What follows belongs to an exercise in optimizing a design on an open flow for small area, a short achievable clock period and few clock cycles per item; a production flow would make more cautious choices. RTL that was checked went through simulation tests only; none was proved equivalent to the original. Some runs may be left out. An edit can pass the tests and still lose a function that they never use. Function not checked in runs 3 to 9: the RTL went through the layout flow alone.

Figure 1. A small window of the routed layout (run 1).
The bar under the picture is 10 um long. Window x 174 to 199, y 174 to 199 um. Cells in grey, sequential cells in the stronger grey; small squares are vias.
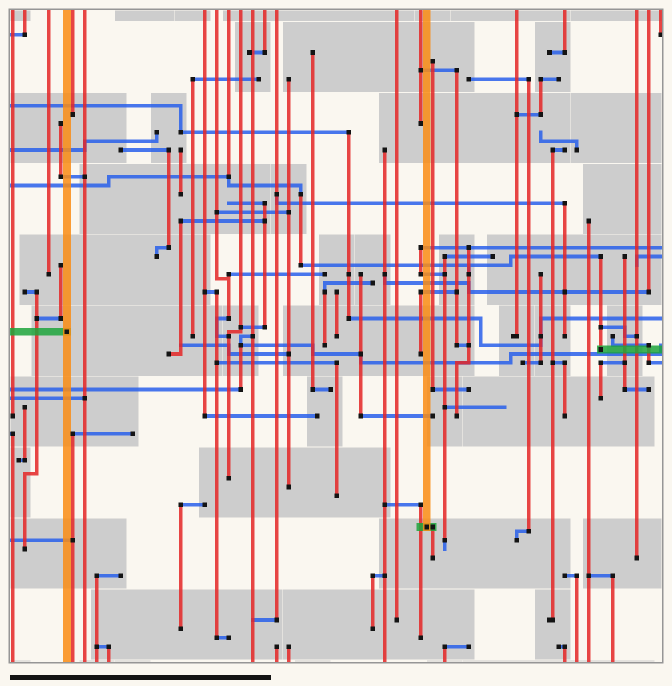
Figure 2. Clock tree branches (run 1).
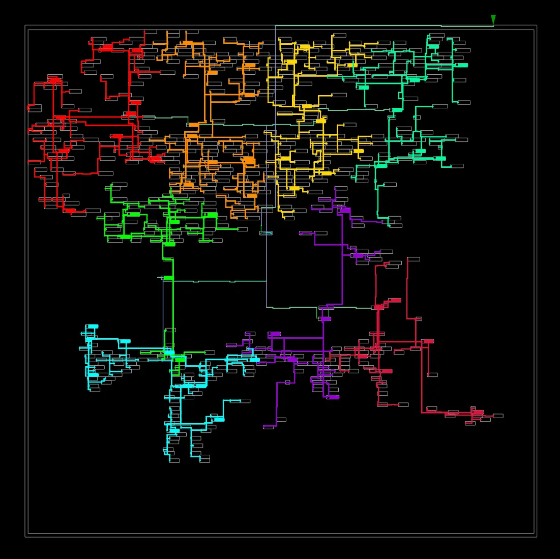
Figure 3. Cell density map (run 1).
The bar under the picture is 100 um long. 37 x 37 tiles, from dark purple (low) to yellow (high), 0 to 100% covered.
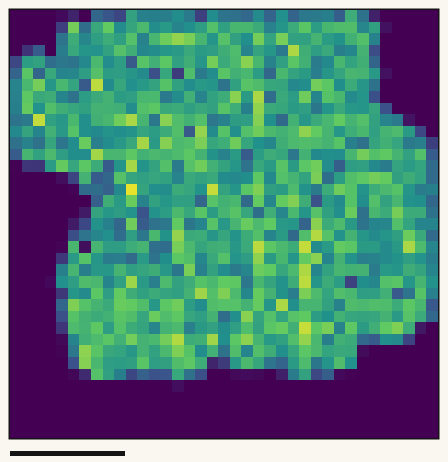
==> design/flow/design.v <==
`timescale 1ns / 1ps
module Barrett_reduce #(
    parameter WIDTH = 24
)(
    input  wire               clk,
    input  wire [2*WIDTH-1:0] prod,  
    input  wire [WIDTH-1:0]   q,     
    input  wire [WIDTH+1:0]   mu,    
    output reg  [WIDTH-1:0]   res
);
    (* use_dsp = "yes" *) reg [3*WIDTH+1:0] r1_big_prod;
    reg [2*WIDTH-1:0] r1_prod; 
    reg [WIDTH-1:0]   r1_q;
    always @(posedge clk) begin
        r1_big_prod <= prod * mu;
        r1_prod     <= prod;
        r1_q        <= q;
    end
    (* use_dsp = "yes" *) reg [WIDTH+2:0] r2_q_times_qhat;
    reg [WIDTH+2:0]   r2_prod_low; 
    reg [WIDTH-1:0]   r2_q;
    wire [WIDTH+2:0] q_hat;
    assign q_hat = r1_big_prod >> 48; 
    always @(posedge clk) begin
        r2_q_times_qhat <= q_hat * r1_q;
        r2_prod_low     <= r1_prod[WIDTH+2:0]; 
        r2_q            <= r1_q;
    end
    wire [WIDTH+2:0] r_raw;
    wire [WIDTH+2:0] r_corr;
    wire [WIDTH-1:0] r_final;
    assign r_raw = r2_prod_low - r2_q_times_qhat;
    assign r_corr  = (r_raw >= r2_q) ? (r_raw - r2_q) : r_raw;
    assign r_final = (r_corr >= r2_q) ? (r_corr - r2_q) : r_corr[WIDTH-1:0];
    always @(posedge clk) begin
        res <= r_final;
    end
endmodule
`timescale 1ns / 1ps
module mod_add #(
    parameter WIDTH = 24
)(
    input  wire [WIDTH-1:0] a,
    input  wire [WIDTH-1:0] b,
    input  wire [WIDTH-1:0] q,  
    output wire [WIDTH-1:0] res
);
    wire [WIDTH:0] sum;
    assign sum = a + b;
    assign res = (sum >= q) ? (sum - q) : sum[WIDTH-1:0];
endmodule
`timescale 1ns / 1ps
module mod_sub #(
    parameter WIDTH = 24
)(
    input  wire [WIDTH-1:0] a,
    input  wire [WIDTH-1:0] b,
    input  wire [WIDTH-1:0] q,  
    output wire [WIDTH-1:0] res
);
    wire [WIDTH:0] sub_res;
    assign sub_res = (a >= b) ? (a - b) : (a + q - b);
    assign res = sub_res[WIDTH-1:0];
endmodule
`timescale 1ns / 1ps
(* use_dsp48="no" *)  
module g1_rom(
    g1,
    mid,
    clk
);
    output reg [23:0] g1;
    input      [8:0]  mid;
    input             clk;
    reg [23:0] lut_val;
    always @(*) begin
        case(mid)
            9'd1:   lut_val = 24'd8380416; 
            9'd2:   lut_val = 24'd4808194;   
            9'd4:   lut_val = 24'd3765607; 
            9'd8:   lut_val = 24'd5178923;  
            9'd16:  lut_val = 24'd7778734; 
            9'd32:  lut_val = 24'd5010068; 
            9'd64:  lut_val = 24'd3602218; 
            9'd128: lut_val = 24'd3073009; 
            default: lut_val = 24'd1;
        endcase
    end
    always @(posedge clk) begin
        g1 <= lut_val;
    end
endmodule
`timescale 1ns / 1ps
module ntt_core #(
    parameter WIDTH = 24
)(
    input  wire          clk,
    input  wire          rst_n,
    input  wire          start,
    output reg           done,
    output reg  [7:0]    ram_addr_a,
    output reg           ram_we_a,        
    output reg  [WIDTH-1:0] ram_wdata_a,
    input  wire [WIDTH-1:0] ram_rdata_a,
    output reg  [7:0]    ram_addr_b,
    output reg           ram_we_b,        
    output reg  [WIDTH-1:0] ram_wdata_b,
    input  wire [WIDTH-1:0] ram_rdata_b
);
    localparam [WIDTH-1:0] Q = 24'd8380417;
    localparam [WIDTH-1:0] G = 24'd1753;
    localparam [25:0]      MU = 26'd33587228;
    localparam [2:0]       MUL_LATENCY = 3'd5;
    localparam S_IDLE           = 6'd0;
    localparam S_PRE_READ       = 6'd1;
    localparam S_PRE_READ_WAIT  = 6'd2;  
    localparam S_PRE_MUL_DAT    = 6'd3;
    localparam S_PRE_WAIT_DAT   = 6'd4;
    localparam S_PRE_MUL_G      = 6'd5;
    localparam S_PRE_WAIT_G     = 6'd6;
    localparam S_BR_CHECK       = 6'd7;
    localparam S_BR_READ_AB     = 6'd8;  
    localparam S_BR_WAIT_AB     = 6'd9; 
    localparam S_BR_WRITE_AB    = 6'd10; 
    localparam S_STAGE_INIT     = 6'd11;
    localparam S_STAGE_INIT_WAIT= 6'd12;
    localparam S_LOOP_I         = 6'd13;
    localparam S_LOOP_J         = 6'd14;
    localparam S_READ_UV        = 6'd15;  
    localparam S_READ_UV_WAIT   = 6'd16; 
    localparam S_CALC_MUL_REQ   = 6'd17; 
    localparam S_CALC_MUL_WAIT  = 6'd18; 
    localparam S_CALC_ADD       = 6'd19; 
    localparam S_WRITE_UV       = 6'd20;  
    localparam S_UPD_GK_REQ     = 6'd21;
    localparam S_UPD_GK_WAIT    = 6'd22;
    localparam S_DONE           = 6'd23;
    reg [5:0] state;
    reg [2:0] wait_cnt;
    reg [8:0] cnt;
    reg [WIDTH-1:0] g_pow;
    reg [7:0] idx_u, idx_rev;
    reg [8:0] mid;
    reg [8:0] i, j;
    reg [WIDTH-1:0] g1, gk;
    reg [WIDTH-1:0] val_u, val_v, prod_y, res_u, res_v;
    reg [WIDTH-1:0] pre_cal_data;
    wire [WIDTH-1:0] mod_add_out, mod_sub_out;
    mod_add #( .WIDTH(WIDTH) ) u_mod_add ( .a(val_u), .b(prod_y), .q(Q), .res(mod_add_out) );
    mod_sub #( .WIDTH(WIDTH) ) u_mod_sub ( .a(val_u), .b(prod_y), .q(Q), .res(mod_sub_out) );
    wire [WIDTH-1:0] g1_rom_out;
    g1_rom u_g1_rom ( .clk(clk), .mid(mid), .g1(g1_rom_out) );
    reg  [WIDTH-1:0] mul_op1, mul_op2;
    wire [WIDTH-1:0] mul_res;
    (* use_dsp = "yes" *) reg [47:0] prod_reg;
    always @(posedge clk) prod_reg <= mul_op1 * mul_op2;
    Barrett_reduce #( .WIDTH(WIDTH) ) u_barrett (
        .clk(clk), .prod(prod_reg), .q(Q), .mu(MU), .res(mul_res)
    );
    function [7:0] bit_reverse(input [7:0] in);
        integer k;
        begin
            for (k = 0; k < 8; k = k + 1) bit_reverse[k] = in[7-k];
        end
    endfunction
    always @(posedge clk or negedge rst_n) begin
        if (!rst_n) begin
            state <= S_IDLE;
            done <= 0;
            ram_we_a <= 0; ram_addr_a <= 0; ram_wdata_a <= 0;
            ram_we_b <= 0; ram_addr_b <= 0; ram_wdata_b <= 0;
            cnt <= 0; g_pow <= 1;
            mid <= 1; mul_op1 <= 0; mul_op2 <= 0;
            val_u <= 0; val_v <= 0;
        end else begin
            case (state)
                S_IDLE: begin
                    done <= 0;
                    ram_we_a <= 0; ram_we_b <= 0;
                    if (start) begin
                        cnt <= 0;
                        g_pow <= 24'd1; 
                        state <= S_PRE_READ;
                    end
                end
                S_PRE_READ: begin
                    ram_we_a <= 0;
                    ram_addr_a <= cnt[7:0];
                    state <= S_PRE_READ_WAIT;
                end
                S_PRE_READ_WAIT: begin
                    state <= S_PRE_MUL_DAT;
                end
                S_PRE_MUL_DAT: begin
                    mul_op1 <= ram_rdata_a;
                    mul_op2 <= g_pow; 
                    wait_cnt <= MUL_LATENCY;
                    state <= S_PRE_WAIT_DAT;
                end
                S_PRE_WAIT_DAT: begin
                    if (wait_cnt == 0) begin
                        pre_cal_data <= mul_res; 
                        mul_op1 <= g_pow; mul_op2 <= G;
                        wait_cnt <= MUL_LATENCY;
                        state <= S_PRE_MUL_G;
                    end else wait_cnt <= wait_cnt - 1;
                end
                S_PRE_MUL_G: begin
                    ram_we_a <= 1;
                    ram_addr_a <= cnt[7:0];
                    ram_wdata_a <= pre_cal_data;
                    state <= S_PRE_WAIT_G;
                end
                S_PRE_WAIT_G: begin
                    ram_we_a <= 0; 
                    if (wait_cnt == 0) begin
                        g_pow <= mul_res;  
                        cnt <= cnt + 1;
                        if (cnt == 255) begin
                            cnt <= 0;
                            state <= S_BR_CHECK; 
                        end else state <= S_PRE_READ;
                    end else wait_cnt <= wait_cnt - 1;
                end
                S_BR_CHECK: begin
                    ram_we_a <= 0; ram_we_b <= 0;
                    if (cnt > 255) begin
                        mid <= 1;
                        state <= S_STAGE_INIT;
                    end else begin
                        idx_u = cnt[7:0];
                        idx_rev = bit_reverse(idx_u);
                        if (idx_u < idx_rev) begin
                            state <= S_BR_READ_AB;
                        end else begin
                            cnt <= cnt + 1;
                            state <= S_BR_CHECK;
                        end
                    end
                end
                S_BR_READ_AB: begin
                    ram_addr_a <= idx_u;
                    ram_addr_b <= idx_rev;
                    state <= S_BR_WAIT_AB;
                end
                S_BR_WAIT_AB: begin
                    state <= S_BR_WRITE_AB;
                end
                S_BR_WRITE_AB: begin
                    ram_we_a <= 1;
                    ram_addr_a <= idx_u;
                    ram_wdata_a <= ram_rdata_b;  
                    ram_we_b <= 1;
                    ram_addr_b <= idx_rev;
                    ram_wdata_b <= ram_rdata_a;  
                    cnt <= cnt + 1;
                    state <= S_BR_CHECK;
                end
                S_STAGE_INIT: begin
                    ram_we_a <= 0; ram_we_b <= 0;
                    if (mid < 256) state <= S_STAGE_INIT_WAIT;
                    else state <= S_DONE;
                end
                S_STAGE_INIT_WAIT: begin
                    g1 <= g1_rom_out;  
                    i <= 0;
                    state <= S_LOOP_I;
                end
                S_LOOP_I: begin
                    if (i < 256) begin
                        gk <= 24'd1;
                        j <= 0; state <= S_LOOP_J;
                    end else begin
                        mid <= mid << 1;  
                        state <= S_STAGE_INIT;
                    end
                end
                S_LOOP_J: begin
                    if (j < mid) state <= S_READ_UV;
                    else begin 
                        i <= i + (mid << 1); 
                        state <= S_LOOP_I;
                    end
                end
                S_READ_UV: begin
                    ram_addr_a <= i + j;
                    ram_addr_b <= i + j + mid;
                    state <= S_READ_UV_WAIT;
                end
                S_READ_UV_WAIT: begin
                    state <= S_CALC_MUL_REQ;
                end
                S_CALC_MUL_REQ: begin
                    val_u <= ram_rdata_a;  
                    val_v <= ram_rdata_b;  
                    mul_op1 <= ram_rdata_b; 
                    mul_op2 <= gk; 
                    wait_cnt <= MUL_LATENCY;
                    state <= S_CALC_MUL_WAIT;
                end
                S_CALC_MUL_WAIT: begin
                    if (wait_cnt == 0) begin
                        prod_y <= mul_res; 
                        state <= S_CALC_ADD;
                    end else wait_cnt <= wait_cnt - 1;
                end
                S_CALC_ADD: begin
                    res_u <= mod_add_out;
                    res_v <= mod_sub_out;
                    state <= S_WRITE_UV;
                end
                S_WRITE_UV: begin
                    ram_we_a <= 1;
                    ram_addr_a <= i + j;
                    ram_wdata_a <= res_u;
                    ram_we_b <= 1;
                    ram_addr_b <= i + j + mid;
                    ram_wdata_b <= res_v;
                    state <= S_UPD_GK_REQ;
                end
                S_UPD_GK_REQ: begin
                    ram_we_a <= 0; ram_we_b <= 0;
                    mul_op1 <= gk; mul_op2 <= g1; 
                    wait_cnt <= MUL_LATENCY;
                    state <= S_UPD_GK_WAIT;
                end
                S_UPD_GK_WAIT: begin
                    if (wait_cnt == 0) begin
                        gk <= mul_res;
                        j <= j + 1;
                        state <= S_LOOP_J;
                    end else wait_cnt <= wait_cnt - 1;
                end
                S_DONE: begin
                    done <= 1;
                    if (start == 0) state <= S_IDLE;
                end
                default: state <= S_IDLE;
            endcase
        end
    end
endmodule
==> design/flow/run.sh <==
#!/bin/bash
# synth_recipe.tcl (not shown) runs the flow's synth.tcl, then flattens the netlist and writes it again
# the make line also repeats each setting of config.mk as NAME=value (left out here)
make -C /OpenROAD-flow-scripts/flow DESIGN_CONFIG=/design/flow/config.mk WORK_HOME=/design/flow/orfs CLKGATE_MAP_FILE= SYNTH_SCRIPT=/design/flow/synth_recipe.tcl finish
==> design/flow/config.mk <==
export PLATFORM = sky130hd
export DESIGN_NAME = ntt_core
export DESIGN_NICKNAME = ntt_core
export VERILOG_FILES = /design/flow/design.v
export SDC_FILE = /design/flow/constraint.sdc
export NUM_CORES = 8
export LEC_CHECK = 0
export CAP_MARGIN = 20
export CORE_MARGIN = 2
export CORE_UTILIZATION = 40
export SLEW_MARGIN = 20
==> design/flow/constraint.sdc <==
create_clock -name core_clock -period 10.0 [get_ports {clk}]
set_input_delay 2.0000 -clock core_clock [delete_from_list [all_inputs] [get_ports {clk}]]
set_output_delay 2.0000 -clock core_clock [all_outputs]
set_load 0.01 [all_outputs]
==> results by group, run 1 <==
Status
  • Outcome: no timing/DRC/antenna violations

Die
  • Row Count: 135
  • Chip width: 373.4 um
  • Die height: 373.4 um
  • Initial Util: 0.4028
  • Die area: 139400 um2

Place
  • Routability congestion estimate: 0.8910
  • PortBufs: 117
  • Detailed Place HPWL: 117600 um
  • DP Worst Slack: 1.443 ns
  • Placed Area: 57650 um2

Finish
  • Non-clk buf share: 0.02684
  • Seq/total area: 0.2306
  • Multi-input logic area: 36630 um2
  • Clock buffers: 84
  • Largest class: multi-input gates
  • Multi-input gate share of total cell area: 0.6107
  • Layout Area Growth over Synthesis: 9.933%
  • Final instance area: 59990 um2
  • Storage cell area: 13840 um2
  • Most common cell after layout, fill and taps aside: inv_1
  • Antenna cell count: 2
  • Max reg flops: 48

Synth
  • Area share of the largest cell type after synthesis: 0.2425
  • Post-synthesis mux area share: 0.002132
  • Area leader, netlist: fa_1
  • Yosys reg bits: 559
  • Cell area after synthesis: 54570 um2
  • Count of cell types in the netlist: 103
  • Main combinational cell family by area after synthesis: adder cells
  • Top_reg_cell synth: dfxtp_1
  • Synth async-reset ratio: 0.3327
  • Post-synth EDFFs: 171
  • Xor/xnor share of the synthesized area: 0.04421
  • Top post-synthesis cells by area: fa_1, ha_1, edfxtp_1, dfrtp_1, dfxtp_1

Setup path
  • Reg2reg end: prod_reg[45]
  • CP Launch Type: flop
  • Buf/Inv on CP: 5
  • Worst path top cell family by delay: adder cells
  • Worst Path Max Fanout: 25
  • Slowest CP cell: dfrtp_1
  • Worst setup path end: prod_reg[45]
  • CP endpoint kind: flop

Routing
  • Routed Wire Length: 150300 um
  • Metal-1 WL: 66140 um
  • Via count: 39840
  • DR pass1 iterations: 8
  • DRC viols: 0
  • Vias/cell: 5.337

Timing
  • Final setup viols: 0
  • Clk_skew: 0.02544 ns
  • Period utilization: 0.8598
  • Min Tclk post-route: 8.598 ns
  • Fin. max-slew vios: 0
  • RSZ-0062 raised after global routing: no
  • Hold slack: 0.3244 ns

Global route
  • Grt met3 use: 0.04129
  • Met2 Resource Use GR: 0.3469
  • Vias in the first global route: 40500
  • Initial antenna violation count: 10

CTS
  • Longest Clk Path Bufs: 3
  • Root Buffer: clkbuf_16
  • CTS tree: built
  • Insertion delay to the later sink of the worst-skew pair: 0.65 ns

Min path
  • Hold Crit Start: u_barrett.r1_prod[24]
  • Hold Path End: u_barrett.r2_prod_low[24]
  • Min-Delay Path Depth: 0
  • Min-Delay Path Class: flop to flop
Testbench counts for the RTL of run 1, summed over its fixed seeds: cycles 592,952, transforms 24.
Back to the opening pictures, Figure 1:
metal 1 -> blue
metal 3 -> green
metal 4 -> orange
metal 2 -> red
most frequent = fa_1 (15), nand2_1 (9), inv_1 (6)
cells with their middle in the window = 30
sequential cells in the window = 0

Back to the opening pictures, Figure 2:
CTS buffer count: 67
CTS HTree Levels: 3
TritonCTS Sinks: 559
FFs & Latches: 559

Back to the opening pictures, Figure 3:
emptiest ninth of the die = bottom left
nearly empty tiles = 26%
fullest tile = 97%
mean over tiles = 41%
tiles over 75% full = 7.5%

==> run 2: a larger rewrite; changed files in full <==
==> design/flow/design.v <==
`timescale 1ns / 1ps
module modmul (
    input  wire        clk,
    input  wire [22:0] a,
    input  wire [22:0] b,
    output reg  [22:0] r
);
    localparam [23:0] Q = 24'd8380417;
    reg [45:0] p1, p2;
    reg [33:0] t1;
    wire [33:0] t1_n = {1'b0, p2[45:13]} + {10'd0, Q} + {21'd0, p2[12:0]} - {11'd0, p2[12:0], 10'd0};
    wire [23:0] t2   = {3'd0, t1[33:13]} + Q + {11'd0, t1[12:0]} - {1'b0, t1[12:0], 10'd0};
    wire [24:0] t2c  = {1'b0, t2} - {1'b0, Q};
    always @(posedge clk) begin
        p1 <= a * b;
        p2 <= p1;
        t1 <= t1_n;
        r  <= t2c[24] ? t2[22:0] : t2c[22:0];
    end
endmodule
`timescale 1ns / 1ps
module bfly_addsub (
    input  wire [22:0] u,
    input  wire [22:0] t,
    output wire [22:0] s,
    output wire [22:0] d
);
    localparam [23:0] Q = 24'd8380417;
    wire [23:0] sum  = {1'b0, u} + {1'b0, t};
    wire [24:0] sumc = {1'b0, sum} - {1'b0, Q};
    assign s = sumc[24] ? sum[22:0] : sumc[22:0];
    wire [23:0] dif  = {1'b0, u} - {1'b0, t};
    wire [23:0] difc = dif + Q;
    assign d = dif[23] ? difc[22:0] : dif[22:0];
endmodule
`timescale 1ns / 1ps
module g1_rom (
    input  wire [7:0]  k,
    output wire [22:0] z
);
    localparam [5887:0] TAB = 5888'hc8bf504f1d6d824bd6cd5588338b98f90394729edfc62a5a382eb15dc7ad370d9f4b3dab1eb1753410b783b73e9e9207012f7460cdb0ccf863b60d1348e23cf0289a75c876c807a2c97160bdf381282940020ef5b5a14769ca8744850b2162c4481a628efb623f33d60edc11aa63fbf8833cb363539e28234e85cd1d06377c3bae64a453f53cfbcf711a8211f3404112d82d8c94fc5a2f58c3e580339c9497d8e5c56ec8c1f1e191178763e114b452e3d825a730c1d99b6646fe6deaad2f919ce37d67843406a0cd1e651c8283ada36765b7a966b8138caed2dc3be1edf7a258c225a9cf0615e888d57a010bc1713c8e5853c8b6c2d7ba674863b69ffc6ffccbc935d0498c0b2c54c95d083f52edb3fbc2ce0165f60b116ee85e9e57a052566e94d7fe1780c99e363dc8810fbc39df7d775c145f9ffbf983dfcd0aa1262f3cc425fa8658314e87b838c463f19238d89dc7eb25393c0b960acc762f230568bc5433c1b2cfe21ca1161dd9265e7f5a692b9dadc144380a3808fbb38bbf71243dec199fc7a23640f9b875bfd8cb35ff296595673271401f2877378590a80192df2742f87b8e0f1502887d6fe3351c123981ff3d6b01b099bd3de064d81dded8002b4e1422f482a45004162d2870773364e98a5ac1e2c45d73023575027f066ccf42fbb80bda9aa29775ab48209393c5f852a7641fc67ad33d9cc944d7d980fc491119b25ff1d4b277be86bff08e37af15adbe13397fc9a161265944595da9a65c3841c23ec199b5029c4a977b61a1d8fadf898e815b5acc450d4fa606b7b0258fd18f9f1e314a8b46c82d5919a067d1313e69c3560596c98b9b2d21f56f2ea1500d810fa62f55314ac3a21d74f6d745ccf75d3c8138d60f97c15ed73f99a8951ffaecb298aaebe731fb5525df7e89665c19e47e6469851883f65369b812f99cc24f99fd5d5dfc677e17dbedec05d01b4150925a652e2bba89ab69a3696b8ea02ffa497824d54292aa64f9701cf2befa167de42f7f07af383abed07148fe8a00fff8;
    assign z = TAB[k*23 +: 23];
endmodule
`timescale 1ns / 1ps
module ntt_core #(
    parameter WIDTH = 24
)(
    input  wire          clk,
    input  wire          rst_n,
    input  wire          start,
    output reg           done,
    output reg  [7:0]    ram_addr_a,
    output reg           ram_we_a,
    output reg  [WIDTH-1:0] ram_wdata_a,
    input  wire [WIDTH-1:0] ram_rdata_a,
    output reg  [7:0]    ram_addr_b,
    output reg           ram_we_b,
    output reg  [WIDTH-1:0] ram_wdata_b,
    input  wire [WIDTH-1:0] ram_rdata_b
);
    localparam integer WOFS = 14;
    localparam [10:0] CC_LAST = 11'd1035;    
    reg        run;       
    reg        prm;       
    reg [10:0] cc;        
    reg [2:0]  pj;        
    reg [3:0]  pd;        
    reg [1:0]  pm;        
    wire idle = !run && !prm;
    function [7:0] pos;
        input [7:0] g;
        input [1:0] e;
        begin
            case (g[7:6])
                2'd0: pos = {e, g[5:0]};
                2'd1: pos = {g[5:4], e, g[3:0]};
                2'd2: pos = {g[5:2], e, g[1:0]};
                default: pos = {g[5:0], e};
            endcase
        end
    endfunction
    function [3:0] brv4;
        input [3:0] x;
        brv4 = {x[0], x[1], x[2], x[3]};
    endfunction
    wire [10:0] cn  = cc + 11'd1;
    wire [10:0] cw  = cc + 11'd1 - WOFS;       
    wire        rd_n = run && (cn[10] == 1'b0) && (cn[1] == 1'b0);
    wire        wr_n = run && (cc >= WOFS - 1) && (cc < CC_LAST) && (cw[1] == 1'b0);
    wire [7:0]  gr   = cn[9:2];
    wire [7:0]  gw   = cw[9:2];
    wire [2:0]  pj_n   = (pj == 3'd5) ? 3'd0 : pj + 3'd1;
    wire        pf_end = (pj == 3'd5);
    wire        plast  = pf_end && (pd == 4'd8) && (pm == 2'd1);
    wire [3:0]  pd_n   = (pf_end && ((pd != 4'd8 && pm == 2'd3))) ? pd + 4'd1 : pd;
    wire [1:0]  pm_n   = pf_end ? ((pm == 2'd3 || (pd == 4'd8 && pm == 2'd1)) ? 2'd0 : pm + 2'd1) : pm;
    wire        sec_n  = pj_n[0];
    wire [3:0]  xa_n   = {pm_n, sec_n, 1'b0};
    wire [3:0]  xb_n   = {pm_n, sec_n, 1'b1};
    wire [3:0]  ya_n   = xa_n + pd_n;
    wire [3:0]  yb_n   = xb_n + pd_n;
    wire        useb_n = (pj_n[2:1] == 2'd1);     
    wire [7:0]  pa_n   = useb_n ? {ya_n, brv4(xa_n)} : {xa_n, brv4(ya_n)};
    wire [7:0]  pb_n   = useb_n ? {yb_n, brv4(xb_n)} : {xb_n, brv4(yb_n)};
    wire        pwe_n  = (pj_n >= 3'd2);
    reg  [22:0] V;                  
    reg  [22:0] H;                  
    reg  [22:0] S, D;               
    reg  [22:0] U1, U2, U3, U4, U5; 
    reg  [7:0]  tidx;               
    reg  [22:0] W;                  
    wire [22:0] T;                  
    wire [22:0] S_n, D_n;
    wire [22:0] z_rom;
    wire [1:0]  ph = cc[1:0];
    wire [7:0]  gk  = cc[9:2];
    wire [7:0]  gk1 = cc[9:2] - 8'd1;
    reg  [7:0]  tidx_n;
    always @(*) begin
        if (ph[1] == 1'b0) begin
            case (gk[7:6])
                2'd0: tidx_n = 8'd1;
                2'd1: tidx_n = {6'b000001, gk[5:4]};
                2'd2: tidx_n = {4'b0001, gk[5:2]};
                default: tidx_n = {2'b01, gk[5:0]};
            endcase
        end else begin
            case (gk1[7:6])
                2'd0: tidx_n = {7'b0000001, ph[0]};
                2'd1: tidx_n = {5'b00001, gk1[5:4], ph[0]};
                2'd2: tidx_n = {3'b001, gk1[5:2], ph[0]};
                default: tidx_n = {1'b1, gk1[5:0], ph[0]};
            endcase
        end
    end
    g1_rom u_rom (.k(tidx), .z(z_rom));
    modmul u_mul (.clk(clk), .a(V), .b(W), .r(T));
    bfly_addsub u_as (.u(U1), .t(T), .s(S_n), .d(D_n));
    always @(posedge clk) begin
        tidx <= tidx_n;
        W    <= z_rom;
        S    <= S_n;
        D    <= D_n;
        H    <= D;
        case (ph)
            2'd1, 2'd2: V <= ram_rdata_b[22:0];
            2'd3:       V <= S;
            default:    V <= H;
        endcase
        U1 <= U2;
        U2 <= U3;
        U3 <= U4;
        U4 <= (ph == 2'd0) ? S : U5;
        U5 <= (ph == 2'd0) ? D : ram_rdata_a[22:0];
    end
    always @(posedge clk or negedge rst_n) begin
        if (!rst_n) begin
            run <= 1'b0; prm <= 1'b0; done <= 1'b0;
            cc <= 11'd0; pj <= 3'd0; pd <= 4'd1; pm <= 2'd0;
            ram_we_a <= 1'b0; ram_we_b <= 1'b0;
            ram_addr_a <= 8'd64; ram_addr_b <= 8'd192;
            ram_wdata_a <= {WIDTH{1'b0}}; ram_wdata_b <= {WIDTH{1'b0}};
        end else begin
            done <= 1'b0;
            if (prm) begin
                ram_wdata_a <= ram_rdata_a;
                ram_wdata_b <= ram_rdata_b;
            end else begin
                ram_wdata_a <= {1'b0, S};
                ram_wdata_b <= {1'b0, D};
            end
            if (idle) begin
                ram_we_a <= 1'b0; ram_we_b <= 1'b0;
                cc <= 11'd0;
                if (start) begin
                    run <= 1'b1;
                    ram_addr_a <= 8'd0; ram_addr_b <= 8'd128;    
                    cc <= 11'd1;
                end
            end else if (run) begin
                cc <= cn;
                if (cc == CC_LAST) begin
                    run <= 1'b0; prm <= 1'b1;
                    pj <= 3'd0; pd <= 4'd1; pm <= 2'd0;
                    ram_we_a <= 1'b0; ram_we_b <= 1'b0;
                    ram_addr_a <= {4'd0, brv4(4'd1)};
                    ram_addr_b <= {4'd1, brv4(4'd2)};
                end else if (rd_n) begin
                    ram_we_a <= 1'b0; ram_we_b <= 1'b0;
                    ram_addr_a <= pos(gr, cn[0] ? 2'd0 : 2'd1);
                    ram_addr_b <= pos(gr, cn[0] ? 2'd2 : 2'd3);
                end else if (wr_n) begin
                    ram_we_a <= 1'b1; ram_we_b <= 1'b1;
                    ram_addr_a <= pos(gw, cw[0] ? 2'd2 : 2'd0);
                    ram_addr_b <= pos(gw, cw[0] ? 2'd3 : 2'd1);
                end else begin
                    ram_we_a <= 1'b0; ram_we_b <= 1'b0;
                end
            end else begin
                pj <= pj_n; pd <= pd_n; pm <= pm_n;
                if (plast) begin
                    prm <= 1'b0;
                    done <= 1'b1;
                    ram_we_a <= 1'b0; ram_we_b <= 1'b0;
                    ram_addr_a <= 8'd64; ram_addr_b <= 8'd192;
                end else begin
                    ram_we_a <= pwe_n; ram_we_b <= pwe_n;
                    ram_addr_a <= pa_n; ram_addr_b <= pb_n;
                end
            end
        end
    end
endmodule
Figure 4. Clock tree branches (run 2).
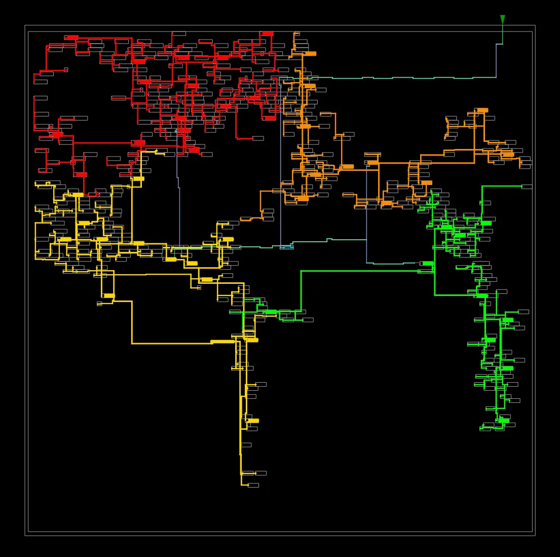
FFs & Latches: 475
CTS HTree Levels: 2
Root Buffer: clkbuf_16
CTS buffer count: 51
TritonCTS Sinks: 475

Figure 5. Placement by cell class (run 2).
The bar under the picture is 100 um long. Fill, decap, tap and diode cells in grey.
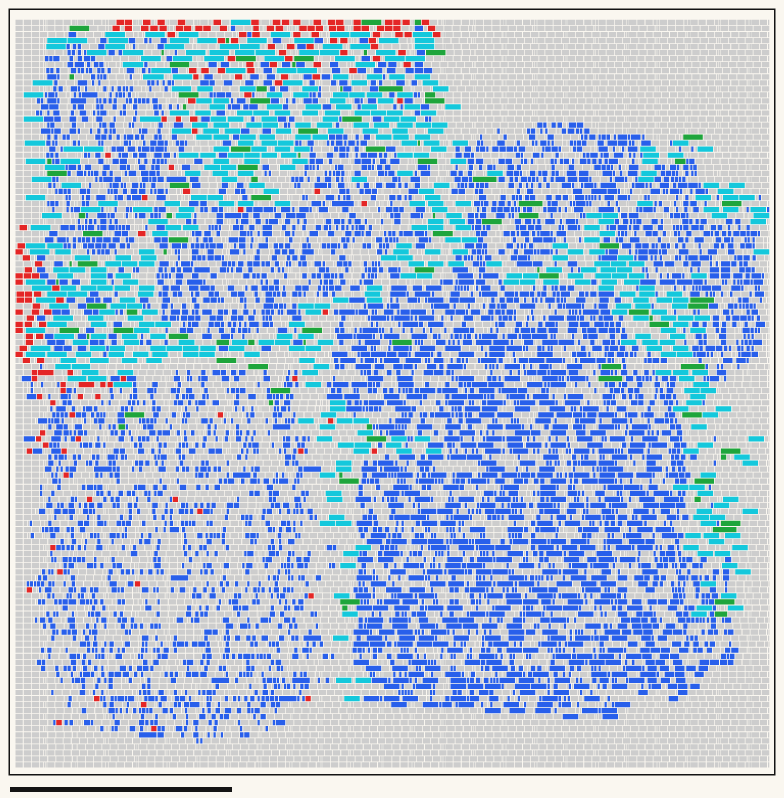
combinational and other logic -> blue  # cells 4770
remaining buffers and delay cells -> red  # cells 169
sequential cells -> cyan  # cells 475
clock drivers and dummy loads -> green  # cells 94

Figure 6. A small window of the routed layout (run 2).
The bar under the picture is 10 um long. Window x 160 to 185, y 160 to 185 um. Cells in grey, sequential cells in the stronger grey; small squares are vias.
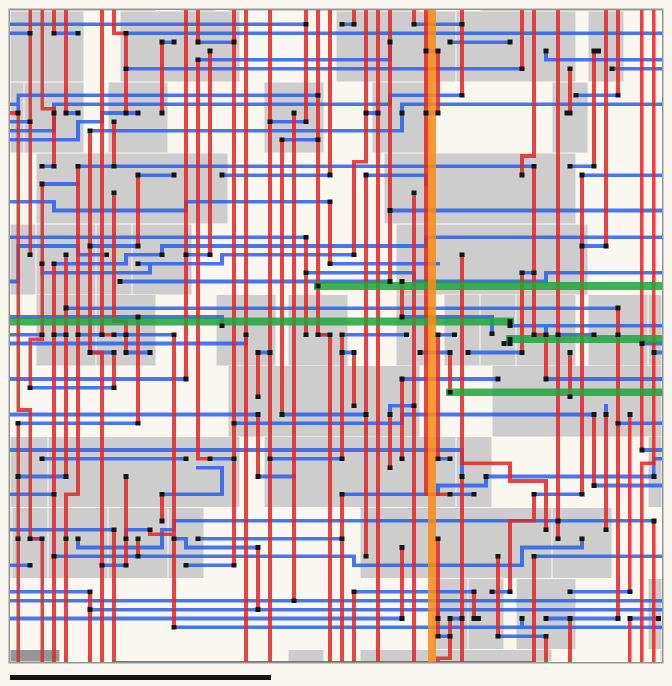
metal 2 -> red
metal 3 -> green
metal 4 -> orange
metal 1 -> blue
cells with their middle in the window = 39
sequential cells in the window = 0
most frequent = and2_1 (17), fa_1 (8), inv_1 (7)

==> results by group, run 2 <==
Synth
  • Top post-synthesis cells by area: fa_1, dfxtp_1, ha_1, inv_1, nand2_1 (was fa_1, ha_1, edfxtp_1, dfrtp_1, dfxtp_1)
  • Synth async-reset ratio: 0.1853 (was 0.3327)
  • Post-synthesis mux area share: 0.03358 (was 0.002132)
  • Top_reg_cell synth: dfxtp_1 (unchanged)
  • Cell area after synthesis: 46310 um2 (was 54570 um2)
  • Main combinational cell family by area after synthesis: adder cells (unchanged)
  • Count of cell types in the netlist: 95 (was 103)
  • Yosys reg bits: 475 (was 559)
  • Area leader, netlist: fa_1 (unchanged)
  • Area share of the largest cell type after synthesis: 0.1945 (was 0.2425)
  • Xor/xnor share of the synthesized area: 0.04085 (was 0.04421)
  • Post-synth EDFFs: 0 (was 171)

Global route
  • Met2 Resource Use GR: 0.4268 (was 0.3469)
  • Grt met3 use: 0.05754 (was 0.04129)
  • Initial antenna violation count: 8 (was 10)
  • Vias in the first global route: 39920 (was 40500)

Finish
  • Final net count: 6305 (was 6930)
  • Seq/total area: 0.1983 (was 0.2306)
  • Largest class: multi-input gates (unchanged)
  • Clock buffers: 65 (was 84)
  • Number of non-clock inverters in the layout: 763 (was 892)
  • Multi-input gate share of total cell area: 0.6407 (was 0.6107)
  • Final instance area: 50300 um2 (was 59990 um2)
  • Most common cell after layout, fill and taps aside: inv_1 (unchanged)
  • Non-clk buf share: 0.03149 (was 0.02684)
  • Antenna cell count: 3 (was 2)
  • Multi-input logic area: 32230 um2 (was 36630 um2)

Min path
  • Min-Delay Path Depth: 0 (unchanged)
  • Min-Delay Path Class: flop to flop (unchanged)
  • Hold Crit Start: U3[7] (was u_barrett.r1_prod[24])
  • Hold Path End: U2[7] (was u_barrett.r2_prod_low[24])

Timing
  • Clk_skew: 0.04103 ns (was 0.02544 ns)
  • PnR worst setup slack: 2.095 ns (was 1.402 ns)
  • Period utilization: 0.7905 (was 0.8598)
  • RSZ-0062 raised after global routing: no (unchanged)
  • Min Tclk post-route: 7.905 ns (was 8.598 ns)
  • Final setup viols: 0 (unchanged)
  • Hold slack: 0.3104 ns (was 0.3244 ns)
  • Fin. max-slew vios: 0 (unchanged)

Die
  • Initial Util: 0.4039 (was 0.4028)
  • Die area: 118500 um2 (was 139400 um2)
  • Die height: 344.3 um (was 373.4 um)
  • Row Count: 124 (was 135)
  • Chip width: 344.3 um (was 373.4 um)

Routing
  • DRC viols: 0 (unchanged)
  • Metal-1 WL: 74430 um (was 66140 um)
  • DR pass1 iterations: 7 (was 8)
  • Met2 Wirelength: 72600 um (was 69080 um)
  • Via count: 40410 (was 39840)
  • Vias/cell: 5.754 (was 5.337)
  • Routed Wire Length: 170700 um (was 150300 um)

Place
  • DP Worst Slack: 2.186 ns (was 1.443 ns)
  • Placed Area: 48540 um2 (was 57650 um2)
  • Detailed Place HPWL: 127800 um (was 117600 um)
  • Routability congestion estimate: 1.056 (was 0.8910)

Setup path
  • Worst setup path end: u_mul.p1[38] (was prod_reg[45])
  • Slowest CP cell: dfxtp_1 (was dfrtp_1)
  • CP endpoint kind: flop (unchanged)
  • CP Launch Type: flop (unchanged)
  • Reg2reg end: u_mul.p1[38] (was prod_reg[45])
  • Worst path top cell family by delay: adder cells (unchanged)
  • Buf/Inv on CP: 4 (was 5)

CTS
  • CTS tree: built (unchanged)
  • Insertion delay to the later sink of the worst-skew pair: 0.65 ns (about the same)
  • Longest Clk Path Bufs: 3 (unchanged)

Status
  • Outcome: no timing/DRC/antenna violations (unchanged)
Testbench counts for the RTL of run 2, summed over its fixed seeds: cycles 29,192, transforms 24.
==> run 3: too many edits to list; what changed since run 2 <==
design/flow/design.v: 213 -> 1326 lines; modules unchanged: 1
  booth_enc: new, 17 lines
  modmul: edited, 19 -> 1111 lines
  bfly_addsub: edited, 14 -> 14 lines
  ntt_core: edited, 169 -> 173 lines
==> module bfly_addsub as of run 3 <==
module bfly_addsub (
    input  wire [22:0] u,
    input  wire [22:0] t,
    output wire [22:0] s,
    output wire [22:0] d
);
    localparam [24:0] Q = 25'd8380417;
    wire [24:0] s0 = {2'd0, u} + {2'd0, t};
    wire [24:0] s1 = {2'd0, u} + {2'd0, t} - Q;
    wire [24:0] d0 = {2'd0, u} - {2'd0, t};
    wire [24:0] d1 = {2'd0, u} - {2'd0, t} + Q;
    assign s = s1[24] ? s0[22:0] : s1[22:0];
    assign d = d0[24] ? d1[22:0] : d0[22:0];
endmodule
==> module ntt_core as of run 3 <==
module ntt_core #(
    parameter WIDTH = 24
)(
    input  wire          clk,
    input  wire          rst_n,
    input  wire          start,
    output reg           done,
    output reg  [7:0]    ram_addr_a,
    output reg           ram_we_a,
    output reg  [WIDTH-1:0] ram_wdata_a,
    input  wire [WIDTH-1:0] ram_rdata_a,
    output reg  [7:0]    ram_addr_b,
    output reg           ram_we_b,
    output reg  [WIDTH-1:0] ram_wdata_b,
    input  wire [WIDTH-1:0] ram_rdata_b
);
    localparam integer WOFS = 14;
    localparam [10:0] CC_LAST = 11'd1035;    
    reg        run;       
    reg        prm;       
    reg [10:0] cc;        
    reg [2:0]  pj;        
    reg [3:0]  pd;        
    reg [1:0]  pm;        
    wire idle = !run && !prm;
    function [7:0] pos;
        input [7:0] g;
        input [1:0] e;
        begin
            case (g[7:6])
                2'd0: pos = {e, g[5:0]};
                2'd1: pos = {g[5:4], e, g[3:0]};
                2'd2: pos = {g[5:2], e, g[1:0]};
                default: pos = {g[5:0], e};
            endcase
        end
    endfunction
    function [3:0] brv4;
        input [3:0] x;
        brv4 = {x[0], x[1], x[2], x[3]};
    endfunction
    wire [10:0] cn  = cc + 11'd1;
    wire [10:0] cw  = cc + 11'd1 - WOFS;       
    wire        rd_n = run && (cn[10] == 1'b0) && (cn[1] == 1'b0);
    wire        wr_n = run && (cc >= WOFS - 1) && (cc < CC_LAST) && (cw[1] == 1'b0);
    wire [7:0]  gr   = cn[9:2];
    wire [7:0]  gw   = cw[9:2];
    wire [2:0]  pj_n   = (pj == 3'd5) ? 3'd0 : pj + 3'd1;
    wire        pf_end = (pj == 3'd5);
    wire        plast  = pf_end && (pd == 4'd8) && (pm == 2'd1);
    wire [3:0]  pd_n   = (pf_end && ((pd != 4'd8 && pm == 2'd3))) ? pd + 4'd1 : pd;
    wire [1:0]  pm_n   = pf_end ? ((pm == 2'd3 || (pd == 4'd8 && pm == 2'd1)) ? 2'd0 : pm + 2'd1) : pm;
    wire        sec_n  = pj_n[0];
    wire [3:0]  xa_n   = {pm_n, sec_n, 1'b0};
    wire [3:0]  xb_n   = {pm_n, sec_n, 1'b1};
    wire [3:0]  ya_n   = xa_n + pd_n;
    wire [3:0]  yb_n   = xb_n + pd_n;
    wire        useb_n = (pj_n[2:1] == 2'd1);     
    wire [7:0]  pa_n   = useb_n ? {ya_n, brv4(xa_n)} : {xa_n, brv4(ya_n)};
    wire [7:0]  pb_n   = useb_n ? {yb_n, brv4(xb_n)} : {xb_n, brv4(yb_n)};
    wire        pwe_n  = (pj_n >= 3'd2);
    reg  [22:0] V;                  
    reg  [22:0] H;                  
    reg  [22:0] S, D;               
    reg  [22:0] U1, U2, U3, U4, U5; 
    reg  [7:0]  tidx;               
    reg  [11:0] Wn, W1, W2;         
    wire [22:0] T;                  
    wire [22:0] S_n, D_n;
    wire [22:0] z_rom;
    wire [11:0] zn, z1, z2;
    wire [1:0]  ph = cc[1:0];
    wire [7:0]  gk  = cc[9:2];
    wire [7:0]  gk1 = cc[9:2] - 8'd1;
    reg  [7:0]  tidx_n;
    always @(*) begin
        if (ph[1] == 1'b0) begin
            case (gk[7:6])
                2'd0: tidx_n = 8'd1;
                2'd1: tidx_n = {6'b000001, gk[5:4]};
                2'd2: tidx_n = {4'b0001, gk[5:2]};
                default: tidx_n = {2'b01, gk[5:0]};
            endcase
        end else begin
            case (gk1[7:6])
                2'd0: tidx_n = {7'b0000001, ph[0]};
                2'd1: tidx_n = {5'b00001, gk1[5:4], ph[0]};
                2'd2: tidx_n = {3'b001, gk1[5:2], ph[0]};
                default: tidx_n = {1'b1, gk1[5:0], ph[0]};
            endcase
        end
    end
    g1_rom u_rom (.k(tidx), .z(z_rom));
    booth_enc u_enc (.b(z_rom), .bn(zn), .b1(z1), .b2(z2));
    modmul u_mul (.clk(clk), .a(V), .bn(Wn), .b1(W1), .b2(W2), .r(T));
    bfly_addsub u_as (.u(U1), .t(T), .s(S_n), .d(D_n));
    always @(posedge clk) begin
        tidx <= tidx_n;
        Wn   <= zn;
        W1   <= z1;
        W2   <= z2;
        S    <= S_n;
        D    <= D_n;
        H    <= D;
        case (ph)
            2'd1, 2'd2: V <= ram_rdata_b[22:0];
            2'd3:       V <= S;
            default:    V <= H;
        endcase
        U1 <= U2;
        U2 <= U3;
        U3 <= U4;
        U4 <= (ph == 2'd0) ? S : U5;
        U5 <= (ph == 2'd0) ? D : ram_rdata_a[22:0];
    end
    always @(posedge clk or negedge rst_n) begin
        if (!rst_n) begin
            run <= 1'b0; prm <= 1'b0; done <= 1'b0;
            cc <= 11'd0; pj <= 3'd0; pd <= 4'd1; pm <= 2'd0;
            ram_we_a <= 1'b0; ram_we_b <= 1'b0;
            ram_addr_a <= 8'd64; ram_addr_b <= 8'd192;
            ram_wdata_a <= {WIDTH{1'b0}}; ram_wdata_b <= {WIDTH{1'b0}};
        end else begin
            done <= 1'b0;
            if (prm) begin
                ram_wdata_a <= ram_rdata_a;
                ram_wdata_b <= ram_rdata_b;
            end else begin
                ram_wdata_a <= {1'b0, S};
                ram_wdata_b <= {1'b0, D};
            end
            if (idle) begin
                ram_we_a <= 1'b0; ram_we_b <= 1'b0;
                cc <= 11'd0;
                if (start) begin
                    run <= 1'b1;
                    ram_addr_a <= 8'd0; ram_addr_b <= 8'd128;    
                    cc <= 11'd1;
                end
            end else if (run) begin
                cc <= cn;
                if (cc == CC_LAST) begin
                    run <= 1'b0; prm <= 1'b1;
                    pj <= 3'd0; pd <= 4'd1; pm <= 2'd0;
                    ram_we_a <= 1'b0; ram_we_b <= 1'b0;
                    ram_addr_a <= {4'd0, brv4(4'd1)};
                    ram_addr_b <= {4'd1, brv4(4'd2)};
                end else if (rd_n) begin
                    ram_we_a <= 1'b0; ram_we_b <= 1'b0;
                    ram_addr_a <= pos(gr, cn[0] ? 2'd0 : 2'd1);
                    ram_addr_b <= pos(gr, cn[0] ? 2'd2 : 2'd3);
                end else if (wr_n) begin
                    ram_we_a <= 1'b1; ram_we_b <= 1'b1;
                    ram_addr_a <= pos(gw, cw[0] ? 2'd2 : 2'd0);
                    ram_addr_b <= pos(gw, cw[0] ? 2'd3 : 2'd1);
                end else begin
                    ram_we_a <= 1'b0; ram_we_b <= 1'b0;
                end
            end else begin
                pj <= pj_n; pd <= pd_n; pm <= pm_n;
                if (plast) begin
                    prm <= 1'b0;
                    done <= 1'b1;
                    ram_we_a <= 1'b0; ram_we_b <= 1'b0;
                    ram_addr_a <= 8'd64; ram_addr_b <= 8'd192;
                end else begin
                    ram_we_a <= pwe_n; ram_we_b <= pwe_n;
                    ram_addr_a <= pa_n; ram_addr_b <= pb_n;
                end
            end
        end
    end
endmodule
==> module booth_enc as of run 3 <==
module booth_enc (
    input  wire [22:0] b,
    output wire [11:0] bn,
    output wire [11:0] b1,
    output wire [11:0] b2
);
    wire [24:0] x = {1'b0, b, 1'b0};    
    genvar i;
    generate
        for (i = 0; i < 12; i = i + 1) begin : g
            wire h = x[2*i+2], m = x[2*i+1], l = x[2*i];
            assign bn[i] = h & ~(m & l);
            assign b1[i] = m ^ l;
            assign b2[i] = (h & ~m & ~l) | (~h & m & l);
        end
    endgenerate
endmodule
Figure 7. A small window of the routed layout (run 3).
The bar under the picture is 10 um long. Window x 154 to 179, y 154 to 179 um. Cells in grey, sequential cells in the stronger grey; small squares are vias.
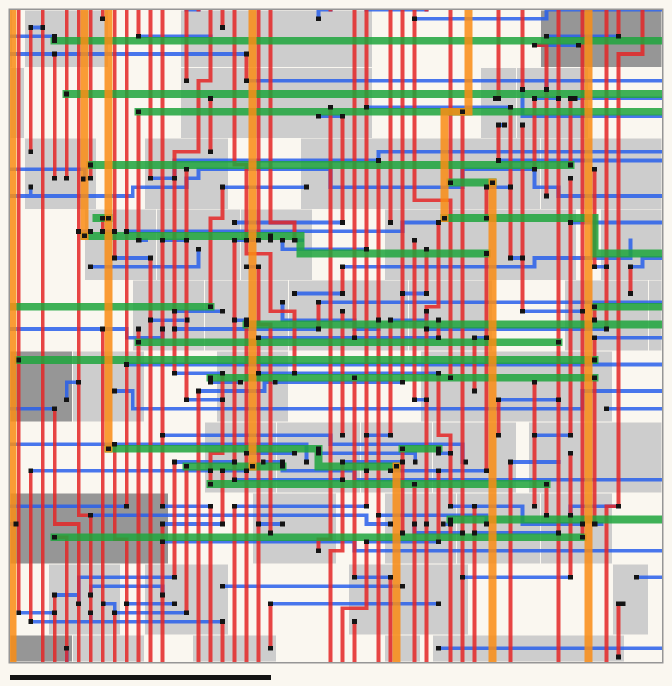
metal 3 -> green
metal 2 -> red
metal 4 -> orange
metal 1 -> blue
cells with their middle in the window = 36
most frequent = a22oi_1 (11), xnor2_1 (11), fa_1 (6)
sequential cells in the window = 2
netlist names of flops here include = Wn (1), u_mul.c41 (1)

Figure 8. Clock tree branches (run 3).
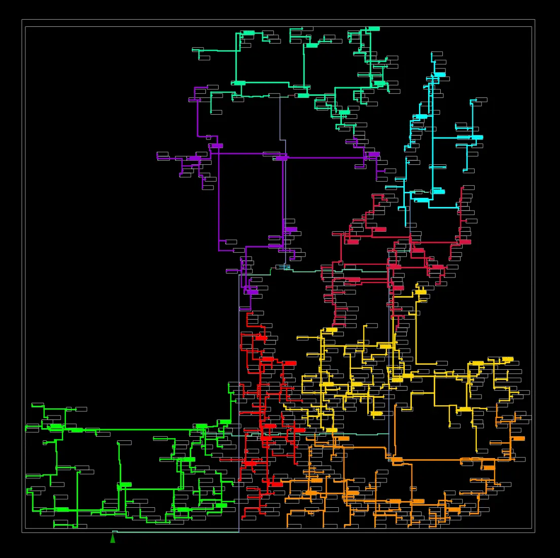
CTS HTree Levels: 3
FFs & Latches: 571
TritonCTS Sinks: 571
CTS buffer count: 66

Figure 9. Clock distribution (run 3).
The bar under the picture is 100 um long.
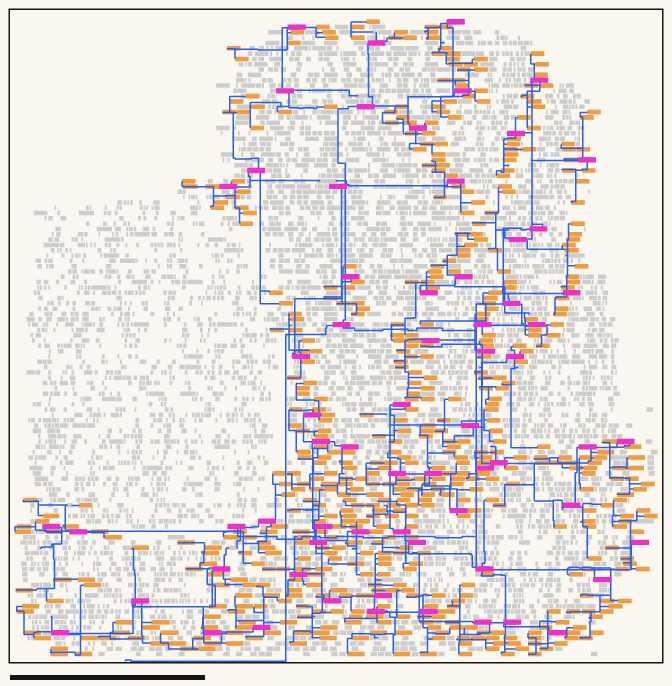
flip-flops -> orange  # count 571
clock drivers -> magenta  # count 66
clock wires -> blue  # length 7660 um
routed clock nets = 67

==> results by group, run 3 <==
Synth
  • Synth async-reset ratio: 0.1541 (was 0.1853)
  • Count of cell types in the netlist: 98 (was 95)
  • Main combinational cell family by area after synthesis: compound AO/OA/AOI/OAI gates (was adder cells)
  • Area leader, netlist: dfxtp_1 (was fa_1)
  • Post-synthesis mux area share: 0.04358 (was 0.03358)
  • Cell area after synthesis: 43500 um2 (was 46310 um2)
  • Area share of the largest cell type after synthesis: 0.2223 (was 0.1945)
  • Post-synth EDFFs: 0 (unchanged)

Finish
  • Max reg flops: 46
  • Multi-input gate share of total cell area: 0.5939 (was 0.6407)
  • Largest class: multi-input gates (unchanged)
  • Final net count: 5465 (was 6305)
  • Multi-input logic area: 28620 um2 (was 32230 um2)
  • Clock buffers: 85 (was 65)
  • Final instance area: 48190 um2 (was 50300 um2)
  • Non-clk buf share: 0.04051 (was 0.03149)
  • Storage cell area: 11900 um2 (was 9977 um2)
  • Layout Area Growth over Synthesis: 10.77% (was 8.622%)
  • Number of non-clock inverters in the layout: 433 (was 763)
  • Seq/total area: 0.2469 (was 0.1983)
  • Antenna cell count: 3 (unchanged)

Routing
  • Metal-1 WL: 67420 um (was 74430 um)
  • DRC viols: 0 (unchanged)
  • DR pass1 iterations: 9 (was 7)
  • Met2 Wirelength: 71710 um (was 72600 um)
  • Via count: 38500 (was 40410)
  • Vias/cell: 6.048 (was 5.754)
  • Routed Wire Length: 163600 um (was 170700 um)

Min path
  • Hold Crit Start: U3[2] (was U3[7])
  • Min-Delay Path Depth: 0 (unchanged)

Die
  • Die area: 111400 um2 (was 118500 um2)
  • Chip width: 333.8 um (was 344.3 um)
  • Initial Util: 0.4046 (was 0.4039)
  • Die height: 333.8 um (was 344.3 um)

Timing
  • Clk_skew: 0.06110 ns (was 0.04103 ns)
  • Period utilization: 0.4839 (was 0.7905)
  • RSZ-0062 raised after global routing: no (unchanged)

CTS
  • Insertion delay to the later sink of the worst-skew pair: 0.65 ns (about the same)
  • Root Buffer: clkbuf_16 (unchanged)
  • Longest Clk Path Bufs: 3 (unchanged)
  • CTS tree: built (unchanged)

Global route
  • Met2 Resource Use GR: 0.4410 (was 0.4268)
  • Most Crowded Layer GR: met2 (unchanged)
  • Vias in the first global route: 37490 (was 39920)
  • Initial antenna violation count: 11 (was 8)
  • Grt met3 use: 0.06349 (was 0.05754)

Setup path
  • Reg2reg end: W1[3] (was u_mul.p1[38])
  • Buf/Inv on CP: 3 (was 4)
  • Worst path top cell family by delay: compound AO/OA/AOI/OAI gates (was adder cells)
  • Worst Path Max Fanout: 22 (was 23)
  • Slowest CP cell: ha_1 (was dfxtp_1)
  • CP Launch Type: flop (unchanged)
  • CP endpoint kind: flop (unchanged)

Place
  • PortBufs: 117 (unchanged)
  • Placed Area: 45850 um2 (was 48540 um2)
  • DP Worst Slack: 5.520 ns (was 2.186 ns)
  • Routability congestion estimate: 1.095 (was 1.056)

Status
  • Outcome: no timing/DRC/antenna violations (unchanged)
--- run 4 (diff from run 3) ---
--- a/design/flow/config.mk
+++ b/design/flow/config.mk
@@ -5,7 +5,9 @@
 export SDC_FILE = /design/flow/constraint.sdc
 export NUM_CORES = 8
 export LEC_CHECK = 0
+export ABC_CLOCK_PERIOD_IN_PS = 3000
 export CAP_MARGIN = 20
 export CORE_MARGIN = 2
 export CORE_UTILIZATION = 40
+export SETUP_SLACK_MARGIN = 5
 export SLEW_MARGIN = 20
Figure 10. Cell density map (run 4).
The bar under the picture is 100 um long. 33 x 33 tiles, from dark purple (low) to yellow (high), 0 to 100% covered.
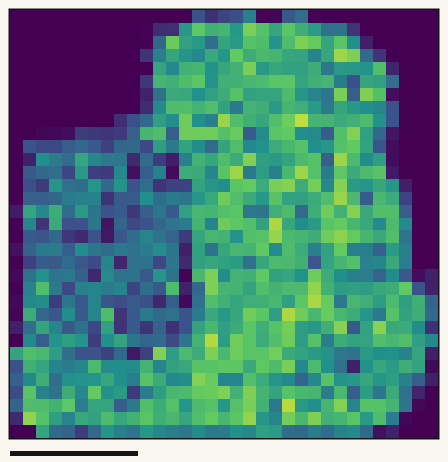
nearly empty tiles = 17%
mean over tiles = 42%
emptiest ninth of the die = top left
fullest tile = 91%
tiles over 75% full = 7.3%

Figure 11. Placement by cell class (run 4).
The bar under the picture is 100 um long. Fill, decap, tap and diode cells in grey.
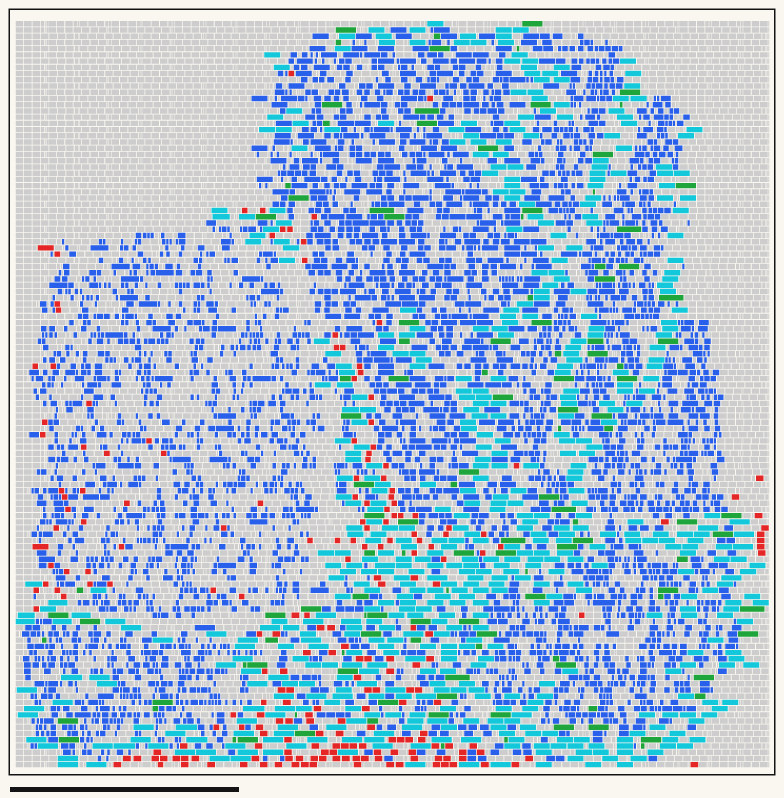
clock drivers and dummy loads -> green  # cells 121
remaining buffers and delay cells -> red  # cells 218
combinational and other logic -> blue  # cells 4050
sequential cells -> cyan  # cells 571

==> results by group, run 4 <==
Status
  • Outcome: no timing/DRC/antenna violations (unchanged)

Routing
  • Routed Wire Length: 163600 um (unchanged)
  • Met2 Wirelength: 71710 um (unchanged)
  • DRC viols: 0 (unchanged)
  • Via count: 38500 (unchanged)
  • DR pass1 iterations: 9 (unchanged)

Global route
  • Initial antenna violation count: 11 (unchanged)

Setup path
  • CP Launch Type: flop (unchanged)
  • Buf/Inv on CP: 3 (unchanged)
  • Worst Path Max Fanout: 22 (unchanged)
  • Reg2reg end: W1[3] (unchanged)
  • Worst path top cell family by delay: compound AO/OA/AOI/OAI gates (unchanged)

Timing
  • Hold slack: 0.2973 ns (unchanged)
  • Fin. max-slew vios: 0 (unchanged)
  • Final setup viols: 0 (unchanged)
  • Min Tclk post-route: 4.839 ns (unchanged)
  • PnR worst setup slack: 5.161 ns (unchanged)
  • Period utilization: 0.4839 (unchanged)
  • Clk_skew: 0.06110 ns (unchanged)

Finish
  • Storage cell area: 11900 um2 (unchanged)
  • Non-clk buf share: 0.04051 (unchanged)
  • Final instance area: 48190 um2 (unchanged)
  • Multi-input logic area: 28620 um2 (unchanged)
  • Seq/total area: 0.2469 (unchanged)
  • FFs & Latches: 571 (unchanged)
  • Largest class: multi-input gates (unchanged)
  • Layout Area Growth over Synthesis: 10.77% (unchanged)
  • Final net count: 5465 (unchanged)
  • Most common cell after layout, fill and taps aside: dfxtp_1 (unchanged)

Die
  • Row Count: 120 (unchanged)
  • Die area: 111400 um2 (unchanged)
  • Chip width: 333.8 um (unchanged)

CTS
  • Root Buffer: clkbuf_16 (unchanged)
  • Insertion delay to the later sink of the worst-skew pair: 0.65 ns (about the same)
  • CTS buffer count: 66 (unchanged)
  • Longest Clk Path Bufs: 3 (unchanged)
  • TritonCTS Sinks: 571 (unchanged)

Place
  • Placed Area: 45850 um2 (unchanged)
  • DP Worst Slack: 5.520 ns (unchanged)
  • PortBufs: 117 (unchanged)
  • Routability congestion estimate: 1.095 (unchanged)

Synth
  • Yosys reg bits: 571 (unchanged)
  • Area leader, netlist: dfxtp_1 (unchanged)
  • Cell area after synthesis: 43500 um2 (unchanged)
  • Area share of the largest cell type after synthesis: 0.2223 (unchanged)

Min path
  • Hold Path End: U2[2] (unchanged)
--- run 5 (diff from run 4) ---
--- a/design/flow/design.v
+++ b/design/flow/design.v
@@ -1217,17 +1217,19 @@
     reg  [22:0] S, D;               
     reg  [22:0] U1, U2, U3, U4, U5; 
     reg  [7:0]  tidx;               
+    reg  [22:0] Z;                  
     reg  [11:0] Wn, W1, W2;         
     wire [22:0] T;                  
     wire [22:0] S_n, D_n;
     wire [22:0] z_rom;
     wire [11:0] zn, z1, z2;
     wire [1:0]  ph = cc[1:0];
-    wire [7:0]  gk  = cc[9:2];
-    wire [7:0]  gk1 = cc[9:2] - 8'd1;
+    wire [1:0]  phn = cn[1:0];
+    wire [7:0]  gk  = cn[9:2];
+    wire [7:0]  gk1 = cn[9:2] - 8'd1;
     reg  [7:0]  tidx_n;
     always @(*) begin
-        if (ph[1] == 1'b0) begin
+        if (phn[1] == 1'b0) begin
             case (gk[7:6])
                 2'd0: tidx_n = 8'd1;
                 2'd1: tidx_n = {6'b000001, gk[5:4]};
@@ -1236,19 +1238,20 @@
             endcase
         end else begin
             case (gk1[7:6])
-                2'd0: tidx_n = {7'b0000001, ph[0]};
-                2'd1: tidx_n = {5'b00001, gk1[5:4], ph[0]};
-                2'd2: tidx_n = {3'b001, gk1[5:2], ph[0]};
-                default: tidx_n = {1'b1, gk1[5:0], ph[0]};
+                2'd0: tidx_n = {7'b0000001, phn[0]};
+                2'd1: tidx_n = {5'b00001, gk1[5:4], phn[0]};
+                2'd2: tidx_n = {3'b001, gk1[5:2], phn[0]};
+                default: tidx_n = {1'b1, gk1[5:0], phn[0]};
             endcase
         end
     end
     g1_rom u_rom (.k(tidx), .z(z_rom));
-    booth_enc u_enc (.b(z_rom), .bn(zn), .b1(z1), .b2(z2));
+    booth_enc u_enc (.b(Z), .bn(zn), .b1(z1), .b2(z2));
     modmul u_mul (.clk(clk), .a(V), .bn(Wn), .b1(W1), .b2(W2), .r(T));
     bfly_addsub u_as (.u(U1), .t(T), .s(S_n), .d(D_n));
     always @(posedge clk) begin
         tidx <= tidx_n;
+        Z    <= z_rom;
         Wn   <= zn;
         W1   <= z1;
         W2   <= z2;
@@ -1294,6 +1297,7 @@
                 cc <= cn;
                 if (cc == CC_LAST) begin
                     run <= 1'b0; prm <= 1'b1;
+                    cc <= 11'd0;
                     pj <= 3'd0; pd <= 4'd1; pm <= 2'd0;
                     ram_we_a <= 1'b0; ram_we_b <= 1'b0;
                     ram_addr_a <= {4'd0, brv4(4'd1)};
==> design/flow/flow/run.sh (new file) <==
#!/bin/bash
# Layout flow: the standard ORFS flow (standard synthesis unchanged), with the
# setup repair aiming for more slack than the 10 ns clock needs, so that the
# resizer works on the design's real critical paths.
set -euo pipefail
MARGIN=$(cat flow/margin.txt)
bash standard.sh SETUP_SLACK_MARGIN=$MARGIN finish > standard.log 2>&1
==> design/flow/flow/margin.txt (new file) <==
6.5
==> design/flow/standard.sh (new file) <==
#!/bin/bash
# synth_recipe.tcl (not shown) runs the flow's synth.tcl, then flattens the netlist and writes it again
# the make line also repeats each setting of config.mk as NAME=value (left out here)
make -C /OpenROAD-flow-scripts/flow DESIGN_CONFIG=/design/flow/config.mk WORK_HOME=/design/flow/orfs CLKGATE_MAP_FILE= SYNTH_SCRIPT=/design/flow/synth_recipe.tcl "${@:-finish}"
==> design/flow/config.mk (replaced) <==
export PLATFORM = sky130hd
export DESIGN_NAME = ntt_core
export DESIGN_NICKNAME = ntt_core
export VERILOG_FILES = /design/flow/design.v
export SDC_FILE = /design/flow/constraint.sdc
export NUM_CORES = 8
export LEC_CHECK = 0
export CAP_MARGIN = 20
export CORE_MARGIN = 2
export CORE_UTILIZATION = 40
export SLEW_MARGIN = 20
removed: design/flow/run.sh
Figure 12. A small window of the routed layout (run 5).
The bar under the picture is 10 um long. Window x 156 to 181, y 156 to 181 um. Cells in grey, sequential cells in the stronger grey; small squares are vias.
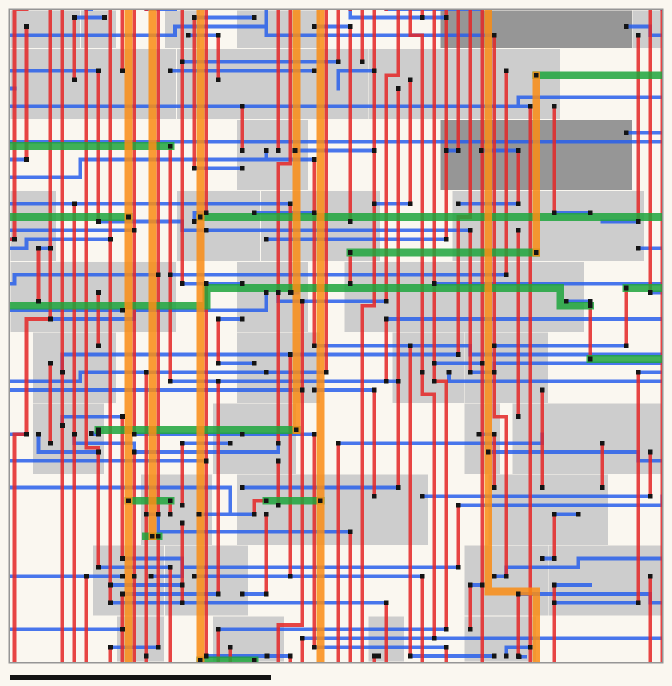
metal 1 -> blue
metal 2 -> red
metal 4 -> orange
metal 3 -> green
sequential cells in the window = 2
most frequent = xnor2_1 (9), a22oi_1 (8), fa_1 (8)
cells with their middle in the window = 35
netlist names of flops here include = u_mul.c40 (1), u_mul.c41 (1)

Figure 13. Placement by cell class (run 5).
The bar under the picture is 100 um long. Fill, decap, tap and diode cells in grey.
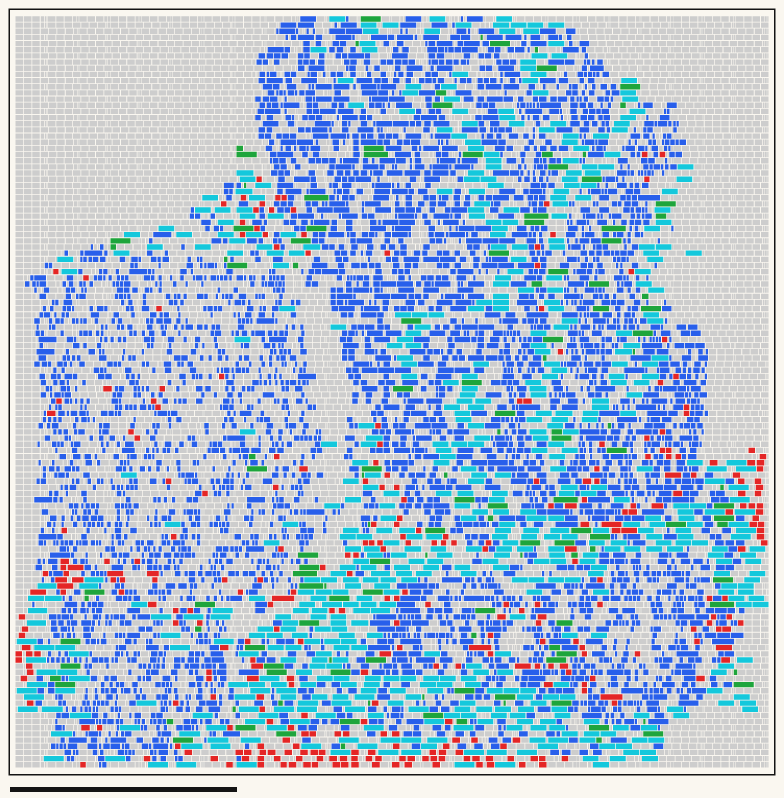
clock drivers and dummy loads -> green  # cells 132
remaining buffers and delay cells -> red  # cells 323
sequential cells -> cyan  # cells 594
combinational and other logic -> blue  # cells 4209

Figure 14. Cell density map (run 5).
The bar under the picture is 100 um long. 34 x 34 tiles, from dark purple (low) to yellow (high), 0 to 100% covered.
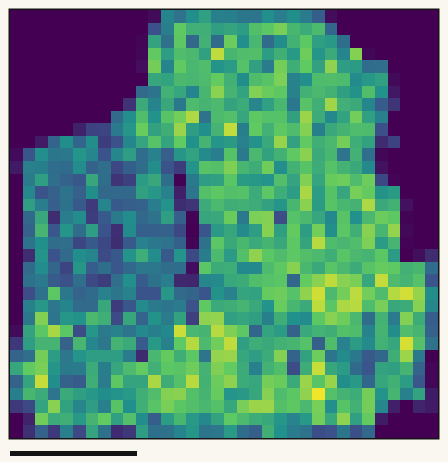
nearly empty tiles = 18%
fullest tile = 98%
mean over tiles = 44%
emptiest ninth of the die = top left
tiles over 75% full = 12%

==> results by group, run 5 <==
Status
  • Outcome: no timing/DRC/antenna violations (unchanged)

Synth
  • Top_reg_cell synth: dfxtp_1 (unchanged)
  • Yosys reg bits: 594 (was 571)
  • Top post-synthesis cells by area: dfxtp_1, fa_1, ha_1, xnor2_1, a22oi_1 (unchanged)
  • Cell area after synthesis: 44400 um2 (was 43500 um2)
  • Main combinational cell family by area after synthesis: compound AO/OA/AOI/OAI gates (unchanged)
  • Xor/xnor share of the synthesized area: 0.09607 (was 0.09702)
  • Synth async-reset ratio: 0.1481 (was 0.1541)
  • Post-synth EDFFs: 0 (unchanged)
  • Post-synthesis mux area share: 0.03543 (was 0.04358)

Timing
  • Clk_skew: 0.04813 ns (was 0.06110 ns)
  • Min Tclk post-route: 3.777 ns (was 4.839 ns)
  • Hold slack: 0.3180 ns (was 0.2973 ns)
  • Period utilization: 0.3777 (was 0.4839)
  • Fin. max-slew vios: 0 (unchanged)
  • PnR worst setup slack: 6.223 ns (was 5.161 ns)

Die
  • Die height: 337.2 um (was 333.8 um)
  • Initial Util: 0.4023 (was 0.4046)
  • Chip width: 337.2 um (was 333.8 um)
  • Die area: 113700 um2 (was 111400 um2)

CTS
  • Longest Clk Path Bufs: 3 (unchanged)
  • CTS tree: built (unchanged)
  • Insertion delay to the later sink of the worst-skew pair: 0.68 ns (was 0.65 ns)
  • CTS HTree Levels: 3 (unchanged)
  • TritonCTS Sinks: 594 (was 571)

Global route
  • Met2 Resource Use GR: 0.4587 (was 0.4410)
  • Initial antenna violation count: 8 (was 11)
  • Vias in the first global route: 39940 (was 37490)
  • Grt met3 use: 0.07841 (was 0.06349)

Setup path
  • Reg2reg end: u_mul.r[20] (was W1[3])
  • Worst setup path end: u_mul.r[20] (was W1[3])
  • Worst path top cell family by delay: compound AO/OA/AOI/OAI gates (unchanged)
  • CP endpoint kind: flop (unchanged)
  • Worst Path Max Fanout: 6 (was 22)
  • Slowest CP cell: or4_4 (was ha_1)

Routing
  • DR pass1 iterations: 9 (unchanged)
  • Routed Wire Length: 177500 um (was 163600 um)

Finish
  • Final net count: 5734 (was 5465)
  • Final instance area: 52320 um2 (was 48190 um2)
  • FFs & Latches: 594 (was 571)
  • Multi-input gate share of total cell area: 0.5928 (was 0.5939)
  • Multi-input logic area: 31010 um2 (was 28620 um2)
  • Number of non-clock inverters in the layout: 423 (was 433)
  • Layout Area Growth over Synthesis: 17.84% (was 10.77%)
  • Seq/total area: 0.2370 (was 0.2469)
  • Non-clk buf share: 0.05651 (was 0.04051)
  • Clock buffers: 95 (was 85)
  • Storage cell area: 12400 um2 (was 11900 um2)

Min path
  • Min-Delay Path Class: flop to flop (unchanged)
  • Min-Delay Path Depth: 0 (unchanged)

Place
  • Placed Area: 47010 um2 (was 45850 um2)
  • PortBufs: 117 (unchanged)
  • DP Worst Slack: 5.468 ns (was 5.520 ns)
--- run 6 (diff from run 5) ---
==> design/flow/flow/margin.txt (replaced) <==
7.0
Figure 15. Cell density map (run 6).
The bar under the picture is 100 um long. 34 x 34 tiles, from dark purple (low) to yellow (high), 0 to 100% covered.
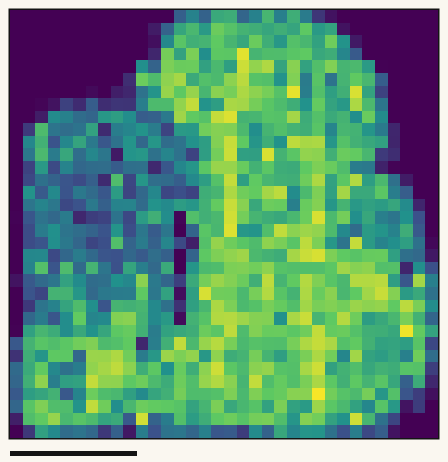
fullest tile = 99%
emptiest ninth of the die = top left
mean over tiles = 49%
tiles over 75% full = 22%
nearly empty tiles = 15%

Figure 16. Placement by cell class (run 6).
The bar under the picture is 100 um long. Fill, decap, tap and diode cells in grey.
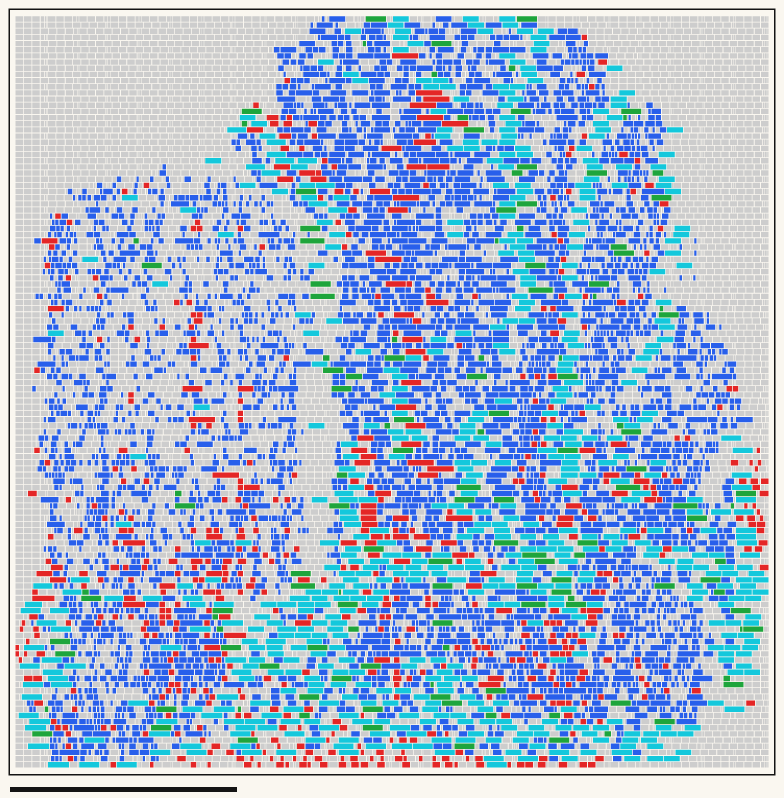
sequential cells -> cyan  # cells 594
clock drivers and dummy loads -> green  # cells 131
combinational and other logic -> blue  # cells 4209
remaining buffers and delay cells -> red  # cells 593

Figure 17. A small window of the routed layout (run 6).
The bar under the picture is 10 um long. Window x 156 to 181, y 156 to 181 um. Cells in grey, sequential cells in the stronger grey; small squares are vias.
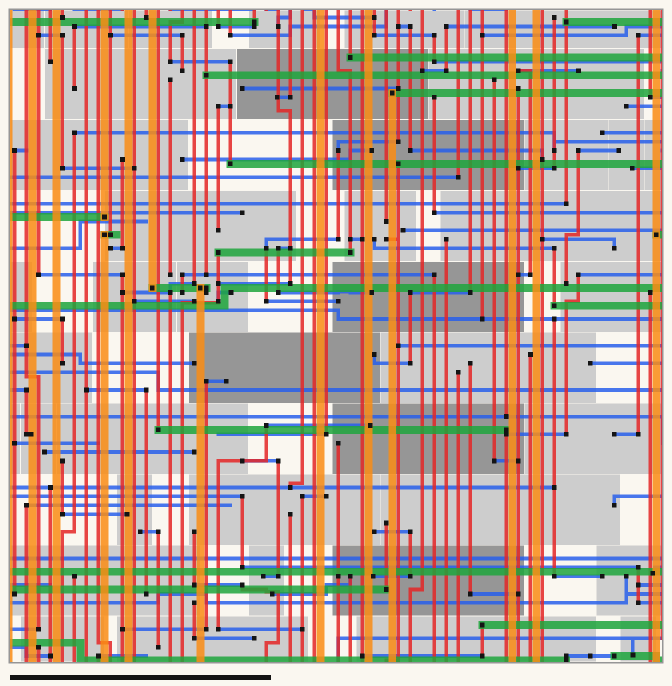
metal 2 -> red
metal 3 -> green
metal 4 -> orange
metal 1 -> blue
cells with their middle in the window = 36
most frequent = fa_1 (7), dfxtp_1 (6)
sequential cells in the window = 6

==> results by group, run 6 <==
Status
  • Outcome: no timing/DRC/antenna violations (unchanged)

Finish
  • Non-clk buf share: 0.1076 (was 0.05651)
  • Layout Area Growth over Synthesis: 30.81% (was 17.84%)
  • FFs & Latches: 594 (unchanged)
  • Final net count: 6004 (was 5734)
  • Multi-input gate share of total cell area: 0.5701 (was 0.5928)
  • Seq/total area: 0.2161 (was 0.2370)
  • Number of non-clock inverters in the layout: 423 (unchanged)
  • Largest class: multi-input gates (unchanged)
  • Multi-input logic area: 33110 um2 (was 31010 um2)
  • Final instance area: 58080 um2 (was 52320 um2)
  • Storage cell area: 12550 um2 (was 12400 um2)
  • Max reg flops: 46 (unchanged)
  • Clock buffers: 89 (was 95)
  • Antenna cell count: 3 (unchanged)

Place
  • Placed insts: 6513 (was 6515)
  • DP Worst Slack: 5.333 ns (was 5.468 ns)
  • Placed Area: 47310 um2 (was 47010 um2)
  • PortBufs: 117 (unchanged)
  • Detailed Place HPWL: 124500 um (was 120800 um)

Setup path
  • Buf/Inv on CP: 1 (was 3)
  • CP Launch Type: flop (unchanged)
  • Slowest stage delay, CP: 0.56 ns (was 0.51 ns)
  • Reg2reg end: u_mul.r[20] (unchanged)
  • Worst setup path end: u_mul.r[20] (unchanged)
  • CP endpoint kind: flop (unchanged)
  • Worst EP required: 10.57 ns (about the same)
  • Worst Path Max Fanout: 4 (was 6)
  • Slowest CP cell: fa_1 (was or4_4)

Synth
  • Post-synth EDFFs: 0 (unchanged)
  • Cell area after synthesis: 44400 um2 (unchanged)
  • Area share of the largest cell type after synthesis: 0.2282 (unchanged)
  • Synth async-reset ratio: 0.1481 (unchanged)
  • Top_reg_cell synth: dfxtp_1 (unchanged)
  • Xor/xnor share of the synthesized area: 0.09607 (unchanged)
  • Area leader, netlist: dfxtp_1 (unchanged)
  • Top post-synthesis cells by area: dfxtp_1, fa_1, ha_1, xnor2_1, a22oi_1 (unchanged)
  • Yosys reg bits: 594 (unchanged)
  • Main combinational cell family by area after synthesis: compound AO/OA/AOI/OAI gates (unchanged)

CTS
  • CTS tree: built (unchanged)
  • Post-CTS sizing: 928 (was 310)
  • CTS HTree Levels: 3 (unchanged)
  • TritonCTS Sinks: 594 (unchanged)
  • Insertion delay to the later sink of the worst-skew pair: 0.66 ns (was 0.68 ns)
  • CTS buffer count: 71 (unchanged)
  • Longest Clk Path Bufs: 3 (unchanged)

Min path
  • Min-Delay Path Depth: 0 (unchanged)
  • Min-Delay Path Class: flop to flop (unchanged)
  • Hold Crit Start: U4[22] (was U4[13])
  • Hold Path End: U3[22] (was U3[13])

Global route
  • Grt met3 use: 0.08237 (was 0.07841)
  • Most Crowded Layer GR: met2 (unchanged)
  • Vias in the first global route: 41790 (was 39940)
  • Met2 Resource Use GR: 0.5064 (was 0.4587)
  • Initial antenna violation count: 5 (was 8)

Routing
  • Metal-1 WL: 74960 um (was 70800 um)
  • Met2 Wirelength: 86420 um (was 77070 um)
  • Via count: 43460 (was 41560)
  • DRC viols: 0 (unchanged)
  • 1st-iter DRT viols: 5440 (was 5354)
  • Vias/cell: 6.192 (was 6.157)

Timing
  • Min Tclk post-route: 3.735 ns (was 3.777 ns)
  • Final setup viols: 0 (unchanged)
  • Hold slack: 0.3193 ns (was 0.3180 ns)
  • Period utilization: 0.3735 (was 0.3777)
  • Fin. max-slew vios: 0 (unchanged)
  • Clk_skew: 0.03329 ns (was 0.04813 ns)

Die
  • Die area: 113700 um2 (unchanged)
  • Chip width: 337.2 um (unchanged)
  • Die height: 337.2 um (unchanged)
  • Row Count: 122 (unchanged)

Flow run
  • Max_cap viols: 0 (unchanged)
--- run 7 (diff from run 6) ---
==> design/flow/flow/margin.txt (replaced) <==
6.0
Figure 18. A small window of the routed layout (run 7).
The bar under the picture is 10 um long. Window x 156 to 181, y 156 to 181 um. Cells in grey, sequential cells in the stronger grey; small squares are vias.
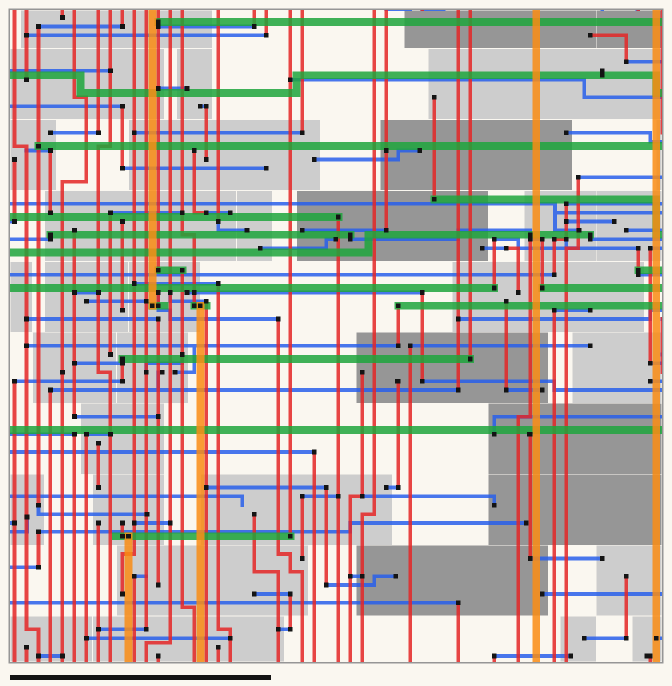
metal 2 -> red
metal 4 -> orange
metal 3 -> green
metal 1 -> blue
sequential cells in the window = 7
cells with their middle in the window = 30
most frequent = fa_1 (8), dfxtp_1 (7), xnor2_1 (5)

Figure 19. Clock tree branches (run 7).
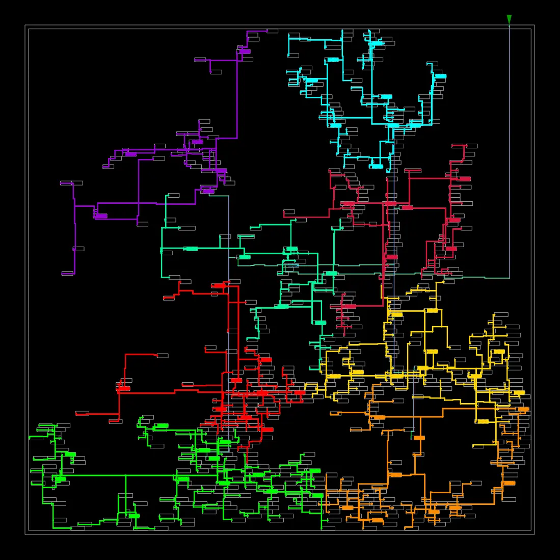
CTS buffer count: 72
FFs & Latches: 594
TritonCTS Sinks: 594

Figure 20. Cell density map (run 7).
The bar under the picture is 100 um long. 34 x 34 tiles, from dark purple (low) to yellow (high), 0 to 100% covered.
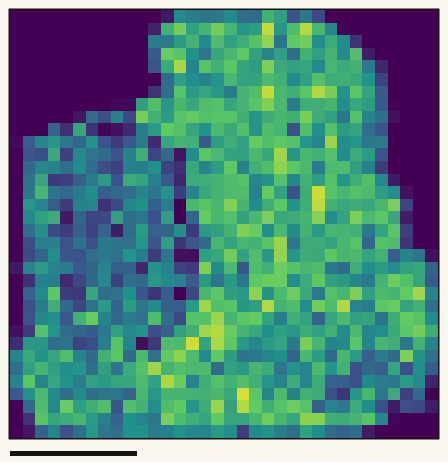
nearly empty tiles = 17%
tiles over 75% full = 6.8%
emptiest ninth of the die = top left

==> results by group, run 7 <==
Status
  • Outcome: no timing/DRC/antenna violations (unchanged)

Synth
  • Main combinational cell family by area after synthesis: compound AO/OA/AOI/OAI gates (unchanged)
  • Top_reg_cell synth: dfxtp_1 (unchanged)
  • Post-synthesis mux area share: 0.03543 (unchanged)
  • Top post-synthesis cells by area: dfxtp_1, fa_1, ha_1, xnor2_1, a22oi_1 (unchanged)
  • Yosys reg bits: 594 (unchanged)
  • Post-synth EDFFs: 0 (unchanged)
  • Area leader, netlist: dfxtp_1 (unchanged)
  • Cell area after synthesis: 44400 um2 (unchanged)
  • Synth async-reset ratio: 0.1481 (unchanged)
  • Count of cell types in the netlist: 88 (unchanged)

Setup path
  • Reg2reg end: Z[10] (was u_mul.r[20])
  • Worst Path Max Fanout: 24 (was 4)
  • Buf/Inv on CP: 3 (was 1)
  • Slowest stage delay, CP: 0.67 ns (was 0.56 ns)
  • Worst EP required: 10.48 ns (was 10.57 ns)
  • CP endpoint kind: flop (unchanged)
  • CP Launch Type: flop (unchanged)
  • Slowest CP cell: nor2_1 (was fa_1)
  • Worst setup path end: Z[10] (was u_mul.r[20])

Flow run
  • Max_cap viols: 0 (unchanged)

Global route
  • Met2 Resource Use GR: 0.4548 (was 0.5064)
  • Grt met3 use: 0.07738 (was 0.08237)
  • Initial antenna violation count: 12 (was 5)
  • Most Crowded Layer GR: met2 (unchanged)
  • Vias in the first global route: 39080 (was 41790)

Timing
  • Min Tclk post-route: 4.166 ns (was 3.735 ns)
  • Clk_skew: 0.04838 ns (was 0.03329 ns)
  • RSZ-0062 raised after global routing: yes (unchanged)
  • Period utilization: 0.4166 (was 0.3735)
  • Hold slack: 0.3211 ns (was 0.3193 ns)

Die
  • Die height: 337.2 um (unchanged)
  • Chip width: 337.2 um (unchanged)
  • Row Count: 122 (unchanged)
  • Die area: 113700 um2 (unchanged)

Finish
  • Final instance area: 50110 um2 (was 58080 um2)
  • Storage cell area: 12370 um2 (was 12550 um2)
  • Number of non-clock inverters in the layout: 423 (unchanged)
  • Final net count: 5653 (was 6004)
  • Seq/total area: 0.2468 (was 0.2161)
  • Max reg flops: 46 (unchanged)
  • Non-clk buf share: 0.04295 (was 0.1076)
  • Largest class: multi-input gates (unchanged)
  • Clock buffers: 93 (was 89)
  • Layout Area Growth over Synthesis: 12.87% (was 30.81%)

Routing
  • Metal-1 WL: 70250 um (was 74960 um)
  • DRC viols: 0 (unchanged)
  • Via count: 40870 (was 43460)
  • Vias/cell: 6.129 (was 6.192)
  • Met2 Wirelength: 75150 um (was 86420 um)

CTS
  • Insertion delay to the later sink of the worst-skew pair: 0.66 ns (about the same)
  • CTS tree: built (unchanged)
  • CTS HTree Levels: 3 (unchanged)
  • Root Buffer: clkbuf_16 (unchanged)
  • Longest Clk Path Bufs: 3 (unchanged)

Place
  • Detailed Place HPWL: 122200 um (was 124500 um)
  • Placed insts: 6510 (was 6513)
  • PortBufs: 117 (unchanged)

Min path
  • Min-Delay Path Class: flop to flop (unchanged)
  • Min-Delay Path Depth: 0 (unchanged)
  • Hold Path End: U2[2] (was U3[22])
--- run 8 (diff from run 7) ---
--- a/design/flow/design.v
+++ b/design/flow/design.v
@@ -22,7 +22,7 @@
     input  wire [11:0] bn,
     input  wire [11:0] b1,
     input  wire [11:0] b2,
-    output reg  [22:0] r
+    output reg  [24:0] r
 );
     localparam [24:0] Q = 25'd8380417;
     reg c0;
@@ -1120,27 +1120,31 @@
     reg  [33:0] t1;
     wire [33:0] t1_n = {1'b0, p[45:13]} + {9'd0, Q} + {21'd0, p[12:0]} - {11'd0, p[12:0], 10'd0};
     wire [24:0] x0 = {4'd0, t1[33:13]} + {12'd0, t1[12:0]} - {2'd0, t1[12:0], 10'd0};
-    wire [24:0] x1 = {4'd0, t1[33:13]} + {12'd0, t1[12:0]} - {2'd0, t1[12:0], 10'd0} + Q;
     always @(posedge clk) begin
         p  <= ps + pc;
         t1 <= t1_n;
-        r  <= x0[24] ? x1[22:0] : x0[22:0];
+        r  <= x0;
     end
 endmodule
 `timescale 1ns / 1ps
-module bfly_addsub (
+module bfly_add1 (
     input  wire [22:0] u,
-    input  wire [22:0] t,
-    output wire [22:0] s,
-    output wire [22:0] d
+    input  wire [24:0] x,
+    output wire [24:0] s,
+    output wire [24:0] d
 );
-    localparam [24:0] Q = 25'd8380417;
-    wire [24:0] s0 = {2'd0, u} + {2'd0, t};
-    wire [24:0] s1 = {2'd0, u} + {2'd0, t} - Q;
-    wire [24:0] d0 = {2'd0, u} - {2'd0, t};
-    wire [24:0] d1 = {2'd0, u} - {2'd0, t} + Q;
-    assign s = s1[24] ? s0[22:0] : s1[22:0];
-    assign d = d0[24] ? d1[22:0] : d0[22:0];
+    assign s = {2'd0, u} + x;
+    assign d = {2'd0, u} - x;
+endmodule
+module bfly_red (
+    input  wire [24:0] a,      
+    output wire [22:0] r       
+);
+    wire        neg = a[24];
+    wire        ge  = ~neg & (a[23] | ((&a[22:13]) & (|a[12:0])));    
+    wire [22:0] ap  = a[22:0] - 23'd8191;                                
+    wire [22:0] am  = a[22:0] + 23'd8191;                                
+    assign r = neg ? ap : (ge ? am : a[22:0]);
 endmodule
 `timescale 1ns / 1ps
 module g1_rom (
@@ -1167,8 +1171,7 @@
     output reg  [WIDTH-1:0] ram_wdata_b,
     input  wire [WIDTH-1:0] ram_rdata_b
 );
-    localparam integer WOFS = 14;
-    localparam [10:0] CC_LAST = 11'd1035;    
+    localparam [10:0] CC_LAST = 11'd1037;    
     reg        run;       
     reg        prm;       
     reg [10:0] cc;        
@@ -1192,12 +1195,13 @@
         input [3:0] x;
         brv4 = {x[0], x[1], x[2], x[3]};
     endfunction
-    wire [10:0] cn  = cc + 11'd1;
-    wire [10:0] cw  = cc + 11'd1 - WOFS;       
-    wire        rd_n = run && (cn[10] == 1'b0) && (cn[1] == 1'b0);
-    wire        wr_n = run && (cc >= WOFS - 1) && (cc < CC_LAST) && (cw[1] == 1'b0);
-    wire [7:0]  gr   = cn[9:2];
-    wire [7:0]  gw   = cw[9:2];
+    wire [10:0] cn   = cc + 11'd1;
+    wire [8:0]  kn   = cn[10:2];
+    wire [8:0]  kw1  = kn - 9'd3;               
+    wire [8:0]  kw2  = kn - 9'd4;               
+    wire        rd_n = run && (kn[8] == 1'b0) && (cn[0] == 1'b0);
+    wire        w1_n = run && (cn[1:0] == 2'd3) && (kn >= 9'd3) && (kw1[8] == 1'b0);
+    wire        w2_n = run && (cn[1:0] == 2'd1) && (kn >= 9'd4) && (kw2[8] == 1'b0);
     wire [2:0]  pj_n   = (pj == 3'd5) ? 3'd0 : pj + 3'd1;
     wire        pf_end = (pj == 3'd5);
     wire        plast  = pf_end && (pd == 4'd8) && (pm == 2'd1);
@@ -1214,60 +1218,68 @@
     wire        pwe_n  = (pj_n >= 3'd2);
     reg  [22:0] V;                  
     reg  [22:0] H;                  
-    reg  [22:0] S, D;               
+    reg  [24:0] SA, DA;             
     reg  [22:0] U1, U2, U3, U4, U5; 
     reg  [7:0]  tidx;               
     reg  [22:0] Z;                  
     reg  [11:0] Wn, W1, W2;         
-    wire [22:0] T;                  
+    wire [24:0] T;                  
+    wire [24:0] SA_n, DA_n;
     wire [22:0] S_n, D_n;
     wire [22:0] z_rom;
     wire [11:0] zn, z1, z2;
     wire [1:0]  ph = cc[1:0];
-    wire [1:0]  phn = cn[1:0];
-    wire [7:0]  gk  = cn[9:2];
-    wire [7:0]  gk1 = cn[9:2] - 8'd1;
+    wire [22:0] S  = ram_wdata_a[22:0];    
+    wire [22:0] D  = ram_wdata_b[22:0];
+    wire [10:0] ci  = cc + 11'd3;
+    wire [7:0]  gk  = ci[9:2];
+    wire [7:0]  gz1 = (ci[1:0] == 2'd2) ? gk : gk - 8'd1;    
+    wire [7:0]  gz2 = gk - 8'd2;                             
     reg  [7:0]  tidx_n;
     always @(*) begin
-        if (phn[1] == 1'b0) begin
-            case (gk[7:6])
+        if (!run) begin
+            tidx_n = 8'd1;
+        end else if (ci[0] == 1'b0) begin
+            case (gz1[7:6])
                 2'd0: tidx_n = 8'd1;
-                2'd1: tidx_n = {6'b000001, gk[5:4]};
-                2'd2: tidx_n = {4'b0001, gk[5:2]};
-                default: tidx_n = {2'b01, gk[5:0]};
+                2'd1: tidx_n = {6'b000001, gz1[5:4]};
+                2'd2: tidx_n = {4'b0001, gz1[5:2]};
+                default: tidx_n = {2'b01, gz1[5:0]};
             endcase
         end else begin
-            case (gk1[7:6])
-                2'd0: tidx_n = {7'b0000001, phn[0]};
-                2'd1: tidx_n = {5'b00001, gk1[5:4], phn[0]};
-                2'd2: tidx_n = {3'b001, gk1[5:2], phn[0]};
-                default: tidx_n = {1'b1, gk1[5:0], phn[0]};
+            case (gz2[7:6])
+                2'd0: tidx_n = {7'b0000001, ci[1]};
+                2'd1: tidx_n = {5'b00001, gz2[5:4], ci[1]};
+                2'd2: tidx_n = {3'b001, gz2[5:2], ci[1]};
+                default: tidx_n = {1'b1, gz2[5:0], ci[1]};
             endcase
         end
     end
     g1_rom u_rom (.k(tidx), .z(z_rom));
     booth_enc u_enc (.b(Z), .bn(zn), .b1(z1), .b2(z2));
     modmul u_mul (.clk(clk), .a(V), .bn(Wn), .b1(W1), .b2(W2), .r(T));
-    bfly_addsub u_as (.u(U1), .t(T), .s(S_n), .d(D_n));
+    bfly_add1 u_as1 (.u(U1), .x(T), .s(SA_n), .d(DA_n));
+    bfly_red  u_rs  (.a(SA), .r(S_n));
+    bfly_red  u_rd  (.a(DA), .r(D_n));
     always @(posedge clk) begin
         tidx <= tidx_n;
         Z    <= z_rom;
         Wn   <= zn;
         W1   <= z1;
         W2   <= z2;
-        S    <= S_n;
-        D    <= D_n;
-        H    <= D;
+        SA   <= SA_n;
+        DA   <= DA_n;
+        if (ph == 2'd0) H <= D;
         case (ph)
-            2'd1, 2'd2: V <= ram_rdata_b[22:0];
-            2'd3:       V <= S;
+            2'd1, 2'd3: V <= ram_rdata_b[22:0];
+            2'd0:       V <= S;
             default:    V <= H;
         endcase
         U1 <= U2;
         U2 <= U3;
-        U3 <= U4;
-        U4 <= (ph == 2'd0) ? S : U5;
-        U5 <= (ph == 2'd0) ? D : ram_rdata_a[22:0];
+        U3 <= (ph == 2'd2) ? S : U4;
+        U4 <= U5;
+        U5 <= (ph == 2'd2) ? D : ram_rdata_a[22:0];
     end
     always @(posedge clk or negedge rst_n) begin
         if (!rst_n) begin
@@ -1279,18 +1291,17 @@
         end else begin
             done <= 1'b0;
             if (prm) begin
-                ram_wdata_a <= ram_rdata_a;
-                ram_wdata_b <= ram_rdata_b;
+                ram_wdata_a <= {1'b0, ram_rdata_a[22:0]};
+                ram_wdata_b <= {1'b0, ram_rdata_b[22:0]};
             end else begin
-                ram_wdata_a <= {1'b0, S};
-                ram_wdata_b <= {1'b0, D};
+                ram_wdata_a <= {1'b0, S_n};
+                ram_wdata_b <= {1'b0, D_n};
             end
             if (idle) begin
                 ram_we_a <= 1'b0; ram_we_b <= 1'b0;
                 cc <= 11'd0;
                 if (start) begin
                     run <= 1'b1;
-                    ram_addr_a <= 8'd0; ram_addr_b <= 8'd128;    
                     cc <= 11'd1;
                 end
             end else if (run) begin
@@ -1304,12 +1315,16 @@
                     ram_addr_b <= {4'd1, brv4(4'd2)};
                 end else if (rd_n) begin
                     ram_we_a <= 1'b0; ram_we_b <= 1'b0;
-                    ram_addr_a <= pos(gr, cn[0] ? 2'd0 : 2'd1);
-                    ram_addr_b <= pos(gr, cn[0] ? 2'd2 : 2'd3);
-                end else if (wr_n) begin
+                    ram_addr_a <= pos(kn[7:0], cn[1] ? 2'd0 : 2'd1);
+                    ram_addr_b <= pos(kn[7:0], cn[1] ? 2'd2 : 2'd3);
+                end else if (w1_n) begin
+                    ram_we_a <= 1'b1; ram_we_b <= 1'b1;
+                    ram_addr_a <= pos(kw1[7:0], 2'd0);
+                    ram_addr_b <= pos(kw1[7:0], 2'd1);
+                end else if (w2_n) begin
                     ram_we_a <= 1'b1; ram_we_b <= 1'b1;
-                    ram_addr_a <= pos(gw, cw[0] ? 2'd2 : 2'd0);
-                    ram_addr_b <= pos(gw, cw[0] ? 2'd3 : 2'd1);
+                    ram_addr_a <= pos(kw2[7:0], 2'd2);
+                    ram_addr_b <= pos(kw2[7:0], 2'd3);
                 end else begin
                     ram_we_a <= 1'b0; ram_we_b <= 1'b0;
                 end
==> design/flow/flow/margin.txt (replaced) <==
6.5
Figure 21. Placement by cell class (run 8).
The bar under the picture is 100 um long. Fill, decap, tap and diode cells in grey.
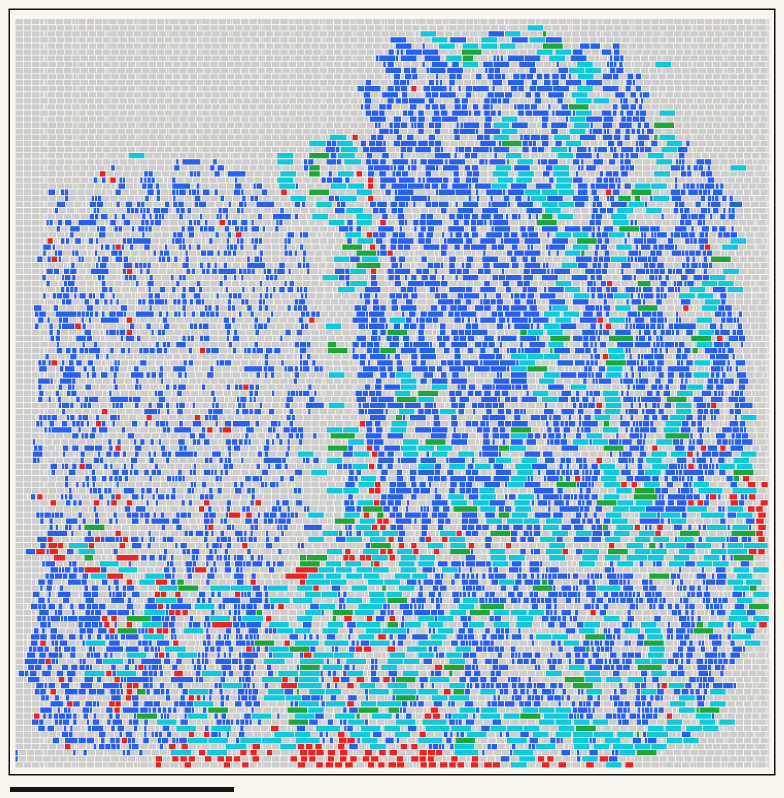
sequential cells -> cyan  # cells 597
combinational and other logic -> blue  # cells 4328
clock drivers and dummy loads -> green  # cells 129
remaining buffers and delay cells -> red  # cells 295

Figure 22. Clock tree branches (run 8).
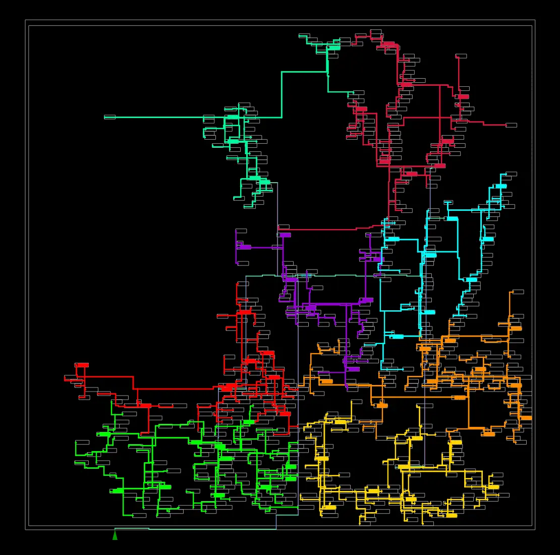
FFs & Latches: 597
CTS buffer count: 70
TritonCTS Sinks: 597

Figure 23. Cell density map (run 8).
The bar under the picture is 100 um long. 34 x 34 tiles, from dark purple (low) to yellow (high), 0 to 100% covered.
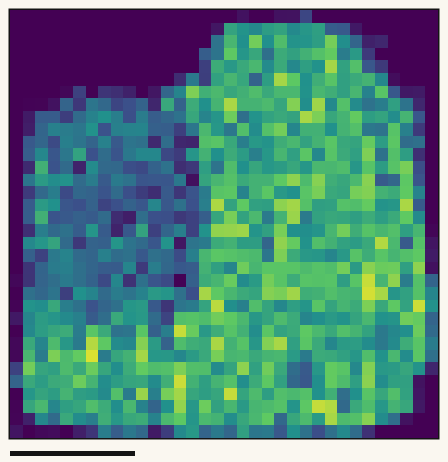
fullest tile = 95%
mean over tiles = 43%
nearly empty tiles = 16%
tiles over 75% full = 8.4%
emptiest ninth of the die = top left

==> results by group, run 8 <==
Status
  • Outcome: no timing/DRC/antenna violations (unchanged)

Synth
  • Cell area after synthesis: 45460 um2 (was 44400 um2)
  • Area share of the largest cell type after synthesis: 0.2149 (was 0.2282)
  • Xor/xnor share of the synthesized area: 0.09701 (was 0.09607)
  • Post-synthesis mux area share: 0.02793 (was 0.03543)
  • Post-synth EDFFs: 23 (was 0)
  • Area leader, netlist: dfxtp_1 (unchanged)
  • Synth async-reset ratio: 0.1441 (was 0.1481)
  • Yosys reg bits: 597 (was 594)
  • Top post-synthesis cells by area: dfxtp_1, fa_1, xnor2_1, ha_1, a22oi_1 (was dfxtp_1, fa_1, ha_1, xnor2_1, a22oi_1)
  • Count of cell types in the netlist: 105 (was 88)

Finish
  • Layout Area Growth over Synthesis: 14.43% (was 12.87%)
  • Clock buffers: 87 (was 93)
  • Most common cell after layout, fill and taps aside: dfxtp_1 (unchanged)
  • Largest class: multi-input gates (unchanged)
  • Multi-input logic area: 30810 um2 (was 29580 um2)
  • Non-clk buf share: 0.04957 (was 0.04295)
  • Max reg flops: 46 (unchanged)
  • Seq/total area: 0.2435 (was 0.2468)
  • Final instance area: 52030 um2 (was 50110 um2)
  • Storage cell area: 12670 um2 (was 12370 um2)
  • Multi-input gate share of total cell area: 0.5922 (was 0.5902)

CTS
  • Insertion delay to the later sink of the worst-skew pair: 0.65 ns (was 0.66 ns)
  • Root Buffer: clkbuf_16 (unchanged)
  • CTS HTree Levels: 3 (unchanged)
  • Post-CTS sizing: 217 (was 18)
  • Longest Clk Path Bufs: 3 (unchanged)
  • CTS tree: built (unchanged)

Place
  • DP Worst Slack: 4.968 ns (was 5.695 ns)
  • Detailed Place HPWL: 123100 um (was 122200 um)
  • Placed insts: 6643 (was 6510)
  • PortBufs: 113 (was 117)

Timing
  • Fin. max-slew vios: 0 (unchanged)
  • Hold slack: 0.3040 ns (was 0.3211 ns)
  • PnR worst setup slack: 6.027 ns (was 5.834 ns)
  • Clk_skew: 0.03843 ns (was 0.04838 ns)
  • RSZ-0062 raised after global routing: yes (unchanged)
  • Period utilization: 0.3973 (was 0.4166)
  • Min Tclk post-route: 3.973 ns (was 4.166 ns)

Global route
  • Initial antenna violation count: 15 (was 12)
  • Most Crowded Layer GR: met2 (unchanged)
  • Grt met3 use: 0.06066 (was 0.07738)
  • Vias in the first global route: 39490 (was 39080)

Routing
  • DRC viols: 0 (unchanged)
  • Met2 Wirelength: 77810 um (was 75150 um)
  • DR pass1 iterations: 9 (unchanged)
  • Via count: 41730 (was 40870)
  • Routed Wire Length: 175500 um (was 175000 um)
  • Metal-1 WL: 71830 um (was 70250 um)
  • 1st-iter DRT viols: 5027 (was 5663)

Die
  • Die height: 341.1 um (was 337.2 um)
  • Chip width: 341.1 um (was 337.2 um)
  • Row Count: 123 (was 122)
  • Die area: 116400 um2 (was 113700 um2)

Setup path
  • Reg2reg end: u_mul.r[22] (was Z[10])
  • Slowest stage delay, CP: 0.39 ns (was 0.67 ns)
  • Worst EP required: 10.58 ns (was 10.48 ns)
  • Buf/Inv on CP: 2 (was 3)
  • CP Launch Type: flop (unchanged)

Min path
  • Min-Delay Path Class: flop to flop (unchanged)
  • Min-Delay Path Depth: 0 (unchanged)

Flow run
  • Max_cap viols: 0 (unchanged)
--- run 9 (diff from run 8) ---
==> design/flow/flow/margin.txt (replaced) <==
6.8
Figure 24. A small window of the routed layout (run 9).
The bar under the picture is 10 um long. Window x 158 to 183, y 158 to 183 um. Cells in grey, sequential cells in the stronger grey; small squares are vias.
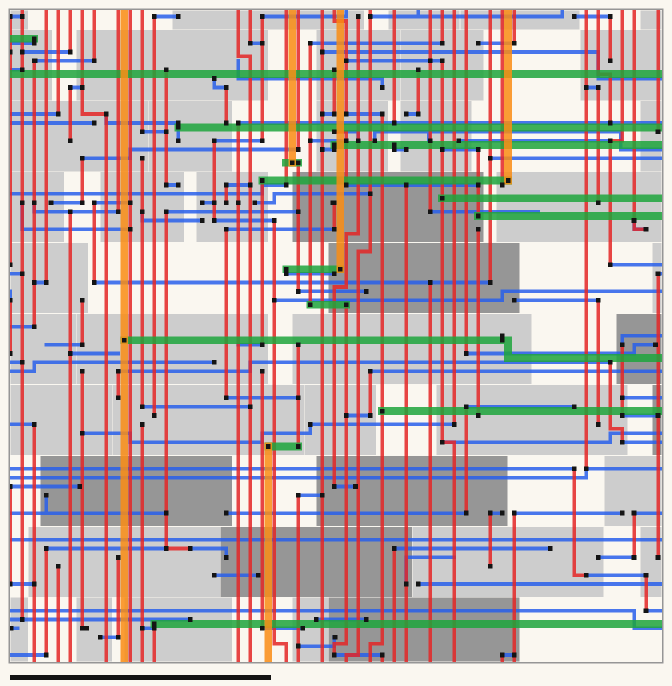
metal 2 -> red
metal 3 -> green
metal 4 -> orange
metal 1 -> blue
cells with their middle in the window = 31
most frequent = fa_1 (8), dfxtp_1 (6)
sequential cells in the window = 6

Figure 25. Cell density map (run 9).
The bar under the picture is 100 um long. 34 x 34 tiles, from dark purple (low) to yellow (high), 0 to 100% covered.
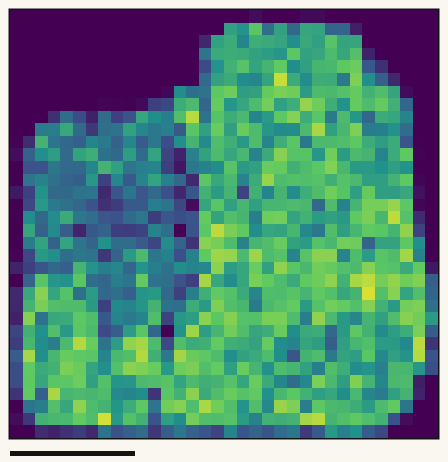
emptiest ninth of the die = top left
tiles over 75% full = 12%
mean over tiles = 45%
nearly empty tiles = 18%
fullest tile = 94%

Figure 26. Clock distribution (run 9).
The bar under the picture is 100 um long.
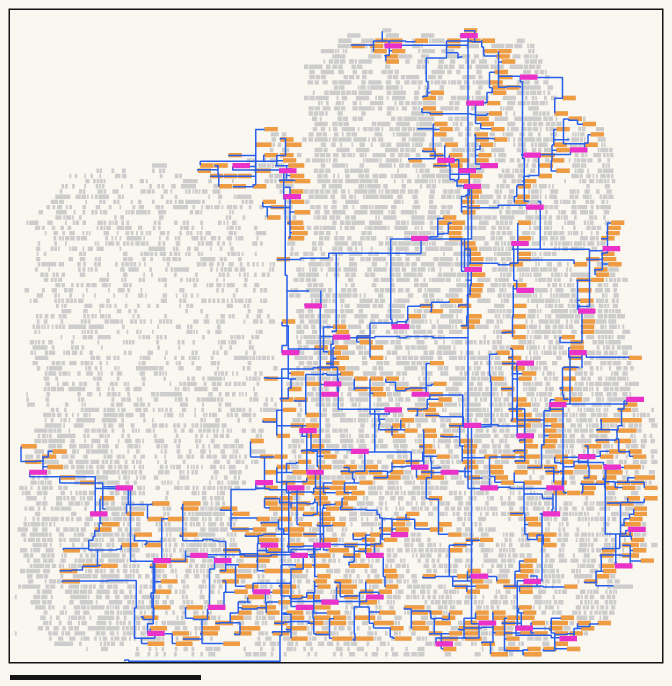
clock drivers -> magenta  # count 71
clock wires -> blue  # length 8070 um
flip-flops -> orange  # count 597
routed clock nets = 72

==> results by group, run 9 <==
Status
  • Outcome: no timing/DRC/antenna violations (unchanged)

Finish
  • Largest class: multi-input gates (unchanged)
  • Final instance area: 54000 um2 (was 52030 um2)
  • Number of non-clock inverters in the layout: 408 (was 407)
  • Final net count: 5925 (was 5820)
  • Storage cell area: 12720 um2 (was 12670 um2)
  • Non-clk buf share: 0.06745 (was 0.04957)
  • Most common cell after layout, fill and taps aside: dfxtp_1 (unchanged)

Min path
  • Min-Delay Path Depth: 0 (unchanged)
  • Hold Path End: U1[7] (unchanged)
  • Hold Crit Start: U2[7] (unchanged)

Routing
  • DR pass1 iterations: 8 (was 9)
  • Vias/cell: 6.106 (was 6.084)
  • Via count: 42490 (was 41730)

Die
  • Die height: 341.1 um (unchanged)
  • Initial Util: 0.4036 (unchanged)
  • Chip width: 341.1 um (unchanged)
  • Row Count: 123 (unchanged)
  • Die area: 116400 um2 (unchanged)

CTS
  • CTS HTree Levels: 3 (unchanged)
  • Longest Clk Path Bufs: 3 (unchanged)
  • CTS tree: built (unchanged)
  • Insertion delay to the later sink of the worst-skew pair: 0.64 ns (was 0.65 ns)
  • Post-CTS sizing: 577 (was 217)

Flow run
  • Max_cap viols: 0 (unchanged)

Place
  • Routability congestion estimate: 1.063 (was 1.013)
  • PortBufs: 113 (unchanged)
  • Placed Area: 47760 um2 (was 47850 um2)

Synth
  • Cell area after synthesis: 45460 um2 (unchanged)
  • Area share of the largest cell type after synthesis: 0.2149 (unchanged)
  • Top post-synthesis cells by area: dfxtp_1, fa_1, xnor2_1, ha_1, a22oi_1 (unchanged)
  • Area leader, netlist: dfxtp_1 (unchanged)
  • Post-synth EDFFs: 23 (unchanged)
  • Post-synthesis mux area share: 0.02793 (unchanged)
  • Xor/xnor share of the synthesized area: 0.09701 (unchanged)

Timing
  • Min Tclk post-route: 4.078 ns (was 3.973 ns)
  • PnR worst setup slack: 5.922 ns (was 6.027 ns)
  • Period utilization: 0.4078 (was 0.3973)

Setup path
  • Worst path top cell family by delay: compound AO/OA/AOI/OAI gates (unchanged)
  • Buf/Inv on CP: 1 (was 2)
  • Slowest CP cell: fa_2 (unchanged)
  • Slowest stage delay, CP: 0.35 ns (was 0.39 ns)

Global route
  • Met2 Resource Use GR: 0.4541 (was 0.4527)
  • Grt met3 use: 0.06785 (was 0.06066)
--- run 10 (diff from run 9) ---
--- a/design/flow/design.v
+++ b/design/flow/design.v
@@ -22,7 +22,7 @@
     input  wire [11:0] bn,
     input  wire [11:0] b1,
     input  wire [11:0] b2,
-    output reg  [24:0] r
+    output reg  [23:0] r
 );
     localparam [24:0] Q = 25'd8380417;
     reg c0;
@@ -1118,23 +1118,40 @@
     wire [45:0] pc = {w825, w823, w821, w819, w817, w815, w813, w811, w809, w807, w805, w803, w801, w799, w797, w795, w793, w791, w789, w787, w785, w783, w781, w779, w777, w775, w773, w771, w769, w767, w765, w763, w761, w759, w757, w755, w753, w751, w749, w747, w745, w743, w741, c5, 1'b0, c1};
     reg  [45:0] p;
     reg  [33:0] t1;
-    wire [33:0] t1_n = {1'b0, p[45:13]} + {9'd0, Q} + {21'd0, p[12:0]} - {11'd0, p[12:0], 10'd0};
-    wire [24:0] x0 = {4'd0, t1[33:13]} + {12'd0, t1[12:0]} - {2'd0, t1[12:0], 10'd0};
+    wire [33:0] r1a = {1'b0, p[45:13]};
+    wire [33:0] r1b = {21'd0, p[12:0]};
+    wire [33:0] r1c = {11'd0, ~p[12:0], 10'd0};
+    wire [33:0] sm1 = r1a ^ r1b ^ r1c;
+    wire [33:0] cy1 = (r1a & r1b) | (r1a & r1c) | (r1b & r1c);
+    wire [23:0] r2a = {3'd0, t1[33:13]};
+    wire [23:0] r2b = {11'd0, t1[12:0]};
+    wire [23:0] r2c = {1'b0, ~t1[12:0], 10'd0};
+    wire [23:0] sm2 = r2a ^ r2b ^ r2c;
+    wire [23:0] cy2 = (r2a & r2b) | (r2a & r2c) | (r2b & r2c);
     always @(posedge clk) begin
         p  <= ps + pc;
-        t1 <= t1_n;
-        r  <= x0;
+        t1 <= sm1 + {cy1[32:0], 1'b0};
+        r  <= sm2 + {cy2[22:0], 1'b0};
     end
 endmodule
 `timescale 1ns / 1ps
 module bfly_add1 (
     input  wire [22:0] u,
-    input  wire [24:0] x,
-    output wire [24:0] s,
-    output wire [24:0] d
+    input  wire [23:0] x,      
+    output wire [24:0] s,      
+    output wire [24:0] d       
 );
-    assign s = {2'd0, u} + x;
-    assign d = {2'd0, u} - x;
+    localparam [24:0] KS = -25'd1055743;        
+    localparam [24:0] KD = 25'd1055744;         
+    wire [24:0] uu = {2'd0, u};
+    wire [24:0] xs = {1'b0, x};
+    wire [24:0] xd = ~{1'b0, x};
+    wire [24:0] ss = uu ^ xs ^ KS;
+    wire [24:0] sc = (uu & xs) | (uu & KS) | (xs & KS);
+    wire [24:0] ds = uu ^ xd ^ KD;
+    wire [24:0] dc = (uu & xd) | (uu & KD) | (xd & KD);
+    assign s = ss + {sc[23:0], 1'b0};
+    assign d = ds + {dc[23:0], 1'b0};
 endmodule
 module bfly_red (
     input  wire [24:0] a,      
@@ -1223,7 +1240,7 @@
     reg  [7:0]  tidx;               
     reg  [22:0] Z;                  
     reg  [11:0] Wn, W1, W2;         
-    wire [24:0] T;                  
+    wire [23:0] T;                  
     wire [24:0] SA_n, DA_n;
     wire [22:0] S_n, D_n;
     wire [22:0] z_rom;
==> design/flow/flow/margin.txt (replaced) <==
6.2
Figure 27. Cell density map (run 10).
The bar under the picture is 100 um long. 34 x 34 tiles, from dark purple (low) to yellow (high), 0 to 100% covered.
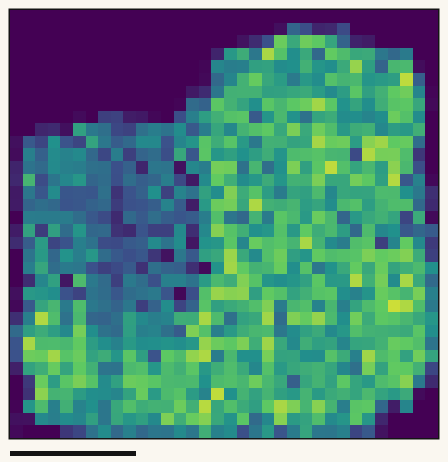
fullest tile = 92%
emptiest ninth of the die = top left
tiles over 75% full = 9.9%
nearly empty tiles = 17%
mean over tiles = 42%

Figure 28. Clock distribution (run 10).
The bar under the picture is 100 um long.
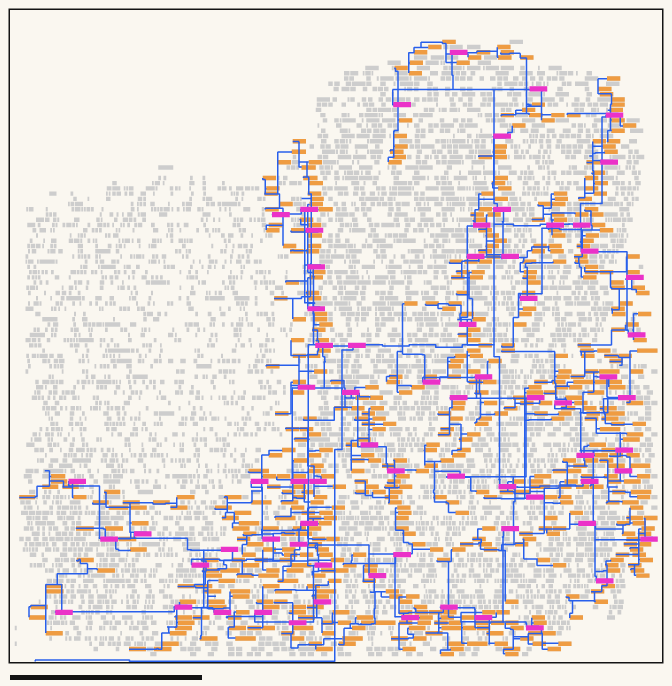
clock wires -> blue  # length 7870 um
clock drivers -> magenta  # count 70
flip-flops -> orange  # count 596
routed clock nets = 71

Figure 29. Placement by cell class (run 10).
The bar under the picture is 100 um long. Fill, decap, tap and diode cells in grey.
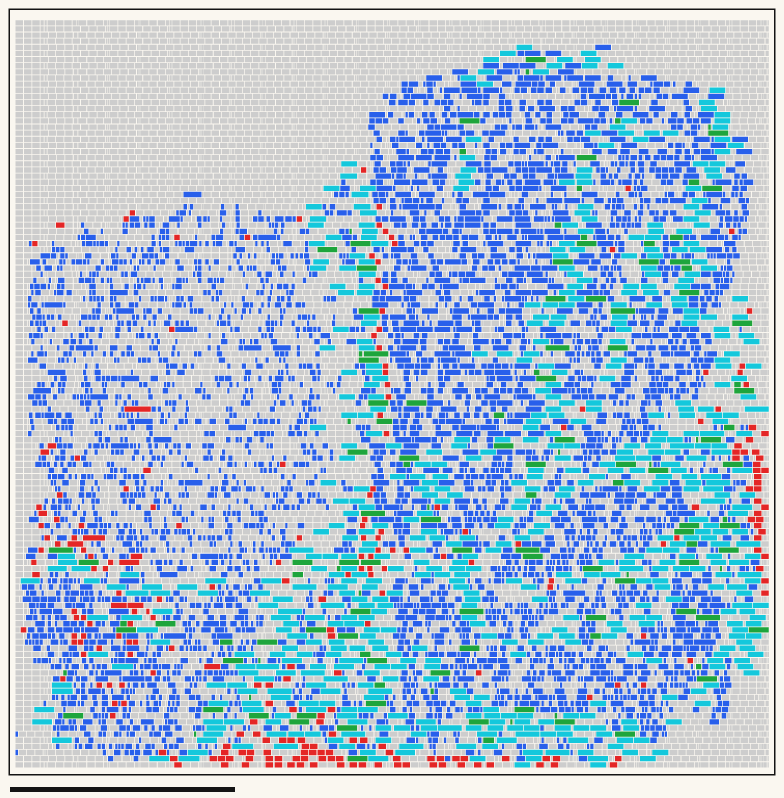
sequential cells -> cyan  # cells 596
remaining buffers and delay cells -> red  # cells 252
combinational and other logic -> blue  # cells 4237
clock drivers and dummy loads -> green  # cells 128

==> results by group, run 10 <==
Status
  • Outcome: no timing/DRC/antenna violations (unchanged)

Timing
  • Final setup viols: 0 (unchanged)
  • RSZ-0062 raised after global routing: yes (unchanged)
  • Period utilization: 0.3927 (was 0.4078)
  • Hold slack: 0.3136 ns (was 0.3045 ns)
  • Clk_skew: 0.05679 ns (was 0.05522 ns)
  • PnR worst setup slack: 6.073 ns (was 5.922 ns)
  • F_max: 254.6 MHz (was 245.2 MHz)
  • Min Tclk post-route: 3.927 ns (was 4.078 ns)
  • Fin. max-slew vios: 0 (unchanged)

Routing
  • Met3 WL: 15170 um (was 17790 um)
  • 1st-iter DRT viols: 4626 (was 5167)
  • WL/cell: 24.60 um (was 25.66 um)
  • DR pass1 iterations: 7 (was 8)
  • Met2 Wirelength: 73250 um (was 78280 um)
  • Metal-1 WL: 68150 um (was 70570 um)
  • Routed Wire Length: 165000 um (was 178500 um)
  • DRC viols: 0 (unchanged)
  • Vias/cell: 5.992 (was 6.106)
  • Via count: 40200 (was 42490)

Setup path
  • Most frequent CP cell: o21ai_0 (was a21oi_2)
  • CP Launch Type: flop (unchanged)
  • CP endpoint kind: flop (unchanged)
  • Reg2reg end: Z[13] (was u_mul.r[22])
  • Worst path top cell family by delay: compound AO/OA/AOI/OAI gates (unchanged)
  • Slowest stage delay, CP: 0.69 ns (was 0.35 ns)
  • Worst Path Max Fanout: 22 (was 3)
  • Worst reg2reg startpoint: tidx[1] (was u_mul.t1[0])
  • CP cell instances: inv_1, buf_4, ha_1, inv_1, nor2_2, nor3_1, o311ai_0, o21ai_0, o21ai_0, o21ai_0 (was ha_4, inv_2, fa_2, nor2b_2, o21ai_2, a21boi_2, o21ai_2, a21oi_2, o2111ai_4, nand3b_1, a21oi_2, xnor2_2, ha_1, a21o_1, a21oi_2, o21ai_2, a21oi_2, nor2b_1, o21a_1, o31a_1, o21bai_4, xor2_1)
  • Worst setup startpoint: tidx[1] (was u_mul.t1[0])
  • Worst setup path end: Z[13] (was u_mul.r[22])
  • Buf/Inv on CP: 3 (was 1)
  • Slowest CP cell: ha_1 (was fa_2)
  • Worst EP required: 10.44 ns (was 10.57 ns)

Synth
  • Complex-gate fraction of the synthesized area: 0.2268 (was 0.2329)
  • Post-synth EDFFs: 23 (unchanged)
  • Area leader, netlist: dfxtp_1 (unchanged)
  • Synth async-reset ratio: 0.1443 (was 0.1441)
  • Main combinational cell family by area after synthesis: compound AO/OA/AOI/OAI gates (unchanged)
  • Xor/xnor share of the synthesized area: 0.09567 (was 0.09701)
  • Area share of the largest cell type after synthesis: 0.2173 (was 0.2149)
  • Adder-Cell Fraction of Synth Area: 0.1862 (was 0.1688)
  • Post-synthesis mux area share: 0.02764 (was 0.02793)
  • Yosys reg bits: 596 (was 597)
  • Cell area after synthesis: 44860 um2 (was 45460 um2)
  • Count of cell types in the netlist: 94 (was 105)
  • Top_reg_cell synth: dfxtp_1 (unchanged)
  • Top post-synthesis cells by area: dfxtp_1, fa_1, ha_1, xnor2_1, a22oi_1 (was dfxtp_1, fa_1, xnor2_1, ha_1, a22oi_1)

CTS
  • Insertion delay to the later sink of the worst-skew pair: 0.64 ns (about the same)
  • Root Buffer: clkbuf_16 (unchanged)
  • CTS tree: built (unchanged)
  • Longest Clk Path Bufs: 3 (unchanged)
  • CTS buffer count: 70 (was 71)
  • Post-CTS sizing: 60 (was 577)
  • Post-CTS Setup Inserts: 14 (was 108)
  • CTS HTree Levels: 3 (unchanged)
  • TritonCTS Sinks: 596 (was 597)

Min path
  • Hold Crit Start: U5[19] (was U2[7])
  • Min-Delay Path Class: flop to flop (unchanged)
  • Hold Path End: U4[19] (was U1[7])
  • Min-Delay Path Depth: 0 (unchanged)

Place
  • DP Worst Slack: 4.515 ns (was 4.885 ns)
  • Placed Area: 47220 um2 (was 47760 um2)
  • Placed insts: 6531 (was 6633)
  • PortBufs: 113 (unchanged)
  • Routability congestion estimate: 1.029 (was 1.063)
  • Detailed Place HPWL: 115800 um (was 121500 um)

Die
  • Chip width: 338.9 um (was 341.1 um)
  • Tap cells: 1488 (was 1500)
  • Die height: 338.9 um (was 341.1 um)
  • Initial Util: 0.4042 (was 0.4036)
  • Row Count: 122 (was 123)
  • Die area: 114800 um2 (was 116400 um2)

Global route
  • Vias in the first global route: 38720 (was 40490)
  • Met2 Resource Use GR: 0.4295 (was 0.4541)
  • Initial antenna violation count: 10 (was 9)
  • Grt met3 use: 0.05922 (was 0.06785)
  • Met1 GRT Util: 0.3669 (was 0.3799)
  • Most Crowded Layer GR: met2 (unchanged)

Finish
  • Storage cell area: 12650 um2 (was 12720 um2)
  • Final instance area: 50590 um2 (was 54000 um2)
  • Largest class: multi-input gates (unchanged)
  • Max reg flops: 46 (unchanged)
  • Antenna cell count: 7 (was 4)
  • Multi-input gate share of total cell area: 0.5881 (was 0.5862)
  • Layout Area Growth over Synthesis: 12.77% (was 18.78%)
  • Most common cell after layout, fill and taps aside: dfxtp_1 (unchanged)
  • Number of non-clock inverters in the layout: 406 (was 408)
  • FFs & Latches: 596 (was 597)
  • Non-clk buf share: 0.04558 (was 0.06745)
  • Seq/total area: 0.2500 (was 0.2356)
  • Core Util, Final: 0.4558 (was 0.4794)
  • Clock buffers: 99 (was 101)
  • Fillers: 10790 (was 10840)
  • Final net count: 5738 (was 5925)
  • Count of non-filler cells in the finished layout: 6708 (was 6958)
  • Multi-input logic area: 29750 um2 (was 31660 um2)

Flow run
  • Max_cap viols: 0 (unchanged)
Testbench counts for the RTL of run 10, summed over its fixed seeds: cycles 29,240, transforms 24.

==> layout pictures side by side <==
Clock distribution.
The bar under the picture is 100 um long.
picture 1
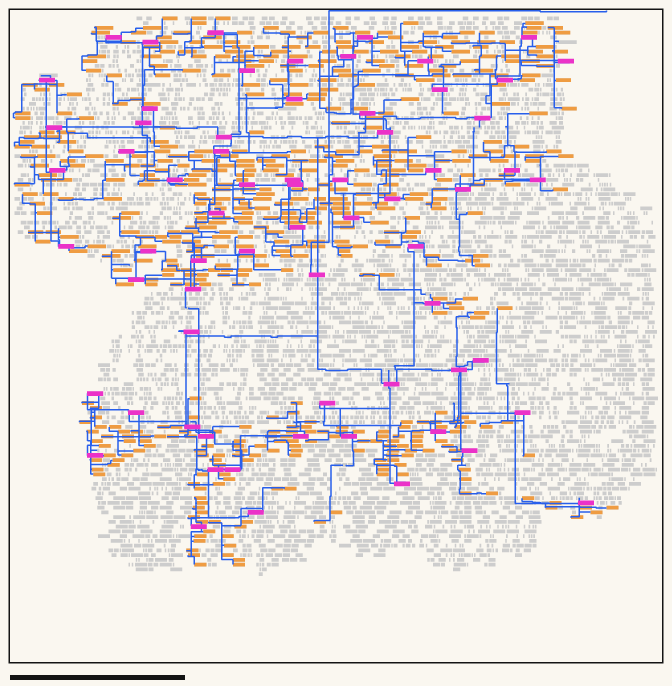
picture 2
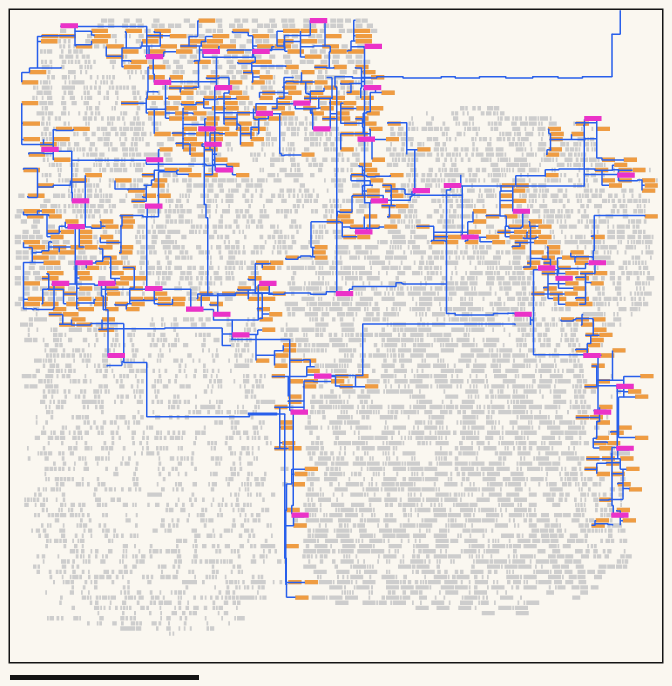
picture 3
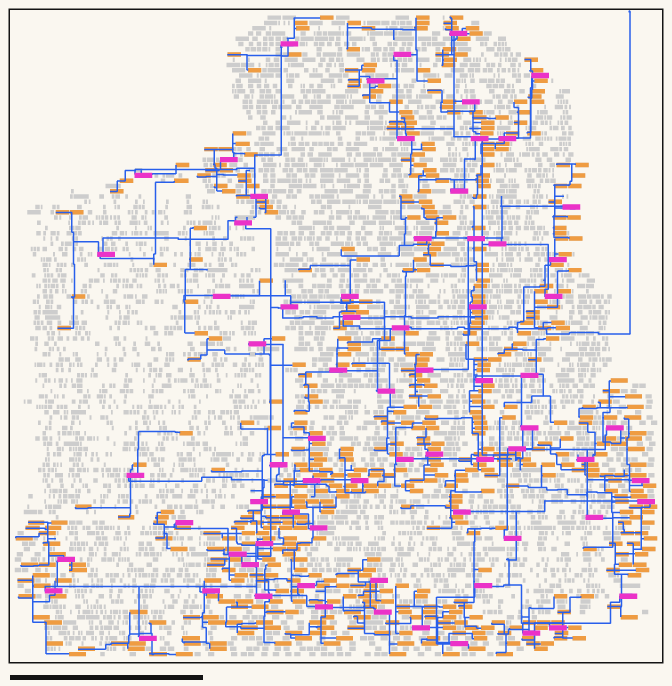
picture 4
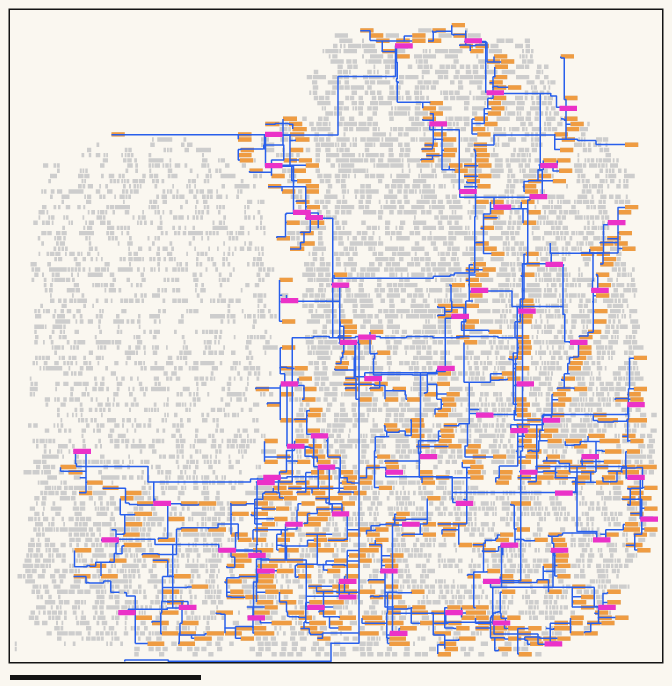
Run 2 is picture 2.
Run 7 is picture 3.
Run 8 is picture 4.
Run 1 is picture 1.
The one with the fewest sequential cells is picture 2.
The one with the largest die is picture 1.

Key to picture 4:
clock drivers -> magenta  # count 70
clock wires -> blue  # length 8270 um
flip-flops -> orange  # count 597
routed clock nets = 71


## Gallery

Placement by cell class.
The bar under the picture is 100 um long. Fill, decap, tap and diode cells in grey.
image #1
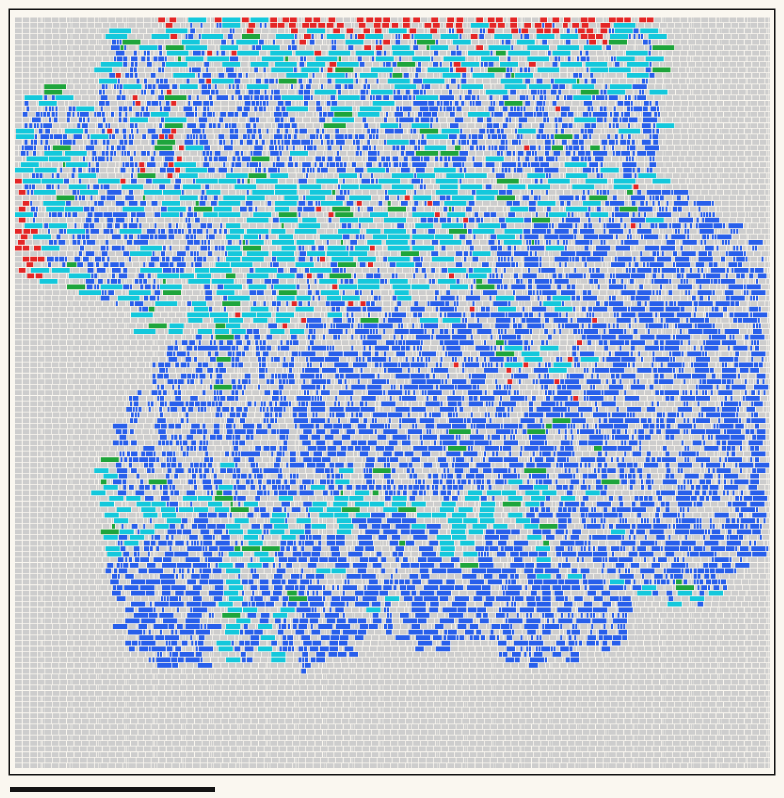
image #2
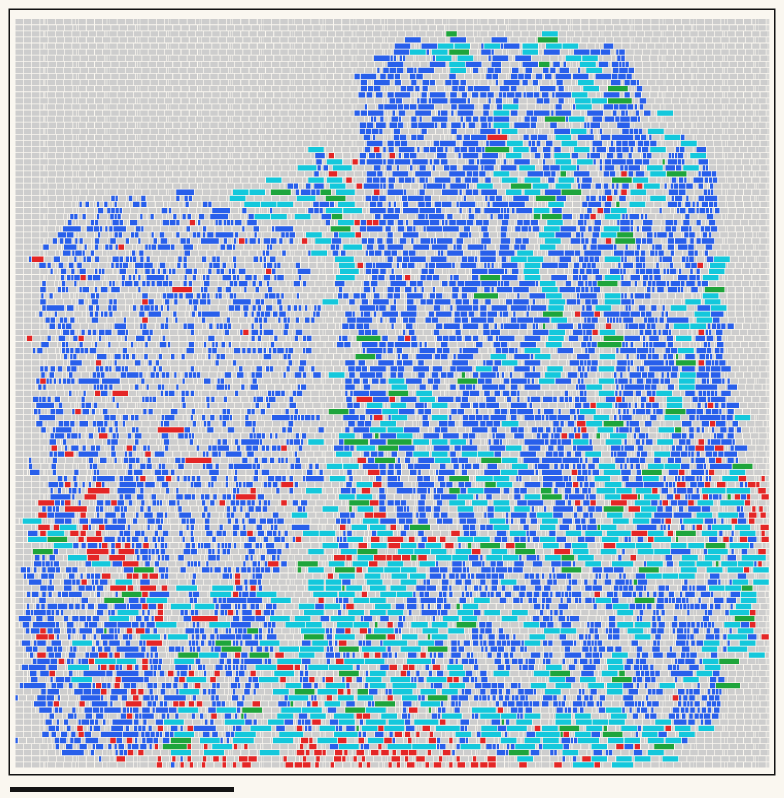
image #1: run 1
image #2: run 9
- largest die: image #1

[afterwards: timing with drivers on the ports]
Ports are ideal in the flow. The routed layouts listed here were re-timed in OpenROAD. Step 1, drivers: a clkbuf_16 drives clk and a buf_2 each remaining input, both assumed. Step 2 also shifts input and output timing later by t, the mid clock arrival at the registers, as if the neighbouring blocks saw the same clock. Three values: ideal ports, drivers, drivers and shift; two values: the first two.
run	t, ns	slack for setup (ns)	worst register clock-pin slew, ns	pins driven straight from the clock port
run 1	0.712	1.402 / 1.402 / 1.402	0.07 / 0.07	1
run 2	0.697	2.095 / 2.095 / 2.095	0.09 / 0.09	1
run 3	0.695	5.161 / 5.161 / 5.161	0.07 / 0.07	1
run 4	0.695	5.161 / 5.161 / 5.161	0.07 / 0.07	1
run 5	0.725	6.223 / 6.223 / 6.223	0.08 / 0.08	1
run 6	0.720	6.265 / 6.265 / 6.265	0.08 / 0.08	1
run 7	0.711	5.834 / 5.834 / 5.834	0.07 / 0.07	1
run 8	0.696	6.027 / 6.027 / 6.027	0.07 / 0.07	1
run 9	0.681	5.922 / 5.922 / 5.922	0.07 / 0.07	1
run 10	0.683	6.073 / 6.073 / 6.073	0.07 / 0.07	1
After both steps every run listed still meets setup and hold.
